Context: an optimization exercise on an open-source flow, tuned for a short achievable clock period and few clock cycles. The choices shown serve that exercise and are no tape-out recipe. Function was checked by simulation only, so behaviour that the tests miss may differ from the original. Not every run is shown, and edits may drop behaviour that the tests do not exercise. No activity file was given, so power comes from the tool's default toggle rates.

File: flow/config.mk
export PLATFORM = sky130hd
export DESIGN_NAME = cf_cpu
export DESIGN_NICKNAME = cf_cpu
export VERILOG_FILES = /design/flow/design.v
export SDC_FILE = /design/flow/constraint.sdc
export NUM_CORES = 4
export LEC_CHECK = 0
export ABC_CLOCK_PERIOD_IN_PS = 3000
export CAP_MARGIN = 20
export CELL_PAD_IN_SITES_DETAIL_PLACEMENT = 1
export CELL_PAD_IN_SITES_GLOBAL_PLACEMENT = 2
export CORE_MARGIN = 2
export CORE_UTILIZATION = 35
export PLACE_DENSITY = 0.55
export SETUP_SLACK_MARGIN = 4.0
export SLEW_MARGIN = 20
File: flow/constraint.sdc
create_clock -name core_clock -period 7.5 [get_ports {clk}]
set_input_delay 1.5000 -clock core_clock [delete_from_list [all_inputs] [get_ports {clk}]]
set_output_delay 1.5000 -clock core_clock [all_outputs]
set_load 0.01 [all_outputs]
File: flow/design.v
`timescale 1ns/1ps
`default_nettype none
module serial_divide(
	input wire clk,
	input wire rst_n,
	input wire start,
	input wire [15:0] num,
	input wire [15:0] denom,
	output wire done,
	output wire [15:0] quotient,
	output wire [15:0] remainder);
	reg [1:0]  st;
	reg [2:0]  cnt;
	reg [15:0] d;
	reg [17:0] d3;
	reg [15:0] r;
	reg [15:0] nq;			 
	localparam
		ST_IDLE = 0,
		ST_RUN  = 1,
		ST_DONE = 2;
	function [16:0] ksa(input [15:0] a, input [15:0] b, input cin);
		reg [15:0] g, p, gk, pk, c;
		integer i, d;
		begin
			g  = a & b;
			p  = a ^ b;
			gk = g;
			pk = p;
			for (d = 1; d < 16; d = d * 2)
				for (i = 15; i >= d; i = i - 1) begin
					gk[i] = gk[i] | (pk[i] & gk[i - d]);
					pk[i] = pk[i] & pk[i - d];
				end
			c[0] = cin;
			for (i = 1; i < 16; i = i + 1) c[i] = gk[i - 1] | (pk[i - 1] & cin);
			ksa = {gk[15] | (pk[15] & cin), p ^ c};
		end
	endfunction
	function [32:0] ksa32(input [31:0] a, input [31:0] b, input cin);
		reg [31:0] g, p, gk, pk, c;
		integer i, d;
		begin
			g  = a & b;
			p  = a ^ b;
			gk = g;
			pk = p;
			for (d = 1; d < 32; d = d * 2)
				for (i = 31; i >= d; i = i - 1) begin
					gk[i] = gk[i] | (pk[i] & gk[i - d]);
					pk[i] = pk[i] & pk[i - d];
				end
			c[0] = cin;
			for (i = 1; i < 32; i = i + 1) c[i] = gk[i - 1] | (pk[i - 1] & cin);
			ksa32 = {gk[31] | (pk[31] & cin), p ^ c};
		end
	endfunction
	wire [17:0] r4 = {r, nq[15:14]};
	wire [32:0] s1 = ksa32({14'b0, r4}, ~{16'b0, d}, 1'b1);
	wire [32:0] s2 = ksa32({14'b0, r4}, ~{15'b0, d, 1'b0}, 1'b1);
	wire [32:0] s3 = ksa32({14'b0, r4}, ~{14'b0, d3}, 1'b1);
	wire [18:0] t1 = {!s1[32], s1[17:0]};
	wire [18:0] t2 = {!s2[32], s2[17:0]};
	wire [18:0] t3 = {!s3[32], s3[17:0]};
	always @(posedge clk) begin
		if (!rst_n) begin
			st <= ST_IDLE;
		end else begin
			case (st)
				ST_IDLE: if (start) begin
					d  <= denom;
					d3 <= {2'b0, denom} + {1'b0, denom, 1'b0};
					if (denom == 16'd0) begin
						r  <= 16'd0;
						nq <= 16'd0;
						st <= ST_DONE;
					end else if (num < denom) begin
						r  <= num;
						nq <= 16'd0;
						st <= ST_DONE;
					end else if (denom[15:8] != 8'h00 || num[15:8] == 8'h00) begin
						r   <= {8'h00, num[15:8]};
						nq  <= {num[7:0], 8'h00};
						cnt <= 3'd3;
						st  <= ST_RUN;
					end else begin
						r   <= 16'd0;
						nq  <= num;
						cnt <= 3'd7;
						st  <= ST_RUN;
					end
				end
				ST_RUN: begin
					if (!t3[18]) begin
						r  <= t3[15:0];
						nq <= {nq[13:0], 2'd3};
					end else if (!t2[18]) begin
						r  <= t2[15:0];
						nq <= {nq[13:0], 2'd2};
					end else if (!t1[18]) begin
						r  <= t1[15:0];
						nq <= {nq[13:0], 2'd1};
					end else begin
						r  <= r4[15:0];
						nq <= {nq[13:0], 2'd0};
					end
					cnt <= cnt - 3'd1;
					if (cnt == 3'd0) st <= ST_DONE;
				end
				default: st <= ST_IDLE;
			endcase
		end
	end
	assign done      = (st == ST_DONE);
	assign quotient  = nq;
	assign remainder = r;
endmodule
`default_nettype none
`timescale 1ns/1ps
module cf_cpu #(
	parameter TOP_VER     = 8'h00,
    parameter BOOT_VECTOR = 16'hF000,
    parameter USE_BARREL  = 1
)(
	input wire clk,
	input wire rst_n,
	output reg [16:0] bus_address,
	output reg bus_wr_en,
	output reg bus_io_flag,
	output reg bus_burst,
	output reg [15:0] bus_data_in,
	output reg bus_enable,
	input wire bus_ready,
	input wire [15:0] bus_data_out
);
	reg [15:0] reg_ACC;
	reg [15:0] reg_INDEX;
	reg [15:0] reg_R0;
	reg [15:0] reg_R1;
	reg [15:0] reg_SP;
	reg [15:0] reg_PC;					 
	reg [4:0]  reg_flags;				 
	reg [15:0] reg_alt;
	reg [15:0] cycle_count;
	localparam
		FLAG_SLT = 0,
		FLAG_SGT = 1,
		FLAG_ULT = 2,
		FLAG_UGT = 3,
		FLAG_EQ  = 4;
	reg [7:0]  qb0, qb1, qb2, qb3, qb4, qb5, qb6, qb7;
	reg [7:0]  qv;						 
	reg [15:0] fpc;						 
	reg [7:0]  ic_d [0:31];
	reg [2:0]  ic_p [0:31];				 
	reg [10:0] ic_tag0, ic_tag1;
	reg [31:0] ic_v;
	reg [1:0]  btype;
	localparam
		BT_EXEC  = 0,					 
		BT_FETCH = 1,					 
		BT_DISC  = 2;					 
	reg [9:0]  xs;
	localparam
		S_DEC = 0,
		S_WAITD = 1,
		S_WAITP = 2,
		S_ALU = 3,
		S_MUL = 4,
		S_DIV = 5,
		S_RET = 6,
		S_SWA = 7,
		S_SWV = 8,
		S_IO = 9;
	localparam [9:0]
		X_DEC = 10'd1 << S_DEC,
		X_WAITD = 10'd1 << S_WAITD,
		X_WAITP = 10'd1 << S_WAITP,
		X_ALU = 10'd1 << S_ALU,
		X_MUL = 10'd1 << S_MUL,
		X_DIV = 10'd1 << S_DIV,
		X_RET = 10'd1 << S_RET,
		X_SWA = 10'd1 << S_SWA,
		X_SWV = 10'd1 << S_SWV,
		X_IO = 10'd1 << S_IO;
	reg [7:0]  xop;
	reg [15:0] opnd;
	reg [15:0] sw_tab;
	reg [15:0] sw_addr;
	reg [31:0] macc;
	reg [17:0] mpa, mpb;
	reg [15:0] mul_b;
	reg [2:0]  mul_cnt;
	wire       div_start = xs[S_ALU] && (xop[7:4] == 4'h4);
	wire       div_done;
	wire [15:0] div_q;
	wire [15:0] div_r;
	serial_divide divider(
		.clk(clk), .rst_n(rst_n),
		.start(div_start), .num(reg_ACC), .denom(opnd),
		.done(div_done), .quotient(div_q), .remainder(div_r));
	function [16:0] ksa(input [15:0] a, input [15:0] b, input cin);
		reg [15:0] g, p, gk, pk, c;
		integer i, d;
		begin
			g  = a & b;
			p  = a ^ b;
			gk = g;
			pk = p;
			for (d = 1; d < 16; d = d * 2)
				for (i = 15; i >= d; i = i - 1) begin
					gk[i] = gk[i] | (pk[i] & gk[i - d]);
					pk[i] = pk[i] & pk[i - d];
				end
			c[0] = cin;
			for (i = 1; i < 16; i = i + 1) c[i] = gk[i - 1] | (pk[i - 1] & cin);
			ksa = {gk[15] | (pk[15] & cin), p ^ c};
		end
	endfunction
	function [32:0] ksa32(input [31:0] a, input [31:0] b, input cin);
		reg [31:0] g, p, gk, pk, c;
		integer i, d;
		begin
			g  = a & b;
			p  = a ^ b;
			gk = g;
			pk = p;
			for (d = 1; d < 32; d = d * 2)
				for (i = 31; i >= d; i = i - 1) begin
					gk[i] = gk[i] | (pk[i] & gk[i - d]);
					pk[i] = pk[i] & pk[i - d];
				end
			c[0] = cin;
			for (i = 1; i < 32; i = i + 1) c[i] = gk[i - 1] | (pk[i - 1] & cin);
			ksa32 = {gk[31] | (pk[31] & cin), p ^ c};
		end
	endfunction
	wire [7:0] op = qb0;
	wire [7:0] b1 = qb1;
	wire [7:0] b2 = qb2;
	wire [2:0] mode = op[2:0];
	wire       is_alu   = (op <= 8'h97) || (op >= 8'hB8 && op <= 8'hC7);
	wire       is_store = (op >= 8'h98 && op <= 8'hB7);
	wire       wide_imm = (op <= 8'h97) && !op[3];
	function [2:0] predec(input [7:0] o);
		reg [1:0] l;
		reg nb;
		begin
			if (o <= 8'hC7) begin
				case (o[2:0])
					3'd0: l = ((o <= 8'h97) && !o[3]) ? 2'd3 : 2'd2;
					3'd1: l = 2'd3;
					3'd3, 3'd4: l = 2'd2;
					default: l = 2'd1;
				endcase
				if (o >= 8'h98 && o <= 8'hB7)
					nb = (o[7:3] == 5'b10011) ? (o[2:0] == 3'd6 || o[2:0] == 3'd7) : 1'b1;
				else
					nb = (o[2:0] != 3'd0);
			end else begin
				case (o)
					8'hD0, 8'hD1, 8'hD2, 8'hD8: l = 2'd3;
					8'hD3, 8'hD4, 8'hD5, 8'hDA, 8'hDB, 8'hEA, 8'hEB: l = 2'd2;
					default: l = 2'd1;
				endcase
				case (o)
					8'hD7, 8'hD8, 8'hD9, 8'hDC, 8'hDD, 8'hEA, 8'hEB: nb = 1'b1;
					default: nb = 1'b0;
				endcase
			end
			predec = {nb, l};
		end
	endfunction
	reg [2:0] pq0, pq1, pq2, pq3, pq4, pq5, pq6, pq7;
	wire [1:0] ilen = pq0[1:0];
	reg have;
	always @* begin
		case (ilen)
			2'd2: have = qv[1];
			2'd3: have = qv[2];
			default: have = qv[0];
		endcase
	end
	wire [15:0] imm  = wide_imm ? {b2, b1} : {8'h00, b1};
	wire [16:0] pc_s1 = ksa(reg_PC, 16'd1, 1'b0);
	wire [16:0] pc_s2 = ksa(reg_PC, 16'd2, 1'b0);
	wire [16:0] pc_s3 = ksa(reg_PC, 16'd3, 1'b0);
	wire [16:0] fpc_s1 = ksa(fpc, 16'd1, 1'b0);
	wire [16:0] fpc_s2 = ksa(fpc, 16'd2, 1'b0);
	wire [15:0] pc_p1 = pc_s1[15:0];
	wire [15:0] pc_p2 = pc_s2[15:0];
	wire [15:0] pc_p3 = pc_s3[15:0];
	wire [15:0] fpc_p1 = fpc_s1[15:0];
	wire [15:0] fpc_p2 = fpc_s2[15:0];
	reg  [15:0] pc_next;
	wire [16:0] sjmp_sum    = ksa(pc_p2, {{8{b1[7]}}, b1}, 1'b0);
	wire [15:0] sjmp_target = sjmp_sum[15:0];
	wire [16:0] ea_ix = ksa(reg_INDEX, {8'h00, b1}, 1'b0);
	wire [16:0] sp_s_p2 = ksa(reg_SP, 16'd2, 1'b0);
	wire [16:0] sp_s_m2 = ksa(reg_SP, 16'hFFFE, 1'b0);
	wire [16:0] sp_s_mb = ksa(reg_SP, ~{8'h00, b1}, 1'b1);
	wire [16:0] ix_s_pa = ksa(reg_INDEX, reg_ACC, 1'b0);
	wire [16:0] r0_s_pa = ksa(reg_R0, reg_ACC, 1'b0);
	wire [16:0] r1_s_pa = ksa(reg_R1, reg_ACC, 1'b0);
	wire [16:0] r0_s_p1 = ksa(reg_R0, 16'd1, 1'b0);
	wire [16:0] r1_s_p1 = ksa(reg_R1, 16'd1, 1'b0);
	wire [16:0] r0_s_m1 = ksa(reg_R0, 16'hFFFF, 1'b0);
	wire [16:0] r1_s_m1 = ksa(reg_R1, 16'hFFFF, 1'b0);
	wire [16:0] ac_s_p1 = ksa(reg_ACC, 16'd1, 1'b0);
	wire [16:0] ac_s_m1 = ksa(reg_ACC, 16'hFFFF, 1'b0);
	wire [16:0] ac_s_ng = ksa(~reg_ACC, 16'd0, 1'b1);
	wire [15:0] sp_p2 = sp_s_p2[15:0];
	wire [15:0] sp_m2 = sp_s_m2[15:0];
	wire [16:0] ea_sp = ksa(reg_SP, {8'h00, b1}, 1'b0);
	reg [15:0] ea;
	always @* begin
		case (mode)
			3'd1: ea = {b2, b1};
			3'd2: ea = reg_INDEX;
			3'd3: ea = ea_ix[15:0];
			3'd4: ea = ea_sp[15:0];
			default: ea = reg_SP;
		endcase
	end
	wire ea_hi = !(mode == 3'd2 || mode == 3'd3 || mode == 3'd4);
	wire        in_alu = xs[S_ALU];
	wire [15:0] A      = reg_ACC;
	function [15:0] alu(input [3:0] f, input [15:0] a, input [15:0] b);
		reg [16:0] sa, ss;
		begin
		sa = ksa(a, b, 1'b0);
		ss = ksa(a, ~b, 1'b1);
		case (f)
			4'h0: alu = b;
			4'h1: alu = sa[15:0];
			4'h2: alu = ss[15:0];
			4'h5: alu = a & b;
			4'h6: alu = a | b;
			4'h7: alu = a ^ b;
			4'h8: alu = {15'b0, a == b};
			4'hB: alu = a >> b[3:0];
			4'hC: alu = a << b[3:0];
			default: alu = a;
		endcase
		end
	endfunction
	function [4:0] cmpf(input [15:0] a, input [15:0] b, input w);
		reg [16:0] u1, u2, s1, s2, t1, t2;
		reg [15:0] as, bs;
		begin
			as = {a[15] ^ w, a[14:8], a[7] ^ !w, a[6:0]};
			bs = {b[15] ^ w, b[14:8], b[7] ^ !w, b[6:0]};
			u1 = ksa(a, ~b, 1'b1);
			u2 = ksa(b, ~a, 1'b1);
			s1 = ksa(as, ~bs, 1'b1);
			s2 = ksa(bs, ~as, 1'b1);
			t1 = ksa({8'h00, as[7:0]}, ~{8'h00, bs[7:0]}, 1'b1);
			t2 = ksa({8'h00, bs[7:0]}, ~{8'h00, as[7:0]}, 1'b1);
			cmpf[FLAG_EQ]  = (a == b);
			cmpf[FLAG_ULT] = !u1[16];
			cmpf[FLAG_UGT] = !u2[16];
			cmpf[FLAG_SLT] = w ? !s1[16] : !t1[16];
			cmpf[FLAG_SGT] = w ? !s2[16] : !t2[16];
		end
	endfunction
	wire [15:0] B_d      = imm;
	wire [15:0] alu_d    = alu(op[7:4], A, B_d);
	wire [4:0]  cmp_d    = cmpf(A, B_d, wide_imm);
	reg         xa16, xbyte;
	wire [15:0] rd_opnd  = xbyte ? {8'h00, bus_data_out[7:0]} : bus_data_out;
	wire [15:0] B_x      = in_alu ? opnd : rd_opnd;
	wire [15:0] alu_x    = alu(xop[7:4], A, B_x);
	wire [4:0]  cmp_x    = cmpf(A, B_x, xa16);
	reg ftest;
	always @* begin
		case (op[2:0])
			3'd0: ftest = reg_flags[FLAG_SLT];
			3'd1: ftest = reg_flags[FLAG_SLT] | reg_flags[FLAG_EQ];
			3'd2: ftest = reg_flags[FLAG_SGT];
			3'd3: ftest = reg_flags[FLAG_SGT] | reg_flags[FLAG_EQ];
			3'd4: ftest = reg_flags[FLAG_ULT];
			3'd5: ftest = reg_flags[FLAG_ULT] | reg_flags[FLAG_EQ];
			3'd6: ftest = reg_flags[FLAG_UGT];
			default: ftest = reg_flags[FLAG_UGT] | reg_flags[FLAG_EQ];
		endcase
	end
	function [15:0] st_data(input [7:0] o, input [15:0] acc, input [15:0] idx);
		st_data = (o[7:4] == 4'hA) ? acc : idx;
	endfunction
	function st_burst(input [7:0] o);
		st_burst = (o[7:4] == 4'hB) | ~o[3];
	endfunction
	wire [31:0] mx = {macc[27:0], 4'b0};
	wire [31:0] my = {14'b0, mpa};
	wire [31:0] mz = {12'b0, mpb, 2'b0};
	wire [32:0] mul_sum  = ksa32(mx ^ my ^ mz, {(mx[30:0] & my[30:0]) | (mx[30:0] & mz[30:0]) | (my[30:0] & mz[30:0]), 1'b0}, 1'b0);
	wire [31:0] mul_next = mul_sum[31:0];
	wire [15:0] mul_b0   = (opnd[15:8] == 8'h00) ? {opnd[7:0], 8'h00} : opnd;
	function [17:0] pp2(input [1:0] m, input [15:0] a);
		reg [32:0] t;
		begin
			t = ksa32({15'b0, m[1] ? a : 16'd0, 1'b0}, {16'b0, m[0] ? a : 16'd0}, 1'b0);
			pp2 = t[17:0];
		end
	endfunction
	wire [17:0] pa_r = pp2(mul_b[13:12], reg_ACC);
	wire [17:0] pb_r = pp2(mul_b[15:14], reg_ACC);
	wire [17:0] pa_h = pp2(opnd[13:12], reg_ACC);
	wire [17:0] pb_h = pp2(opnd[15:14], reg_ACC);
	wire [17:0] pa_l = pp2(opnd[5:4], reg_ACC);
	wire [17:0] pb_l = pp2(opnd[7:6], reg_ACC);
	wire        op_hz = (opnd[15:8] == 8'h00);
	wire [17:0] mul_pa   = xs[S_ALU] ? (op_hz ? pa_l : pa_h) : pa_r;
	wire [17:0] mul_pb   = xs[S_ALU] ? (op_hz ? pb_l : pb_h) : pb_r;
	wire [4:0]  ic_i0 = fpc[4:0];
	wire [4:0]  ic_i1 = fpc[4:0] + 5'd1;
	wire        ic_tm0 = (ic_tag0 == fpc[15:5]);
	wire        ic_tm1 = (ic_tag1 == fpc[15:5]);
	wire        ic_h0 = ic_v[ic_i0] && (fpc[4] ? ic_tm1 : ic_tm0);
	wire        ic_h1 = (fpc[4:0] != 5'd31) && ic_v[ic_i1] && (ic_i1[4] ? ic_tm1 : ic_tm0);
	wire        finfl = bus_enable && (btype != BT_EXEC);	 
	wire bfree  = !bus_enable || bus_ready;
	wire bdone  = bus_enable && bus_ready;
	wire exec_now = have && (!pq0[2] || bfree);
	wire [2:0] pd_lo = predec(bus_data_out[7:0]);
	wire [2:0] pd_hi = predec(bus_data_out[15:8]);
	wire       fapp  = bus_enable && bus_ready && (btype == BT_FETCH);
	wire       capp2 = !finfl && ic_h0 && ic_h1 && !qv[6];
	wire       capp1 = !finfl && ic_h0 && !(ic_h1 && !qv[6]) && !qv[7];
	wire       app2  = fapp || capp2;
	wire       app1  = capp1;
	wire       app   = app2 || app1;
	wire [7:0] a_lo  = finfl ? bus_data_out[7:0]  : ic_d[ic_i0];
	wire [7:0] a_hi  = finfl ? bus_data_out[15:8] : ic_d[ic_i1];
	wire [2:0] a_plo = finfl ? pd_lo : ic_p[ic_i0];
	wire [2:0] a_phi = finfl ? pd_hi : ic_p[ic_i1];
	wire [7:0] lo_pos = ~qv & {qv[6:0], 1'b1};
	wire [7:0] hi_pos = {lo_pos[6:0], 1'b0};
	reg [1:0]  cons;
	reg        flush;
	reg        redir;
	reg [15:0] rtarget;
	reg        xreq;
	reg [16:0] r_addr;
	reg        r_wr, r_io, r_burst;
	reg [15:0] r_din;
	reg        r_wait;
	reg        fetch_ok;
	reg [7:0]  t0, t1, t2, t3, t4, t5, t6, t7, t8, t9;
	reg [2:0]  u0, u1, u2, u3, u4, u5, u6, u7, u8, u9;
	reg [7:0]  qva, qvs;
	reg [15:0] mask_d;
	always @(posedge clk) begin
		if (!rst_n) begin
			bus_enable  <= 1'b0;
			bus_wr_en   <= 1'b0;
			bus_io_flag <= 1'b0;
			reg_PC      <= BOOT_VECTOR;
			fpc         <= BOOT_VECTOR;
			qv          <= 8'h00;
			xs          <= X_DEC;
			btype       <= BT_FETCH;
			cycle_count <= 16'd0;
		end else begin
			cycle_count <= cycle_count + 1'b1;
			cons    = 2'd0;
			flush   = 1'b0;
			redir   = 1'b0;
			rtarget = 16'h0000;
			xreq    = 1'b0;
			r_addr  = 17'h0;
			r_wr    = 1'b0;
			r_io    = 1'b0;
			r_burst = 1'b1;
			r_din   = reg_ACC;
			r_wait  = 1'b1;
			case (1'b1)
				xs[S_DEC]: if (exec_now) begin
					xop   <= op;
					xa16  <= wide_imm;
					xbyte <= !wide_imm && mode != 3'd5;
					if (is_alu) begin
						if (mode == 3'd0) begin
							cons = ilen;
							if (op[7:4] == 4'h3 || op[7:4] == 4'h4) begin
								opnd <= imm;
								xop  <= op;
								xs   <= X_ALU;
							end else begin
								if (op[7:4] == 4'h8) reg_flags <= cmp_d;
								if (op[7:4] == 4'h9) reg_INDEX <= B_d;
								else reg_ACC <= alu_d;
							end
						end else begin
							cons   = ilen;
							xop    <= op;
							if (mode == 3'd5 || mode == 3'd6) reg_SP <= sp_p2;
							xreq   = 1'b1;
							r_addr = {ea_hi, ea};
							xs <= (mode == 3'd6 || mode == 3'd7) ? X_WAITP : X_WAITD;
						end
					end else if (is_store) begin
						if (op[7:3] == 5'b10011) begin	 
							if (mode == 3'd6 || mode == 3'd7) begin
								cons = 2'd1;
								xop  <= op;
								xreq   = 1'b1;
								r_addr = {1'b1, reg_SP};
								xs     <= X_WAITP;
							end else begin
								cons = ilen;
								reg_INDEX <= ea;
							end
						end else begin
							cons   = ilen;
							xop    <= op;
							xreq   = 1'b1;
							if (mode == 3'd6 || mode == 3'd7) begin
								r_addr = {1'b1, reg_SP};
								if (mode == 3'd6) reg_SP <= sp_p2;
								xs <= X_WAITP;
							end else begin
								r_addr  = {ea_hi, ea};
								r_wr    = 1'b1;
								r_din   = st_data(op, reg_ACC, reg_INDEX);
								r_burst = st_burst(op);
								r_wait  = 1'b0;
							end
						end
					end else if (op <= 8'hCF) begin
						cons = 2'd1;
						reg_ACC <= {15'b0, ftest};
					end else begin
						case (op)
							8'hD0, 8'hD1, 8'hD2: begin
								cons = 2'd3;
								if (op == 8'hD0 || (op == 8'hD1 && reg_ACC == 16'd0) || (op == 8'hD2 && reg_ACC != 16'd0)) begin
									redir = 1'b1; rtarget = {b2, b1};
								end
							end
							8'hD3, 8'hD4, 8'hD5: begin
								cons = 2'd2;
								if (op == 8'hD3 || (op == 8'hD4 && reg_ACC == 16'd0) || (op == 8'hD5 && reg_ACC != 16'd0)) begin
									redir = 1'b1; rtarget = sjmp_target;
								end
							end
							8'hD6: begin
								cons = 2'd1;
								redir = 1'b1; rtarget = reg_ACC;
							end
							8'hD7: begin	 
								cons   = 2'd1;
								flush  = 1'b1;
								xreq   = 1'b1;
								r_addr = {1'b0, reg_INDEX};
								sw_tab <= reg_INDEX + 16'd2;
								xs     <= X_SWA;
							end
							8'hD8: begin	 
								cons    = 2'd3;
								xreq    = 1'b1;
								r_addr  = {1'b1, sp_m2};
								r_wr    = 1'b1;
								r_din   = pc_p3;
								r_wait  = 1'b0;
								reg_SP  <= sp_m2;
								redir   = 1'b1;
								rtarget = {b2, b1};
							end
							8'hD9: begin	 
								cons   = 2'd1;
								reg_SP <= sp_p2;
								flush  = 1'b1;
								xreq   = 1'b1;
								r_addr = {1'b1, reg_SP};
								xs     <= X_RET;
							end
							8'hDA: begin cons = 2'd2; reg_SP <= sp_s_mb[15:0]; end
							8'hDB: begin cons = 2'd2; reg_SP <= ea_sp[15:0]; end
							8'hDC, 8'hDD: begin	 
								cons   = 2'd1;
								xreq   = 1'b1;
								r_addr = {1'b1, sp_m2};
								r_wr   = 1'b1;
								r_din  = op[0] ? reg_INDEX : reg_ACC;
								r_wait = 1'b0;
								reg_SP <= sp_m2;
							end
							8'hDE: begin cons = 2'd1; reg_SP <= reg_ACC; end
							8'hDF: begin cons = 2'd1; reg_ACC <= reg_SP; end
							8'hE0: begin cons = 2'd1; reg_ACC <= 16'd0; end
							8'hE1: begin cons = 2'd1; reg_ACC <= ~reg_ACC; end
							8'hE2: begin cons = 2'd1; reg_ACC <= ac_s_ng[15:0]; end
							8'hE3: begin cons = 2'd1; reg_ACC <= (reg_ACC == 16'd0) ? 16'd1 : 16'd0; end
							8'hE4: begin cons = 2'd1; reg_ACC <= ac_s_p1[15:0]; end
							8'hE5: begin cons = 2'd1; reg_ACC <= ac_s_m1[15:0]; end
							8'hE6: begin cons = 2'd1; reg_INDEX <= reg_ACC; end
							8'hE7: begin cons = 2'd1; reg_ACC <= reg_INDEX; end
							8'hE8: begin cons = 2'd1; reg_INDEX <= ix_s_pa[15:0]; end
							8'hE9: begin cons = 2'd1; reg_ACC <= reg_alt; end
							8'hEA, 8'hEB: begin	 
								cons   = 2'd2;
								xreq   = 1'b1;
								r_addr = {9'b0, b1};
								r_io   = 1'b1;
								r_wr   = (op == 8'hEA);
								r_din  = reg_ACC;
								if (op == 8'hEB || b1[7:2] == 6'b111100) begin
									xs <= X_IO;
								end else begin
									r_wait = 1'b0;
								end
							end
							8'hED: begin cons = 2'd1; reg_ACC <= {TOP_VER, 8'h06}; end
							8'hEE: begin cons = 2'd1; reg_ACC <= cycle_count; cycle_count <= 16'd0; end
							8'hEF: begin cons = 2'd1; reg_R0 <= reg_ACC; end
							8'hF0: begin cons = 2'd1; reg_R1 <= reg_ACC; end
							8'hF1: begin cons = 2'd1; reg_ACC <= reg_R0; end
							8'hF2: begin cons = 2'd1; reg_ACC <= reg_R1; end
							8'hF3: begin cons = 2'd1; reg_ACC <= reg_R0; reg_R0 <= reg_ACC; end
							8'hF4: begin cons = 2'd1; reg_ACC <= reg_R1; reg_R1 <= reg_ACC; end
							8'hF5: begin cons = 2'd1; reg_ACC <= r0_s_m1[15:0]; reg_R0 <= r0_s_m1[15:0]; end
							8'hF6: begin cons = 2'd1; reg_ACC <= r1_s_m1[15:0]; reg_R1 <= r1_s_m1[15:0]; end
							8'hF7: begin cons = 2'd1; reg_R0 <= r0_s_pa[15:0]; end
							8'hF8: begin cons = 2'd1; reg_R1 <= r1_s_pa[15:0]; end
							8'hF9: begin cons = 2'd1; reg_INDEX <= r0_s_p1[15:0]; reg_R0 <= r0_s_p1[15:0]; end
							8'hFA: begin cons = 2'd1; reg_INDEX <= r1_s_p1[15:0]; reg_R1 <= r1_s_p1[15:0]; end
							default: cons = 2'd1;		 
						endcase
					end
				end
				xs[S_WAITD]: if (bdone) begin
					if (xop[7:4] == 4'h3 || xop[7:4] == 4'h4) begin
						opnd <= rd_opnd;
						xs <= X_ALU;
					end else begin
						if (xop[7:4] == 4'h8) reg_flags <= cmp_x;
						if (xop[7:4] == 4'h9) reg_INDEX <= B_x;
						else reg_ACC <= alu_x;
						xs <= X_DEC;
					end
				end
				xs[S_WAITP]: if (bdone) begin
					if (xop <= 8'h97 || xop >= 8'hB8) begin		 
						xreq   = 1'b1;
						r_addr = {1'b1, bus_data_out};
						xs     <= X_WAITD;
					end else if (xop[7:3] == 5'b10011) begin	 
						reg_INDEX <= bus_data_out;
						xs <= X_DEC;
					end else begin								 
						xreq    = 1'b1;
						r_addr  = {1'b1, bus_data_out};
						r_wr    = 1'b1;
						r_din   = st_data(xop, reg_ACC, reg_INDEX);
						r_burst = st_burst(xop);
						r_wait  = 1'b0;
						xs <= X_DEC;
					end
				end
				xs[S_ALU]: begin
					if (xop[7:4] == 4'h3) begin
						macc    <= 32'd0;
						mpa     <= mul_pa;
						mpb     <= mul_pb;
						mul_b   <= {mul_b0[11:0], 4'b0};
						mul_cnt <= (opnd[15:8] == 8'h00) ? 3'd1 : 3'd3;
						xs <= X_MUL;
					end else if (xop[7:4] == 4'h4) begin
						xs <= X_DIV;
					end else begin
						if (xop[7:4] == 4'h8) reg_flags <= cmp_x;
						if (xop[7:4] == 4'h9) reg_INDEX <= B_x;
						else reg_ACC <= alu_x;
						xs <= X_DEC;
					end
				end
				xs[S_MUL]: begin
					mpa     <= mul_pa;
					mpb     <= mul_pb;
					macc    <= mul_next;
					mul_b   <= {mul_b[11:0], 4'b0};
					mul_cnt <= mul_cnt - 3'd1;
					if (mul_cnt == 3'd0) begin
						{reg_alt, reg_ACC} <= mul_next;
						xs <= X_DEC;
					end
				end
				xs[S_DIV]: if (div_done) begin
					reg_ACC <= div_q;
					reg_alt <= div_r;
					xs <= X_DEC;
				end
				xs[S_RET]: if (bdone) begin
					redir   = 1'b1;
					rtarget = bus_data_out;
					xs <= X_DEC;
				end
				xs[S_SWA]: if (bdone) begin
					sw_addr <= bus_data_out;
					xreq    = 1'b1;
					r_addr  = {1'b0, sw_tab};
					sw_tab  <= sw_tab + 16'd2;
					xs <= X_SWV;
				end
				xs[S_SWV]: if (bdone) begin
					if (sw_addr == 16'd0) begin
						redir = 1'b1; rtarget = bus_data_out;
						xs <= X_DEC;
					end else if (bus_data_out == reg_ACC) begin
						redir = 1'b1; rtarget = sw_addr;
						xs <= X_DEC;
					end else begin
						xreq   = 1'b1;
						r_addr = {1'b0, sw_tab};
						sw_tab <= sw_tab + 16'd2;
						xs <= X_SWA;
					end
				end
				xs[S_IO]: if (bdone) begin
					reg_ACC <= bus_data_out;
					xs <= X_DEC;
				end
				default: xs <= X_DEC;
			endcase
			if (redir) flush = 1'b1;
			cons = (xs[S_DEC] && exec_now) ? ilen : 2'd0;
			if (xs[S_DEC] && exec_now && (op == 8'hD7 || op == 8'hD9)) flush = 1'b1;
			t0 = (app && lo_pos[0]) ? a_lo : qb0;
			t1 = (app && lo_pos[1]) ? a_lo : (app && hi_pos[1]) ? a_hi : qb1;
			t2 = (app && lo_pos[2]) ? a_lo : (app && hi_pos[2]) ? a_hi : qb2;
			t3 = (app && lo_pos[3]) ? a_lo : (app && hi_pos[3]) ? a_hi : qb3;
			t4 = (app && lo_pos[4]) ? a_lo : (app && hi_pos[4]) ? a_hi : qb4;
			t5 = (app && lo_pos[5]) ? a_lo : (app && hi_pos[5]) ? a_hi : qb5;
			t6 = (app && lo_pos[6]) ? a_lo : (app && hi_pos[6]) ? a_hi : qb6;
			t7 = (app && lo_pos[7]) ? a_lo : (app && hi_pos[7]) ? a_hi : qb7;
			t8 = 8'h00; t9 = 8'h00;
			u0 = (app && lo_pos[0]) ? a_plo : pq0;
			u1 = (app && lo_pos[1]) ? a_plo : (app && hi_pos[1]) ? a_phi : pq1;
			u2 = (app && lo_pos[2]) ? a_plo : (app && hi_pos[2]) ? a_phi : pq2;
			u3 = (app && lo_pos[3]) ? a_plo : (app && hi_pos[3]) ? a_phi : pq3;
			u4 = (app && lo_pos[4]) ? a_plo : (app && hi_pos[4]) ? a_phi : pq4;
			u5 = (app && lo_pos[5]) ? a_plo : (app && hi_pos[5]) ? a_phi : pq5;
			u6 = (app && lo_pos[6]) ? a_plo : (app && hi_pos[6]) ? a_phi : pq6;
			u7 = (app && lo_pos[7]) ? a_plo : (app && hi_pos[7]) ? a_phi : pq7;
			u8 = 3'd1; u9 = 3'd1;
			qva = app2 ? {qv[5:0], 2'b11} : app1 ? {qv[6:0], 1'b1} : qv;
			case (cons)
				2'd1: begin
					qb0 <= t1; qb1 <= t2; qb2 <= t3; qb3 <= t4; qb4 <= t5; qb5 <= t6; qb6 <= t7; qb7 <= t8;
					pq0 <= u1; pq1 <= u2; pq2 <= u3; pq3 <= u4; pq4 <= u5; pq5 <= u6; pq6 <= u7; pq7 <= u8;
					qvs = {1'b0, qva[7:1]};
				end
				2'd2: begin
					qb0 <= t2; qb1 <= t3; qb2 <= t4; qb3 <= t5; qb4 <= t6; qb5 <= t7; qb6 <= t8; qb7 <= t9;
					pq0 <= u2; pq1 <= u3; pq2 <= u4; pq3 <= u5; pq4 <= u6; pq5 <= u7; pq6 <= u8; pq7 <= u9;
					qvs = {2'b0, qva[7:2]};
				end
				2'd3: begin
					qb0 <= t3; qb1 <= t4; qb2 <= t5; qb3 <= t6; qb4 <= t7; qb5 <= t8; qb6 <= t9; qb7 <= t9;
					pq0 <= u3; pq1 <= u4; pq2 <= u5; pq3 <= u6; pq4 <= u7; pq5 <= u8; pq6 <= u9; pq7 <= u9;
					qvs = {3'b0, qva[7:3]};
				end
				default: begin
					qb0 <= t0; qb1 <= t1; qb2 <= t2; qb3 <= t3; qb4 <= t4; qb5 <= t5; qb6 <= t6; qb7 <= t7;
					pq0 <= u0; pq1 <= u1; pq2 <= u2; pq3 <= u3; pq4 <= u4; pq5 <= u5; pq6 <= u6; pq7 <= u7;
					qvs = qva;
				end
			endcase
			qv <= flush ? 8'h00 : qvs;
			case (cons)
				2'd1: pc_next = pc_p1;
				2'd2: pc_next = pc_p2;
				2'd3: pc_next = pc_p3;
				default: pc_next = reg_PC;
			endcase
			reg_PC <= redir ? rtarget : pc_next;
			fetch_ok = (fapp ? !qv[4] : !qv[6]) && !ic_h0 && !xs[S_RET] && !xs[S_SWA] && !xs[S_SWV];
			if (redir) fpc <= rtarget;
			else if (app && !finfl) fpc <= app2 ? fpc_p2 : fpc_p1;
			if (xreq) begin
				bus_enable  <= 1'b1;
				bus_address <= r_addr;
				bus_wr_en   <= r_wr;
				bus_io_flag <= r_io;
				bus_burst   <= r_burst;
				bus_data_in <= r_din;
				btype       <= BT_EXEC;
			end else if (bfree && !redir && fetch_ok) begin
				bus_enable  <= 1'b1;
				bus_address <= {1'b0, fpc};
				bus_wr_en   <= 1'b0;
				bus_io_flag <= 1'b0;
				bus_burst   <= 1'b1;
				btype       <= BT_FETCH;
				fpc         <= fpc_p2;
			end else begin
				if (bfree) begin
					bus_enable  <= 1'b0;
					bus_wr_en   <= 1'b0;
					bus_io_flag <= 1'b0;
				end else if (redir && btype == BT_FETCH) begin
					btype <= BT_DISC;
				end
			end
		end
	end
	wire [15:0] fa0 = bus_address[15:0];
	wire [15:0] bus_addr1 = bus_address[15:0] + 16'd1;
	reg  [31:0] icv_n;
	always @(posedge clk) begin
		if (!rst_n) begin
			ic_v <= 32'd0;
		end else if (finfl) begin
			ic_d[fa0[4:0]]       <= bus_data_out[7:0];
			ic_p[fa0[4:0]]       <= pd_lo;
			ic_d[bus_addr1[4:0]] <= bus_data_out[15:8];
			ic_p[bus_addr1[4:0]] <= pd_hi;
			icv_n = ic_v;
			if (!fa0[4] || !bus_addr1[4]) begin
				if (ic_tag0 != (!fa0[4] ? fa0[15:5] : bus_addr1[15:5])) begin
					ic_tag0 <= !fa0[4] ? fa0[15:5] : bus_addr1[15:5];
					icv_n[15:0] = 16'd0;
				end
			end
			if (fa0[4] || bus_addr1[4]) begin
				if (ic_tag1 != (fa0[4] ? fa0[15:5] : bus_addr1[15:5])) begin
					ic_tag1 <= fa0[4] ? fa0[15:5] : bus_addr1[15:5];
					icv_n[31:16] = 16'd0;
				end
			end
			icv_n[fa0[4:0]]       = 1'b1;
			icv_n[bus_addr1[4:0]] = 1'b1;
			ic_v <= icv_n;
		end
	end
endmodule
File: flow/run.sh
#!/bin/bash
# synth_recipe.tcl (not shown) runs the flow's synth.tcl, then flattens the netlist and writes it again
# the make line also repeats each setting of config.mk as NAME=value (left out here)
make -C /OpenROAD-flow-scripts/flow DESIGN_CONFIG=/design/flow/config.mk WORK_HOME=/design/flow/orfs CLKGATE_MAP_FILE= SYNTH_SCRIPT=/design/flow/synth_recipe.tcl finish
==> qor.yml, run 1 <==
power:
  top_power_group: "combinational logic"
  peakVddDrop_uv: 261
  p_comb_share_pct: 65.1
  leakagePower_nw: 37.5
  p_per_area_nw_per_um2: 369
  p_int_mw: 19.5
critical_path:
  cp_slowest_cell: "dfxtp_1"
  rr_worst_depth: 10
  r2r_end: "pq5[1]"
  cpPeakStageDelay_ns: 0.77
  cp.arrival_ns: 4.67
  cp_max_fo: 7
  cp.required_ns: 8.05
  start_kind: "flip-flop"
  cp-end-kind: "flip-flop"
  crit_family: "simple AND/OR/NAND/NOR gates"
synth:
  synth_top_cell_by_area: "edfxtp_1"
  async_flop_share_pct: 0
  synthDistinctLibCells: 115
  synth_seq_cells: 904
  synth.top_cell.area_share_pct: 29.5
  synth.avg_cell_area_um2: 9.03
  syn_area_um2: 81200
finish:
  largestClassByArea: "multi-input combinational cells"
  seq_cell_count: 904
  n_fill_cell: 25300
  layout_common_cells: "nor2_1 (847), edfxtp_1 (799), buf_4 (734)"
  layout.nets: 10000
  final_cells: 12600
  layout_commonest_cell: "nor2_1"
  inv_count: 261
  clkbuf_count: 152
  layout-drive-gt1-share_pct: 30.5
timing:
  rsz0062_at_grt: "yes"
  hold_viol: 0
  period_minus_slack_ns: 4.12
  worst_pin_slew_ns: 1.38
  setup_violations: 0
  drv_slew: 0
  tns_ns: 0
cts:
  tritoncts: "built"
  path_clk_slew_ns: 0.06
  clock_path_buffers: 3
  post_cts_buffers: 456
  cts_root_buffer: "clkbuf_16"
global_route:
  first_global_vias: 82000
  antenna_found_initial: 23
  grt_pass1_wl_mm: 647
detailed_routing:
  drc_errors: 0
  drt-initial-drc-count: 9177
  viasPerCell: 6.59
  wl_per_cell_um: 37.2
status:
  outcome: "finished clean"
run:
  drv_cap: 0
min_path:
  hold_class: "reg2reg"
  hold_path_startpoint: "xs[9]"
placement:
  dp_hpwl_mm: 314
  gp_congestion: 0.964
  place_area_um2: 86100
floorplanning:
  chipHeight_um: 486
  rows: 176
  io_pins: 56
  nWellTaps: 3026
Testbench counts for the RTL of run 1, summed over its fixed seeds: cycles 166,442.
[run 1: cell families (layout without fill, tap and decap cells)]
family / after synthesis / count (layout) / synth area share, %
multiplexers: 630 / 630 / 11.6
flip-flops: 904 / 904 / 32.1
AND/OR/NAND/NOR: 2666 / 2670 / 15.2
other: 0 / 18 / 0
adder cells (fa/ha/maj): 503 / 503 / 8.02
buffers and inverters: 1013 / 1609 / 5.13
XOR/XNOR: 495 / 495 / 5.35
AO/OA/AOI/OAI: 2790 / 2790 / 22.6
[run 1: cell usage after synthesis (105+ instances only)]
library cell / count
xor2_1: 218
dfxtp_1: 105
mux2_2: 261
o21ai_0: 514
nand3_1: 189
a21oi_1: 825
ha_1: 472
edfxtp_1: 799
nor3_1: 195
nand2_1: 644
a211oi_1: 157
nor2_1: 988
clkbuf_1: 574
mux2i_1: 148
o22ai_1: 161
inv_1: 247
mux4_2: 210
xnor2_1: 276
[run 1: metal layers]
layer | routed length (um) | track usage (%) | part of all wire [%]
met5 | 119 | 0 | 0.025
met1 | 190000 | 49.6 | 40
met3 | 36900 | 6.13 | 7.8
met2 | 212000 | 60.3 | 45
met4 | 31100 | 20.8 | 6.6
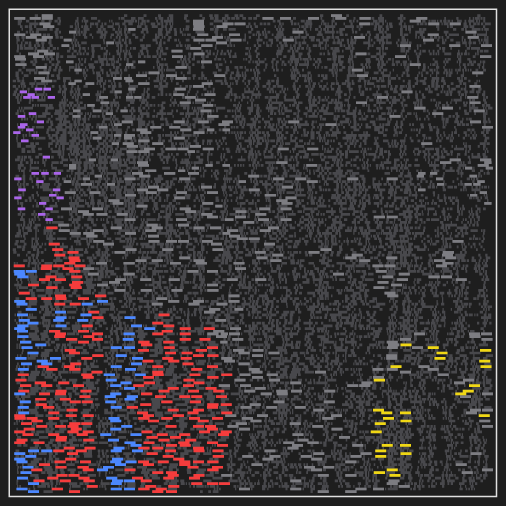
(run_1/ff_map.png)
(1 px per um) Other sequential cells in the stronger grey, the rest of the logic in the fainter grey.
red -> ic_d  # sequential cells 256, where lower left
blue -> ic_p  # sequential cells 96, where lower left
purple -> ic_v  # sequential cells 32
yellow -> macc  # sequential cells 28, where lower right
not coloured = 492
Seq/total area: 24.7%
Reg area: 26,100 um2
fin util: 46.0%
sequential power: 7.39 mW

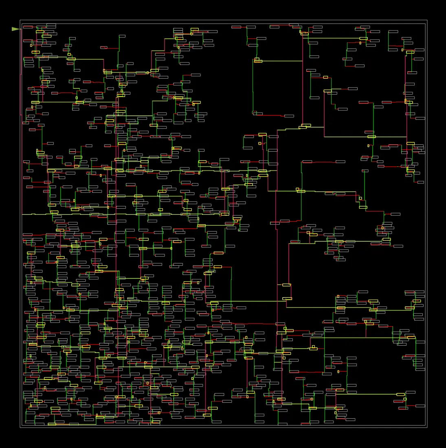
(run_1/clock_nets.png)
CTS buffer count: 119
worst skew pair latency: 0.91 ns
clk sinks: 904
Clock group: 6.22 mW
skew final: 0.148 ns

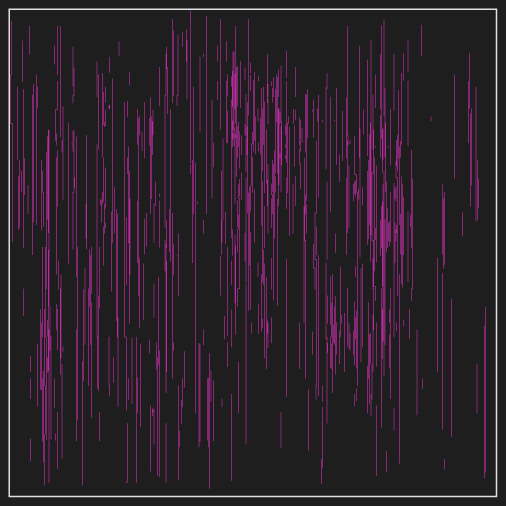
(run_1/m4.png)
(1 px per um)
main direction = vertical
share of all routed wire = 6.6%
wire length on this layer = 31.1 mm
WL final: 471 mm
Vias: 83,300

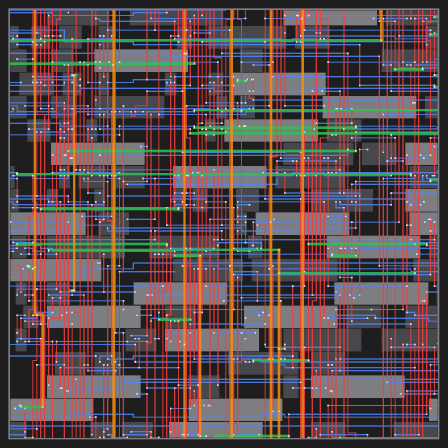
(run_1/closeup.png)
Region (96, 96) to (146, 146) um. Cells in grey, sequential cells in the stronger grey; small squares are vias.
red -> M2
green -> M3
blue -> M1
orange -> M4
most frequent = edfxtp_1 (21), a21oi_1 (10)
sequential cells in the window = 21
cells with their middle in the window = 89
netlist names of flops here include = ic_p (15), ic_d (6)

==> run 2, diff against run 1 <==
--- a/flow/design.v
+++ b/flow/design.v
@@ -6,9 +6,12 @@
 	input wire start,
 	input wire [15:0] num,
 	input wire [15:0] denom,
-	output wire done,
+	output wire done,					 
+	output wire last,					 
 	output wire [15:0] quotient,
-	output wire [15:0] remainder);
+	output wire [15:0] remainder,
+	output wire [15:0] quotient_n,
+	output wire [15:0] remainder_n);
 	reg [1:0]  st;
 	reg [2:0]  cnt;
 	reg [15:0] d;
@@ -62,6 +65,22 @@
 	wire [18:0] t1 = {!s1[32], s1[17:0]};
 	wire [18:0] t2 = {!s2[32], s2[17:0]};
 	wire [18:0] t3 = {!s3[32], s3[17:0]};
+	reg  [15:0] r_step, nq_step;
+	always @* begin
+		if (!t3[18]) begin
+			r_step  = t3[15:0];
+			nq_step = {nq[13:0], 2'd3};
+		end else if (!t2[18]) begin
+			r_step  = t2[15:0];
+			nq_step = {nq[13:0], 2'd2};
+		end else if (!t1[18]) begin
+			r_step  = t1[15:0];
+			nq_step = {nq[13:0], 2'd1};
+		end else begin
+			r_step  = r4[15:0];
+			nq_step = {nq[13:0], 2'd0};
+		end
+	end
 	always @(posedge clk) begin
 		if (!rst_n) begin
 			st <= ST_IDLE;
@@ -91,19 +110,8 @@
 					end
 				end
 				ST_RUN: begin
-					if (!t3[18]) begin
-						r  <= t3[15:0];
-						nq <= {nq[13:0], 2'd3};
-					end else if (!t2[18]) begin
-						r  <= t2[15:0];
-						nq <= {nq[13:0], 2'd2};
-					end else if (!t1[18]) begin
-						r  <= t1[15:0];
-						nq <= {nq[13:0], 2'd1};
-					end else begin
-						r  <= r4[15:0];
-						nq <= {nq[13:0], 2'd0};
-					end
+					r   <= r_step;
+					nq  <= nq_step;
 					cnt <= cnt - 3'd1;
 					if (cnt == 3'd0) st <= ST_DONE;
 				end
@@ -112,6 +120,9 @@
 		end
 	end
 	assign done      = (st == ST_DONE);
+	assign last      = (st == ST_RUN) && (cnt == 3'd0);
+	assign quotient_n  = nq_step;
+	assign remainder_n = r_step;
 	assign quotient  = nq;
 	assign remainder = r;
 endmodule
@@ -149,10 +160,11 @@
 		FLAG_UGT = 3,
 		FLAG_EQ  = 4;
 	reg [7:0]  qb0, qb1, qb2, qb3, qb4, qb5, qb6, qb7;
+	reg [3:0]  pq0, pq1, pq2, pq3, pq4, pq5, pq6, pq7;	 
 	reg [7:0]  qv;						 
 	reg [15:0] fpc;						 
 	reg [7:0]  ic_d [0:31];
-	reg [2:0]  ic_p [0:31];				 
+	reg [3:0]  ic_p [0:31];				 
 	reg [10:0] ic_tag0, ic_tag1;
 	reg [31:0] ic_v;
 	reg [1:0]  btype;
@@ -192,13 +204,14 @@
 	reg [15:0] mul_b;
 	reg [2:0]  mul_cnt;
 	wire       div_start = xs[S_ALU] && (xop[7:4] == 4'h4);
-	wire       div_done;
-	wire [15:0] div_q;
-	wire [15:0] div_r;
+	wire       div_done, div_last;
+	wire [15:0] div_q, div_qn;
+	wire [15:0] div_r, div_rn;
 	serial_divide divider(
 		.clk(clk), .rst_n(rst_n),
 		.start(div_start), .num(reg_ACC), .denom(opnd),
-		.done(div_done), .quotient(div_q), .remainder(div_r));
+		.done(div_done), .last(div_last), .quotient(div_q), .remainder(div_r),
+		.quotient_n(div_qn), .remainder_n(div_rn));
 	function [16:0] ksa(input [15:0] a, input [15:0] b, input cin);
 		reg [15:0] g, p, gk, pk, c;
 		integer i, d;
@@ -241,8 +254,8 @@
 	wire [2:0] mode = op[2:0];
 	wire       is_alu   = (op <= 8'h97) || (op >= 8'hB8 && op <= 8'hC7);
 	wire       is_store = (op >= 8'h98 && op <= 8'hB7);
-	wire       wide_imm = (op <= 8'h97) && !op[3];
-	function [2:0] predec(input [7:0] o);
+	wire       wide_imm = pq0[3];
+	function [3:0] predec(input [7:0] o);
 		reg [1:0] l;
 		reg nb;
 		begin
@@ -268,10 +281,9 @@
 					default: nb = 1'b0;
 				endcase
 			end
-			predec = {nb, l};
+			predec = {(o <= 8'h97) && !o[3], nb, l};
 		end
 	endfunction
-	reg [2:0] pq0, pq1, pq2, pq3, pq4, pq5, pq6, pq7;
 	wire [1:0] ilen = pq0[1:0];
 	reg have;
 	always @* begin
@@ -416,14 +428,15 @@
 	wire [4:0]  ic_i1 = fpc[4:0] + 5'd1;
 	wire        ic_tm0 = (ic_tag0 == fpc[15:5]);
 	wire        ic_tm1 = (ic_tag1 == fpc[15:5]);
+	wire [31:0] ic_vr  = {ic_v[0], ic_v[31:1]};		 
 	wire        ic_h0 = ic_v[ic_i0] && (fpc[4] ? ic_tm1 : ic_tm0);
-	wire        ic_h1 = (fpc[4:0] != 5'd31) && ic_v[ic_i1] && (ic_i1[4] ? ic_tm1 : ic_tm0);
+	wire        ic_h1 = (fpc[4:0] != 5'd31) && ic_vr[ic_i0] && ((fpc[4] ^ (fpc[3:0] == 4'hF)) ? ic_tm1 : ic_tm0);
 	wire        finfl = bus_enable && (btype != BT_EXEC);	 
 	wire bfree  = !bus_enable || bus_ready;
 	wire bdone  = bus_enable && bus_ready;
 	wire exec_now = have && (!pq0[2] || bfree);
-	wire [2:0] pd_lo = predec(bus_data_out[7:0]);
-	wire [2:0] pd_hi = predec(bus_data_out[15:8]);
+	wire [3:0] pd_lo = predec(bus_data_out[7:0]);
+	wire [3:0] pd_hi = predec(bus_data_out[15:8]);
 	wire       fapp  = bus_enable && bus_ready && (btype == BT_FETCH);
 	wire       capp2 = !finfl && ic_h0 && ic_h1 && !qv[6];
 	wire       capp1 = !finfl && ic_h0 && !(ic_h1 && !qv[6]) && !qv[7];
@@ -432,8 +445,8 @@
 	wire       app   = app2 || app1;
 	wire [7:0] a_lo  = finfl ? bus_data_out[7:0]  : ic_d[ic_i0];
 	wire [7:0] a_hi  = finfl ? bus_data_out[15:8] : ic_d[ic_i1];
-	wire [2:0] a_plo = finfl ? pd_lo : ic_p[ic_i0];
-	wire [2:0] a_phi = finfl ? pd_hi : ic_p[ic_i1];
+	wire [3:0] a_plo = finfl ? pd_lo : ic_p[ic_i0];
+	wire [3:0] a_phi = finfl ? pd_hi : ic_p[ic_i1];
 	wire [7:0] lo_pos = ~qv & {qv[6:0], 1'b1};
 	wire [7:0] hi_pos = {lo_pos[6:0], 1'b0};
 	reg [1:0]  cons;
@@ -447,7 +460,7 @@
 	reg        r_wait;
 	reg        fetch_ok;
 	reg [7:0]  t0, t1, t2, t3, t4, t5, t6, t7, t8, t9;
-	reg [2:0]  u0, u1, u2, u3, u4, u5, u6, u7, u8, u9;
+	reg [3:0]  u0, u1, u2, u3, u4, u5, u6, u7, u8, u9;
 	reg [7:0]  qva, qvs;
 	reg [15:0] mask_d;
 	always @(posedge clk) begin
@@ -664,7 +677,7 @@
 						mpa     <= mul_pa;
 						mpb     <= mul_pb;
 						mul_b   <= {mul_b0[11:0], 4'b0};
-						mul_cnt <= (opnd[15:8] == 8'h00) ? 3'd1 : 3'd3;
+						mul_cnt <= op_hz ? 3'd1 : 3'd3;
 						xs <= X_MUL;
 					end else if (xop[7:4] == 4'h4) begin
 						xs <= X_DIV;
@@ -686,9 +699,9 @@
 						xs <= X_DEC;
 					end
 				end
-				xs[S_DIV]: if (div_done) begin
-					reg_ACC <= div_q;
-					reg_alt <= div_r;
+				xs[S_DIV]: if (div_done || div_last) begin
+					reg_ACC <= div_done ? div_q : div_qn;
+					reg_alt <= div_done ? div_r : div_rn;
 					xs <= X_DEC;
 				end
 				xs[S_RET]: if (bdone) begin
@@ -743,7 +756,7 @@
 			u5 = (app && lo_pos[5]) ? a_plo : (app && hi_pos[5]) ? a_phi : pq5;
 			u6 = (app && lo_pos[6]) ? a_plo : (app && hi_pos[6]) ? a_phi : pq6;
 			u7 = (app && lo_pos[7]) ? a_plo : (app && hi_pos[7]) ? a_phi : pq7;
-			u8 = 3'd1; u9 = 3'd1;
+			u8 = 4'd1; u9 = 4'd1;
 			qva = app2 ? {qv[5:0], 2'b11} : app1 ? {qv[6:0], 1'b1} : qv;
 			case (cons)
 				2'd1: begin
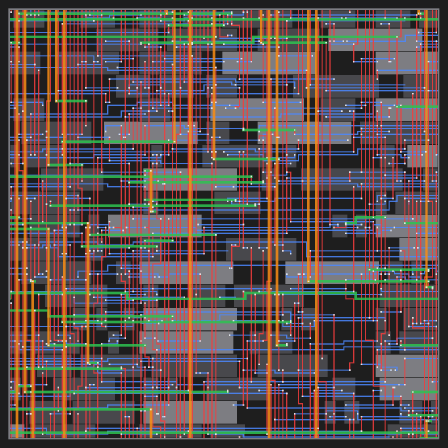
(run_2/closeup.png)
Region (99, 99) to (149, 149) um. Cells in grey, sequential cells in the stronger grey; small squares are vias.
red -> M2
orange -> M4
green -> M3
blue -> M1
cells with their middle in the window = 99
netlist names of flops here include = ic_p (14), ic_d (3)
sequential cells in the window = 17
most frequent = edfxtp_1 (17), mux4_2 (12)

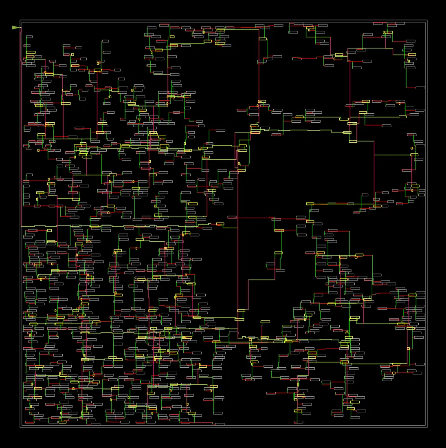
(run_2/clock_nets.png)
Clock group: 6.74 mW
CTS buffer count: 133
worst skew pair latency: 0.87 ns

==> qor.yml, run 2 <==
status:
  outcome: "finished clean"
floorplanning:
  start_util_pct: 35.2
  die_w_um: 498
  chipHeight_um: 498
  io_pins: 56
  rows: 181
  nWellTaps: 3202
  core_area_um2: 243000
  die-area_um2: 248000
synth:
  async_flop_share_pct: 0
  ys_top_cells_by_count: "nor2_1 (863), edfxtp_1 (839), nand2_1 (769)"
  synthDistinctLibCells: 117
  synth_top_cell_by_area: "edfxtp_1"
  synth.avg_cell_area_um2: 9.09
  yosysMostFrequentCell: "nor2_1"
  synth_edf_count: 839
  syn_area_um2: 85300
  synth_flop_cell: "edfxtp_1"
  synth.top_cell.area_share_pct: 29.5
  syn_nets: 9911
  seq_area_frac_synth_pct: 32.0
  synth_seq_cells: 944
  ys.warnings.count: 2
  synthCells: 9392
  ys_top_cells_by_area: "edfxtp_1 (30%), ha_1 (6.9%), mux4_2 (5.5%)"
global_route:
  first_global_vias: 85900
  grt_pass1_wl_mm: 684
  grt.met3_usage_pct: 7.00
  grtUsageTotal_pct: 38.3
  grt_use_met2_pct: 61.2
  grt_busiest_layer: "met2"
  grt_use_met1_pct: 48.8
  overflow: 0
  grt_max_degree: 74
  antenna_found_initial: 27
timing:
  drv_slew: 0
  worst_pin_slew_ns: 1.25
  max_freq_ghz: 0.249
  rsz0062_at_grt: "yes"
  slew_headroom_pct: 16.4
  hold_viol: 0
  tns_ns: 0
  period_minus_slack_ns: 4.02
  setup_violations: 0
  post-route-period-util_pct: 53.6
  clock_skew_ns: 0.101
cts:
  htreeDepth: 4
  postCtsHoldBufs: 0
  clock_path_buffers: 3
  clock_sinks: 944
  tritoncts: "built"
  cts_root_buffer: "clkbuf_16"
  path_clk_slew_ns: 0.06
detailed_routing:
  drt-initial-drc-count: 9725
  drt-total-wl_mm: 500
  wl_met3_mm: 40.7
  viasPerCell: 6.65
  ant_nets: 0
  firstDrtPassIters: 7
  vias: 87800
  maxUsedRoutingLayer: "met5"
  wl_met1_mm: 198
  drc_errors: 0
  wl_met2_mm: 226
  wl_per_cell_um: 37.9
finish:
  layout.nets: 10400
  multi_input_cells: 7355
  area_growth_pct: 30.9
  largest_reg_flops: 256
  seq_share_pct: 24.5
  bufAreaShareNonClock_pct: 11.2
  clkbuf_count: 170
  seqCellArea_um2: 27400
  inv_count: 279
  multi_input_area_share_pct: 55.5
  seq_cell_count: 944
  layout-drive-gt1-share_pct: 30.3
  buffers: 1163
  layout_commonest_cell: "edfxtp_1"
  multi_input_area_um2: 62000
  largestClassByArea: "multi-input combinational cells"
  layout_common_cells: "edfxtp_1 (839), nor2_1 (796), buf_4 (744)"
  n_fill_cell: 26500
  diodes: 11
  clkCellAreaFrac_pct: 4.04
  fin_area_um2: 112000
critical_path:
  cpPeakStageDelay_ns: 0.70
  crit_family: "compound AO/OA/AOI/OAI gates"
  path_buf_inv: 0
  r2r_start: "qb2[3]"
  cp-end-kind: "flip-flop"
  crit_end: "reg_ACC[15]"
  r2r_end: "reg_ACC[15]"
  cpMostUsedCell: "nand2_1"
  rr_worst_depth: 9
  cp.required_ns: 8.04
  start_kind: "flip-flop"
  crit_path_start: "qb2[3]"
  path_depth: 9
  path_cells: "nand2_1, ha_1, nor4_4, nand2_1, o211ai_4, a21boi_1, a2111o_1, a41oi_1, o2111ai_1"
  cp_slowest_cell: "edfxtp_1"
  r2r_setup_slack_ns: 3.48
  crit_type: "reg2reg"
  cp.arrival_ns: 4.56
  cp_max_fo: 7
run:
  drv_cap: 0
min_path:
  hold_path_startpoint: "ic_v[13]"
  holdPathStages: 1
  hold_path_end: "ic_v[13]"
  hold_class: "reg2reg"
power:
  peakVddDrop_uv: 237
  leakagePower_nw: 39.2
  p_per_area_nw_per_um2: 356
placement:
  io_buffers: 55
  place_area_um2: 90500
  gp_congestion: 0.957
  dp_hpwl_mm: 332
Testbench counts for the RTL of run 2, summed over its fixed seeds: cycles 166,072.
## run 2: where the power goes
group	internal, mW	switching (mW)	leakage [nW]
Sequential	6.86	0.805	8.51
Clock	3.79	2.95	2.16
Combinational	9.31	16.0	28.5
Total	20.0	19.8	39.2
## run 2: kinds of logic (layout without fill, tap and decap cells)
family,after synthesis,in the layout,share of synthesized area (%)
compound gates,2856,2859,22.9
xor+xnor,469,469,4.82
fa+ha+maj,503,503,7.63
buf+inv,1106,1681,5.26
flops,944,944,32.0
mux,727,727,12.1
other cells,0,11,0
simple gates,2787,2797,15.3
## run 2: timing repair
| action | CTS | global route |
|---|---|---|
| pin swaps | 323 | 381 |
| cloned | 41 | 10 |
| resized for setup | 1202 | 649 |
| endpoints found under the setup margin | 1279 | 486 |
| buffers inserted | 480 | 273 |
## run 2: metrics by stage
step	hold slack [ns]	cells	power, mW	worst slack (ns)	util, %
final	0.488	13200	39.7	3.48	46.0
after global routing	0.504	13200	40.7	3.43	46.0
after CTS	0.487	12900	37.1	3.55	43.7
after detailed placement	0.473	12100	26.6	1.50	37.3
after global placement	0.465	12100	26.5	1.49	37.3
after floorplan	0.421	9392	19.2	3.07	-
==> run_2/ff_map.png <==
(1 px per um) Other sequential cells in the stronger grey, the rest of the logic in the fainter grey.
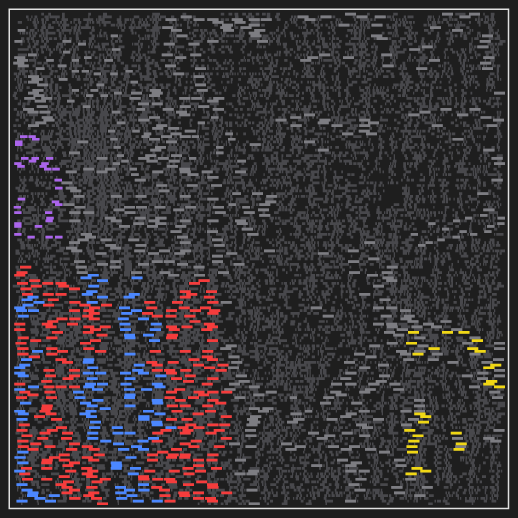

==> run 3, diff against run 2 <==
--- a/flow/design.v
+++ b/flow/design.v
@@ -165,6 +165,8 @@
 	reg [15:0] fpc;						 
 	reg [7:0]  ic_d [0:31];
 	reg [3:0]  ic_p [0:31];				 
+	reg [7:0]  ic_dr [0:31];			 
+	reg [3:0]  ic_pr [0:31];
 	reg [10:0] ic_tag0, ic_tag1;
 	reg [31:0] ic_v;
 	reg [1:0]  btype;
@@ -444,9 +446,9 @@
 	wire       app1  = capp1;
 	wire       app   = app2 || app1;
 	wire [7:0] a_lo  = finfl ? bus_data_out[7:0]  : ic_d[ic_i0];
-	wire [7:0] a_hi  = finfl ? bus_data_out[15:8] : ic_d[ic_i1];
+	wire [7:0] a_hi  = finfl ? bus_data_out[15:8] : ic_dr[ic_i0];
 	wire [3:0] a_plo = finfl ? pd_lo : ic_p[ic_i0];
-	wire [3:0] a_phi = finfl ? pd_hi : ic_p[ic_i1];
+	wire [3:0] a_phi = finfl ? pd_hi : ic_pr[ic_i0];
 	wire [7:0] lo_pos = ~qv & {qv[6:0], 1'b1};
 	wire [7:0] hi_pos = {lo_pos[6:0], 1'b0};
 	reg [1:0]  cons;
@@ -736,6 +738,10 @@
 				end
 				default: xs <= X_DEC;
 			endcase
+			if (xs[S_DEC] && have && is_alu && mode == 3'd0 && op[7:4] != 4'h3 && op[7:4] != 4'h4 && op[7:4] != 4'h9)
+				reg_ACC <= alu_d;
+			if ((xs[S_ALU] || (xs[S_WAITD] && bdone)) && xop[7:4] != 4'h3 && xop[7:4] != 4'h4 && xop[7:4] != 4'h9)
+				reg_ACC <= alu_x;
 			if (redir) flush = 1'b1;
 			cons = (xs[S_DEC] && exec_now) ? ilen : 2'd0;
 			if (xs[S_DEC] && exec_now && (op == 8'hD7 || op == 8'hD9)) flush = 1'b1;
@@ -829,6 +835,10 @@
 			ic_p[fa0[4:0]]       <= pd_lo;
 			ic_d[bus_addr1[4:0]] <= bus_data_out[15:8];
 			ic_p[bus_addr1[4:0]] <= pd_hi;
+			ic_dr[fa0[4:0] - 5'd1] <= bus_data_out[7:0];
+			ic_pr[fa0[4:0] - 5'd1] <= pd_lo;
+			ic_dr[fa0[4:0]]        <= bus_data_out[15:8];
+			ic_pr[fa0[4:0]]        <= pd_hi;
 			icv_n = ic_v;
 			if (!fa0[4] || !bus_addr1[4]) begin
 				if (ic_tag0 != (!fa0[4] ? fa0[15:5] : bus_addr1[15:5])) begin
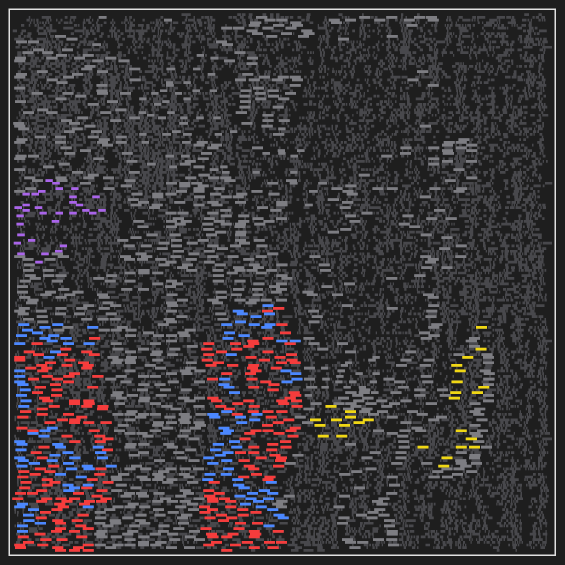
(run_3/ff_map.png)
(1 px per um) Other sequential cells in the stronger grey, the rest of the logic in the fainter grey.
purple -> ic_v  # sequential cells 32
red -> ic_d  # sequential cells 256
yellow -> macc  # sequential cells 28, where lower right
blue -> ic_p  # sequential cells 128
not coloured = 884
fin util: 45.0%
Seq/total area: 29.7%
Reg area: 38,900 um2

==> qor.yml, run 3 <==
critical_path:
  cp_max_fo: 7
  start_kind: "flip-flop"
  cp.arrival_ns: 4.47
  cp-end-kind: "flip-flop"
  r2r_setup_slack_ns: 3.60
  crit_type: "reg2reg"
  cp.required_ns: 8.07
synth:
  yosys.area_share.simple_pct: 14.6
  syn_nets: 11400
  syn_area_um2: 102000
  seq_area_frac_synth_pct: 38.0
  synth.avg_cell_area_um2: 9.37
  synthDistinctLibCells: 113
  synthCells: 10900
  synth_seq_cells: 1328
  ys_top_cells_by_area: "edfxtp_1 (36%), ha_1 (5.8%), mux2_2 (4.7%)"
  synth_flop_cell: "edfxtp_1"
  synth.top_cell.area_share_pct: 35.9
  ys_top_cells_by_count: "edfxtp_1 (1,223), nand2_1 (1,045), nor2_1 (1,012)"
  synth_compound_area_share_pct: 21.7
  yosysMostFrequentCell: "edfxtp_1"
  synth-xor-area-share_pct: 3.91
  ys.warnings.count: 2
  synth_edf_count: 1223
  async_flop_share_pct: 0
  synthAdderAreaFrac_pct: 6.37
  synth_top_family_by_area: "compound AO/OA/AOI/OAI gates"
  synth_mux_area_share_pct: 10.5
  synth_top_cell_by_area: "edfxtp_1"
finish:
  clkbuf_count: 222
  seq_cell_count: 1328
  multi_input_cells: 8325
  clkCellAreaFrac_pct: 3.92
  buffers: 1319
  layout_commonest_cell: "edfxtp_1"
  bufAreaShareNonClock_pct: 10.6
  n_fill_cell: 31800
  layout_common_cells: "edfxtp_1 (1,223), nand2_1 (957), nor2_1 (929)"
  area_growth_pct: 28.0
  layout.nets: 12000
  final_cells: 15500
  inv_count: 285
  layout-drive-gt1-share_pct: 29.6
  multi_input_area_um2: 66800
  diodes: 12
  multi_input_area_share_pct: 51.0
  fin_area_um2: 131000
  largestClassByArea: "multi-input combinational cells"
timing:
  clock_skew_ns: 0.0876
  setup_violations: 0
  period_minus_slack_ns: 3.90
  hold_viol: 0
  max_freq_ghz: 0.256
  finalWorstSetupSlack_ns: 3.60
  tns_ns: 0
  drv_slew: 0
  slew_headroom_pct: 16.7
  worst_pin_slew_ns: 1.25
  hold_ws_ns: 0.470
  post-route-period-util_pct: 52.0
  rsz0062_at_grt: "yes"
global_route:
  grt_pass1_wl_mm: 795
  grt_max_degree: 65
  grt_busiest_layer: "met2"
  grt_use_met2_pct: 59.4
  grt.met3_usage_pct: 5.75
  antenna_found_initial: 36
  first_global_vias: 98800
  overflow: 0
  grt_use_met1_pct: 49.0
  grtUsageTotal_pct: 37.7
detailed_routing:
  wl_per_cell_um: 37.7
  drc_errors: 0
  maxUsedRoutingLayer: "met5"
  firstDrtPassIters: 9
  drt-total-wl_mm: 583
  vias: 100000
  wl_met3_mm: 43.7
  viasPerCell: 6.49
  drt-initial-drc-count: 11400
  wl_met1_mm: 236
  ant_nets: 0
  wl_met2_mm: 263
power:
  p_clk_share_pct: 17.3
  p_per_area_nw_per_um2: 357
  leakagePower_nw: 46.1
  design_power_total_mw: 46.7
  p_sw_share_pct: 48.5
  seqPwrFrac_pct: 21.5
  peakVddDrop_uv: 986
  switchingPower_mw: 22.6
  p_int_mw: 24.1
  p_comb_share_pct: 61.2
placement:
  dp_cells: 14300
  gp_congestion: 0.967
  io_buffers: 55
  place_area_um2: 109000
  dp_slack_ns: 1.77
  dp_hpwl_mm: 389
cts:
  post_cts_buffers: 520
  tritoncts: "built"
  clock_path_buffers: 4
  cts_resized: 1233
  htreeDepth: 4
  path_clk_slew_ns: 0.06
  postCtsHoldBufs: 0
  cts_root_buffer: "clkbuf_16"
floorplanning:
  die_w_um: 545
  chipHeight_um: 545
  nWellTaps: 3900
  die-area_um2: 297000
  io_pins: 56
  core_area_um2: 291000
  start_util_pct: 35.2
  rows: 198
status:
  outcome: "finished clean"
run:
  drv_cap: 0
min_path:
  hold_class: "reg2reg"
Testbench counts for the RTL of run 3, summed over its fixed seeds: cycles 166,072.
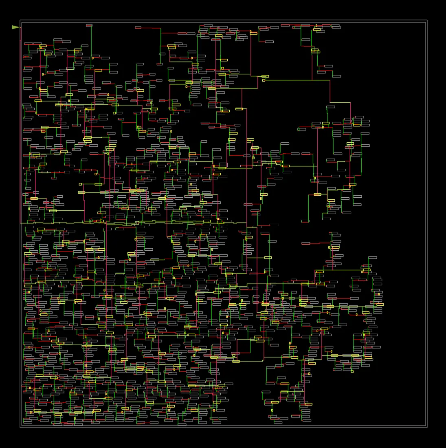
(run_3/clock_nets.png)
clk sinks: 1,328
CTS buffer count: 172
worst skew pair latency: 0.91 ns

## run 3: cell types whose count changed after synthesis, sizes merged, moves of 88 or more
cell and change:
clkbuf +156, nor2 +149, nand2 +275, a22oi +111, mux2 +174, a21oi +88
edfxtp +384, mux2i -91, o21ai +268
## run 3: power groups by stage
stage	Clock, mW	Combinational (mW)	Sequential (mW)
5_1_grt	8.37	29.5	10.1
4_1_cts	8.16	25.7	10.0
2_1_floorplan	0	12.8	9.89
3_5_place_dp	0	21.5	10.3
3_3_place_gp	0	21.4	10.3
6_report	8.06	28.6	10.1
## run 3: worst max-delay path: stages, from the launching register on
cell and delay (ns):
dfxtp_4 0.42, buf_12 0.20, buf_12 0.14, buf_16 0.12
buf_4 0.11, mux4_2 0.54, a22o_4 0.29, a2111oi_4 0.48
a211o_4 0.36, buf_6 0.15, a22oi_2 0.07, o22a_1 0.27
a222oi_1 0.35, a21oi_1 0.11
## run 3: final timing paths
kind,from,to,depth (start not counted)
max,fpc[0],qb3[1],13
min,ic_v[23],ic_v[23],2
max reg2reg,fpc[0],qb3[1],13
min reg2reg,ic_v[23],ic_v[23],2
==> run_3/m4.png <==
(1 px per um)
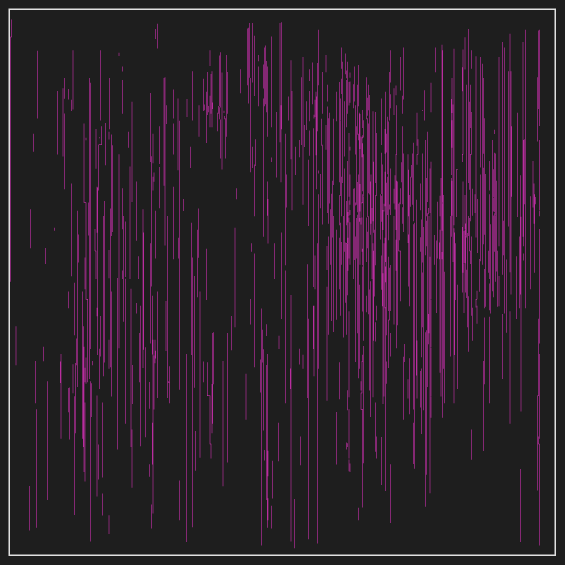

==> run 4, diff against run 3 <==
--- a/flow/design.v
+++ b/flow/design.v
@@ -738,6 +738,8 @@
 				end
 				default: xs <= X_DEC;
 			endcase
+			if (xs[S_MUL] && mul_cnt == 3'd0)
+				{reg_alt, reg_ACC} <= mul_next;
 			if (xs[S_DEC] && have && is_alu && mode == 3'd0 && op[7:4] != 4'h3 && op[7:4] != 4'h4 && op[7:4] != 4'h9)
 				reg_ACC <= alu_d;
 			if ((xs[S_ALU] || (xs[S_WAITD] && bdone)) && xop[7:4] != 4'h3 && xop[7:4] != 4'h4 && xop[7:4] != 4'h9)
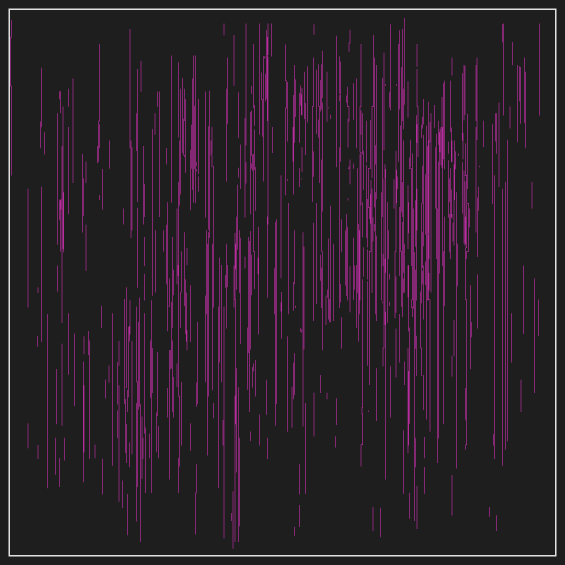
(run_4/m4.png)
(1 px per um)
share of all routed wire = 6.1%
wire length on this layer = 35.3 mm
main direction = vertical
Vias: 99,100
WL final: 580 mm

==> qor.yml, run 4 <==
critical_path:
  cpMostUsedCell: "o211ai_1"
  start_kind: "flip-flop"
  r2r_setup_slack_ns: 3.63
  r2r_start: "qb1[0]"
  rr_worst_depth: 15
  path_cells: "buf_12, ha_4, fa_2, a21o_1, a21oi_2, o21bai_2, a2111oi_4, or2_4, buf_4, buf_6, nor3_4, xnor2_2, o221ai_2, o211ai_1, o211ai_1"
  cp_slowest_cell: "o211ai_1"
  cp_max_fo: 6
  cp.required_ns: 8.01
  path_depth: 15
  cpPeakStageDelay_ns: 0.46
  crit_type: "reg2reg"
  r2r_end: "bus_address[12]"
  crit_family: "compound AO/OA/AOI/OAI gates"
  path_buf_inv: 3
  cp-end-kind: "flip-flop"
  cp.arrival_ns: 4.38
timing:
  worst_pin_slew_ns: 1.18
  tns_ns: 0
  drv_slew: 0
  max_freq_ghz: 0.258
  clock_skew_ns: 0.0800
  post-route-period-util_pct: 51.7
  finalWorstSetupSlack_ns: 3.63
  period_minus_slack_ns: 3.87
  slew_headroom_pct: 20.7
  hold_ws_ns: 0.487
  rsz0062_at_grt: "yes"
  setup_violations: 0
  hold_viol: 0
detailed_routing:
  viasPerCell: 6.47
  wl_met3_mm: 45.9
  wl_per_cell_um: 37.8
  drt-initial-drc-count: 11400
  firstDrtPassIters: 10
  wl_met1_mm: 239
  maxUsedRoutingLayer: "met5"
  ant_nets: 0
  wl_met2_mm: 260
  drc_errors: 0
power:
  design_power_total_mw: 46.7
  leakagePower_nw: 46.1
  switchingPower_mw: 22.4
  p_sw_share_pct: 47.9
  peakVddDrop_uv: 214
  pg_comb_mw: 28.1
  p_clk_share_pct: 18.4
  p_int_mw: 24.4
  top_power_group: "combinational logic"
  p_comb_share_pct: 60.2
  p_clk_mw: 8.60
  seqPwrFrac_pct: 21.4
  sequentialPower_mw: 10.0
  p_per_area_nw_per_um2: 355
cts:
  clock_path_buffers: 4
  cts_root_buffer: "clkbuf_16"
  clk-insertion-delay-late_ns: 0.93
  path_clk_slew_ns: 0.06
  tritoncts: "built"
  post_cts_buffers: 589
  postCtsHoldBufs: 0
  numCtsBuffers: 174
  cts_resized: 1254
  clock_sinks: 1328
  htreeDepth: 4
synth:
  ys.warnings.count: 2
  yosysMostFrequentCell: "edfxtp_1"
  syn_area_um2: 102000
  syn_nets: 11300
  synth_flop_cell: "edfxtp_1"
  synth.top_cell.area_share_pct: 35.8
  synth-xor-area-share_pct: 4.15
  synth_compound_area_share_pct: 20.6
  async_flop_share_pct: 0
  seq_area_frac_synth_pct: 37.9
  synth_edf_count: 1223
  synth_mux_area_share_pct: 12.5
  synthAdderAreaFrac_pct: 6.39
  ys_top_cells_by_count: "edfxtp_1 (1,223), nor2_1 (1,027), nand2_1 (858)"
  synth_top_cell_by_area: "edfxtp_1"
  ys_top_cells_by_area: "edfxtp_1 (36%), ha_1 (5.8%), mux2_2 (5.3%)"
  yosys.area_share.simple_pct: 13.5
  synthDistinctLibCells: 112
  synth_top_family_by_area: "compound AO/OA/AOI/OAI gates"
  synthCells: 10800
  synth_seq_cells: 1328
  synth.avg_cell_area_um2: 9.50
global_route:
  overflow: 0
  grt_busiest_layer: "met2"
  grt_pass1_wl_mm: 793
  grt_max_degree: 83
  first_global_vias: 97800
  grt_use_met1_pct: 50.0
  antenna_found_initial: 41
  grtUsageTotal_pct: 37.6
  grt.met3_usage_pct: 5.98
  grt_use_met2_pct: 59.0
placement:
  place_area_um2: 109000
  dp_slack_ns: 2.06
  gp_congestion: 0.950
  dp_cells: 14100
  dp_hpwl_mm: 383
  io_buffers: 55
finish:
  layout-drive-gt1-share_pct: 30.4
  area_growth_pct: 28.6
  final_cells: 15300
  layout_commonest_cell: "edfxtp_1"
  fin_area_um2: 132000
  fin_util_pct: 45.3
  layout.nets: 11800
  layout_common_cells: "edfxtp_1 (1,223), nor2_1 (917), buf_4 (832)"
floorplanning:
  start_util_pct: 35.2
  rows: 198
  die-area_um2: 297000
  io_pins: 56
  chipHeight_um: 545
  core_area_um2: 291000
  die_w_um: 545
min_path:
  hold_path_end: "ic_v[9]"
  hold_class: "reg2reg"
  holdPathStages: 2
  hold_path_startpoint: "ic_v[9]"
status:
  outcome: "finished clean"
run:
  drv_cap: 0
Testbench counts for the RTL of run 4, summed over its fixed seeds: cycles 166,072.
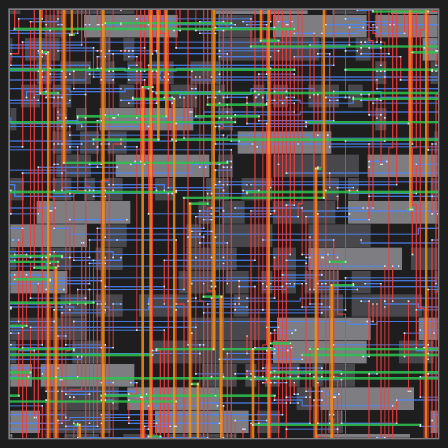
(run_4/closeup.png)
Region (111, 111) to (161, 161) um. Cells in grey, sequential cells in the stronger grey; small squares are vias.
red -> M2
blue -> M1
orange -> M4
green -> M3
netlist names of flops here include = ic_pr (11), ic_p (4), ic_dr (3)
cells with their middle in the window = 100
sequential cells in the window = 18
most frequent = edfxtp_1 (18), nand2_2 (9), a21oi_1 (9)

-- run 4: cell count changes after synthesis, moves of 17 or more --
cell      change
nand2_1     -187
mux2i_1     +168
a21oi_1      -64
mux2_2       +57
a22oi_1      -50
xnor2_1      +35
nor3_1       -28
a221oi_1     -27
inv_1        +24
a211oi_1     +21
o21ai_0      -17
-- run 4: logic make-up (layout without fill, tap and decap cells) --
group,after synthesis,in the layout
AO/OA/AOI/OAI,3164,3167
XOR/XNOR,484,484
adder cells (fa/ha/maj),506,506
buffers and inverters,1291,1909
flip-flops,1328,1328
multiplexers,996,996
other,0,15
AND/OR/NAND/NOR,3018,3024
-- run 4: cell type report --
cell class              instances  area (um2)
fillers                     31400      159000
repair inverters                1        8.76
multi-input cells            8177       66600
well taps                    3900        4880
clock inverters                99        1010
inverters                     304        1320
repair buffers               1293       14400
diodes                         15        37.5
flip-flops and latches       1328       38900
clock buffers                 212        4590
-- run 4: how the worst max path moves through the flow --
stage                               start         endpoint
after detailed placement        bus_ready           pq1[1]
after floorplan           bus_data_out[0]      reg_ACC[10]
after global routing      bus_data_out[9]      reg_ACC[12]
after global placement          bus_ready            qv[3]
final                              qb1[0]  bus_address[12]
after CTS                          pq0[3]      reg_ACC[14]

-- re-timing with driven ports --
The results above use ideal ports. As a check the final layouts listed here were re-extracted and re-timed, cells and wires unchanged.
Step 1 assumes that a clkbuf_16 drives the clock port and a buf_2 every other input.
Step 2 also shifts input and output timing later by t, the mid clock arrival at the registers, as if the neighbouring blocks saw the same clock.
Three values: ideal, step 1, step 2; two values: the first two.
run	t, ns	setup slack, ns	hold WS [ns]	latest minus earliest clock arrival (ns)	worst slew at a driven data input, ns
run 1	0.938	3.382 / 3.382 / 2.569	0.486 / 0.486 / 0.486	0.159 / 0.160	0.45
run 2	0.930	3.481 / 3.481 / 2.717	0.488 / 0.488 / 0.488	0.100 / 0.100	0.19
run 3	0.962	3.600 / 3.412 / 2.451	0.470 / 0.470 / 0.470	0.088 / 0.089	0.37
run 4	0.976	3.626 / 3.626 / 2.678	0.487 / 0.487 / 0.487	0.120 / 0.120	0.19
After both steps every run listed still meets setup and hold. The setup slack of run 3, which loses most, moves by -0.188 ns with the drivers and by -1.149 ns with both steps.
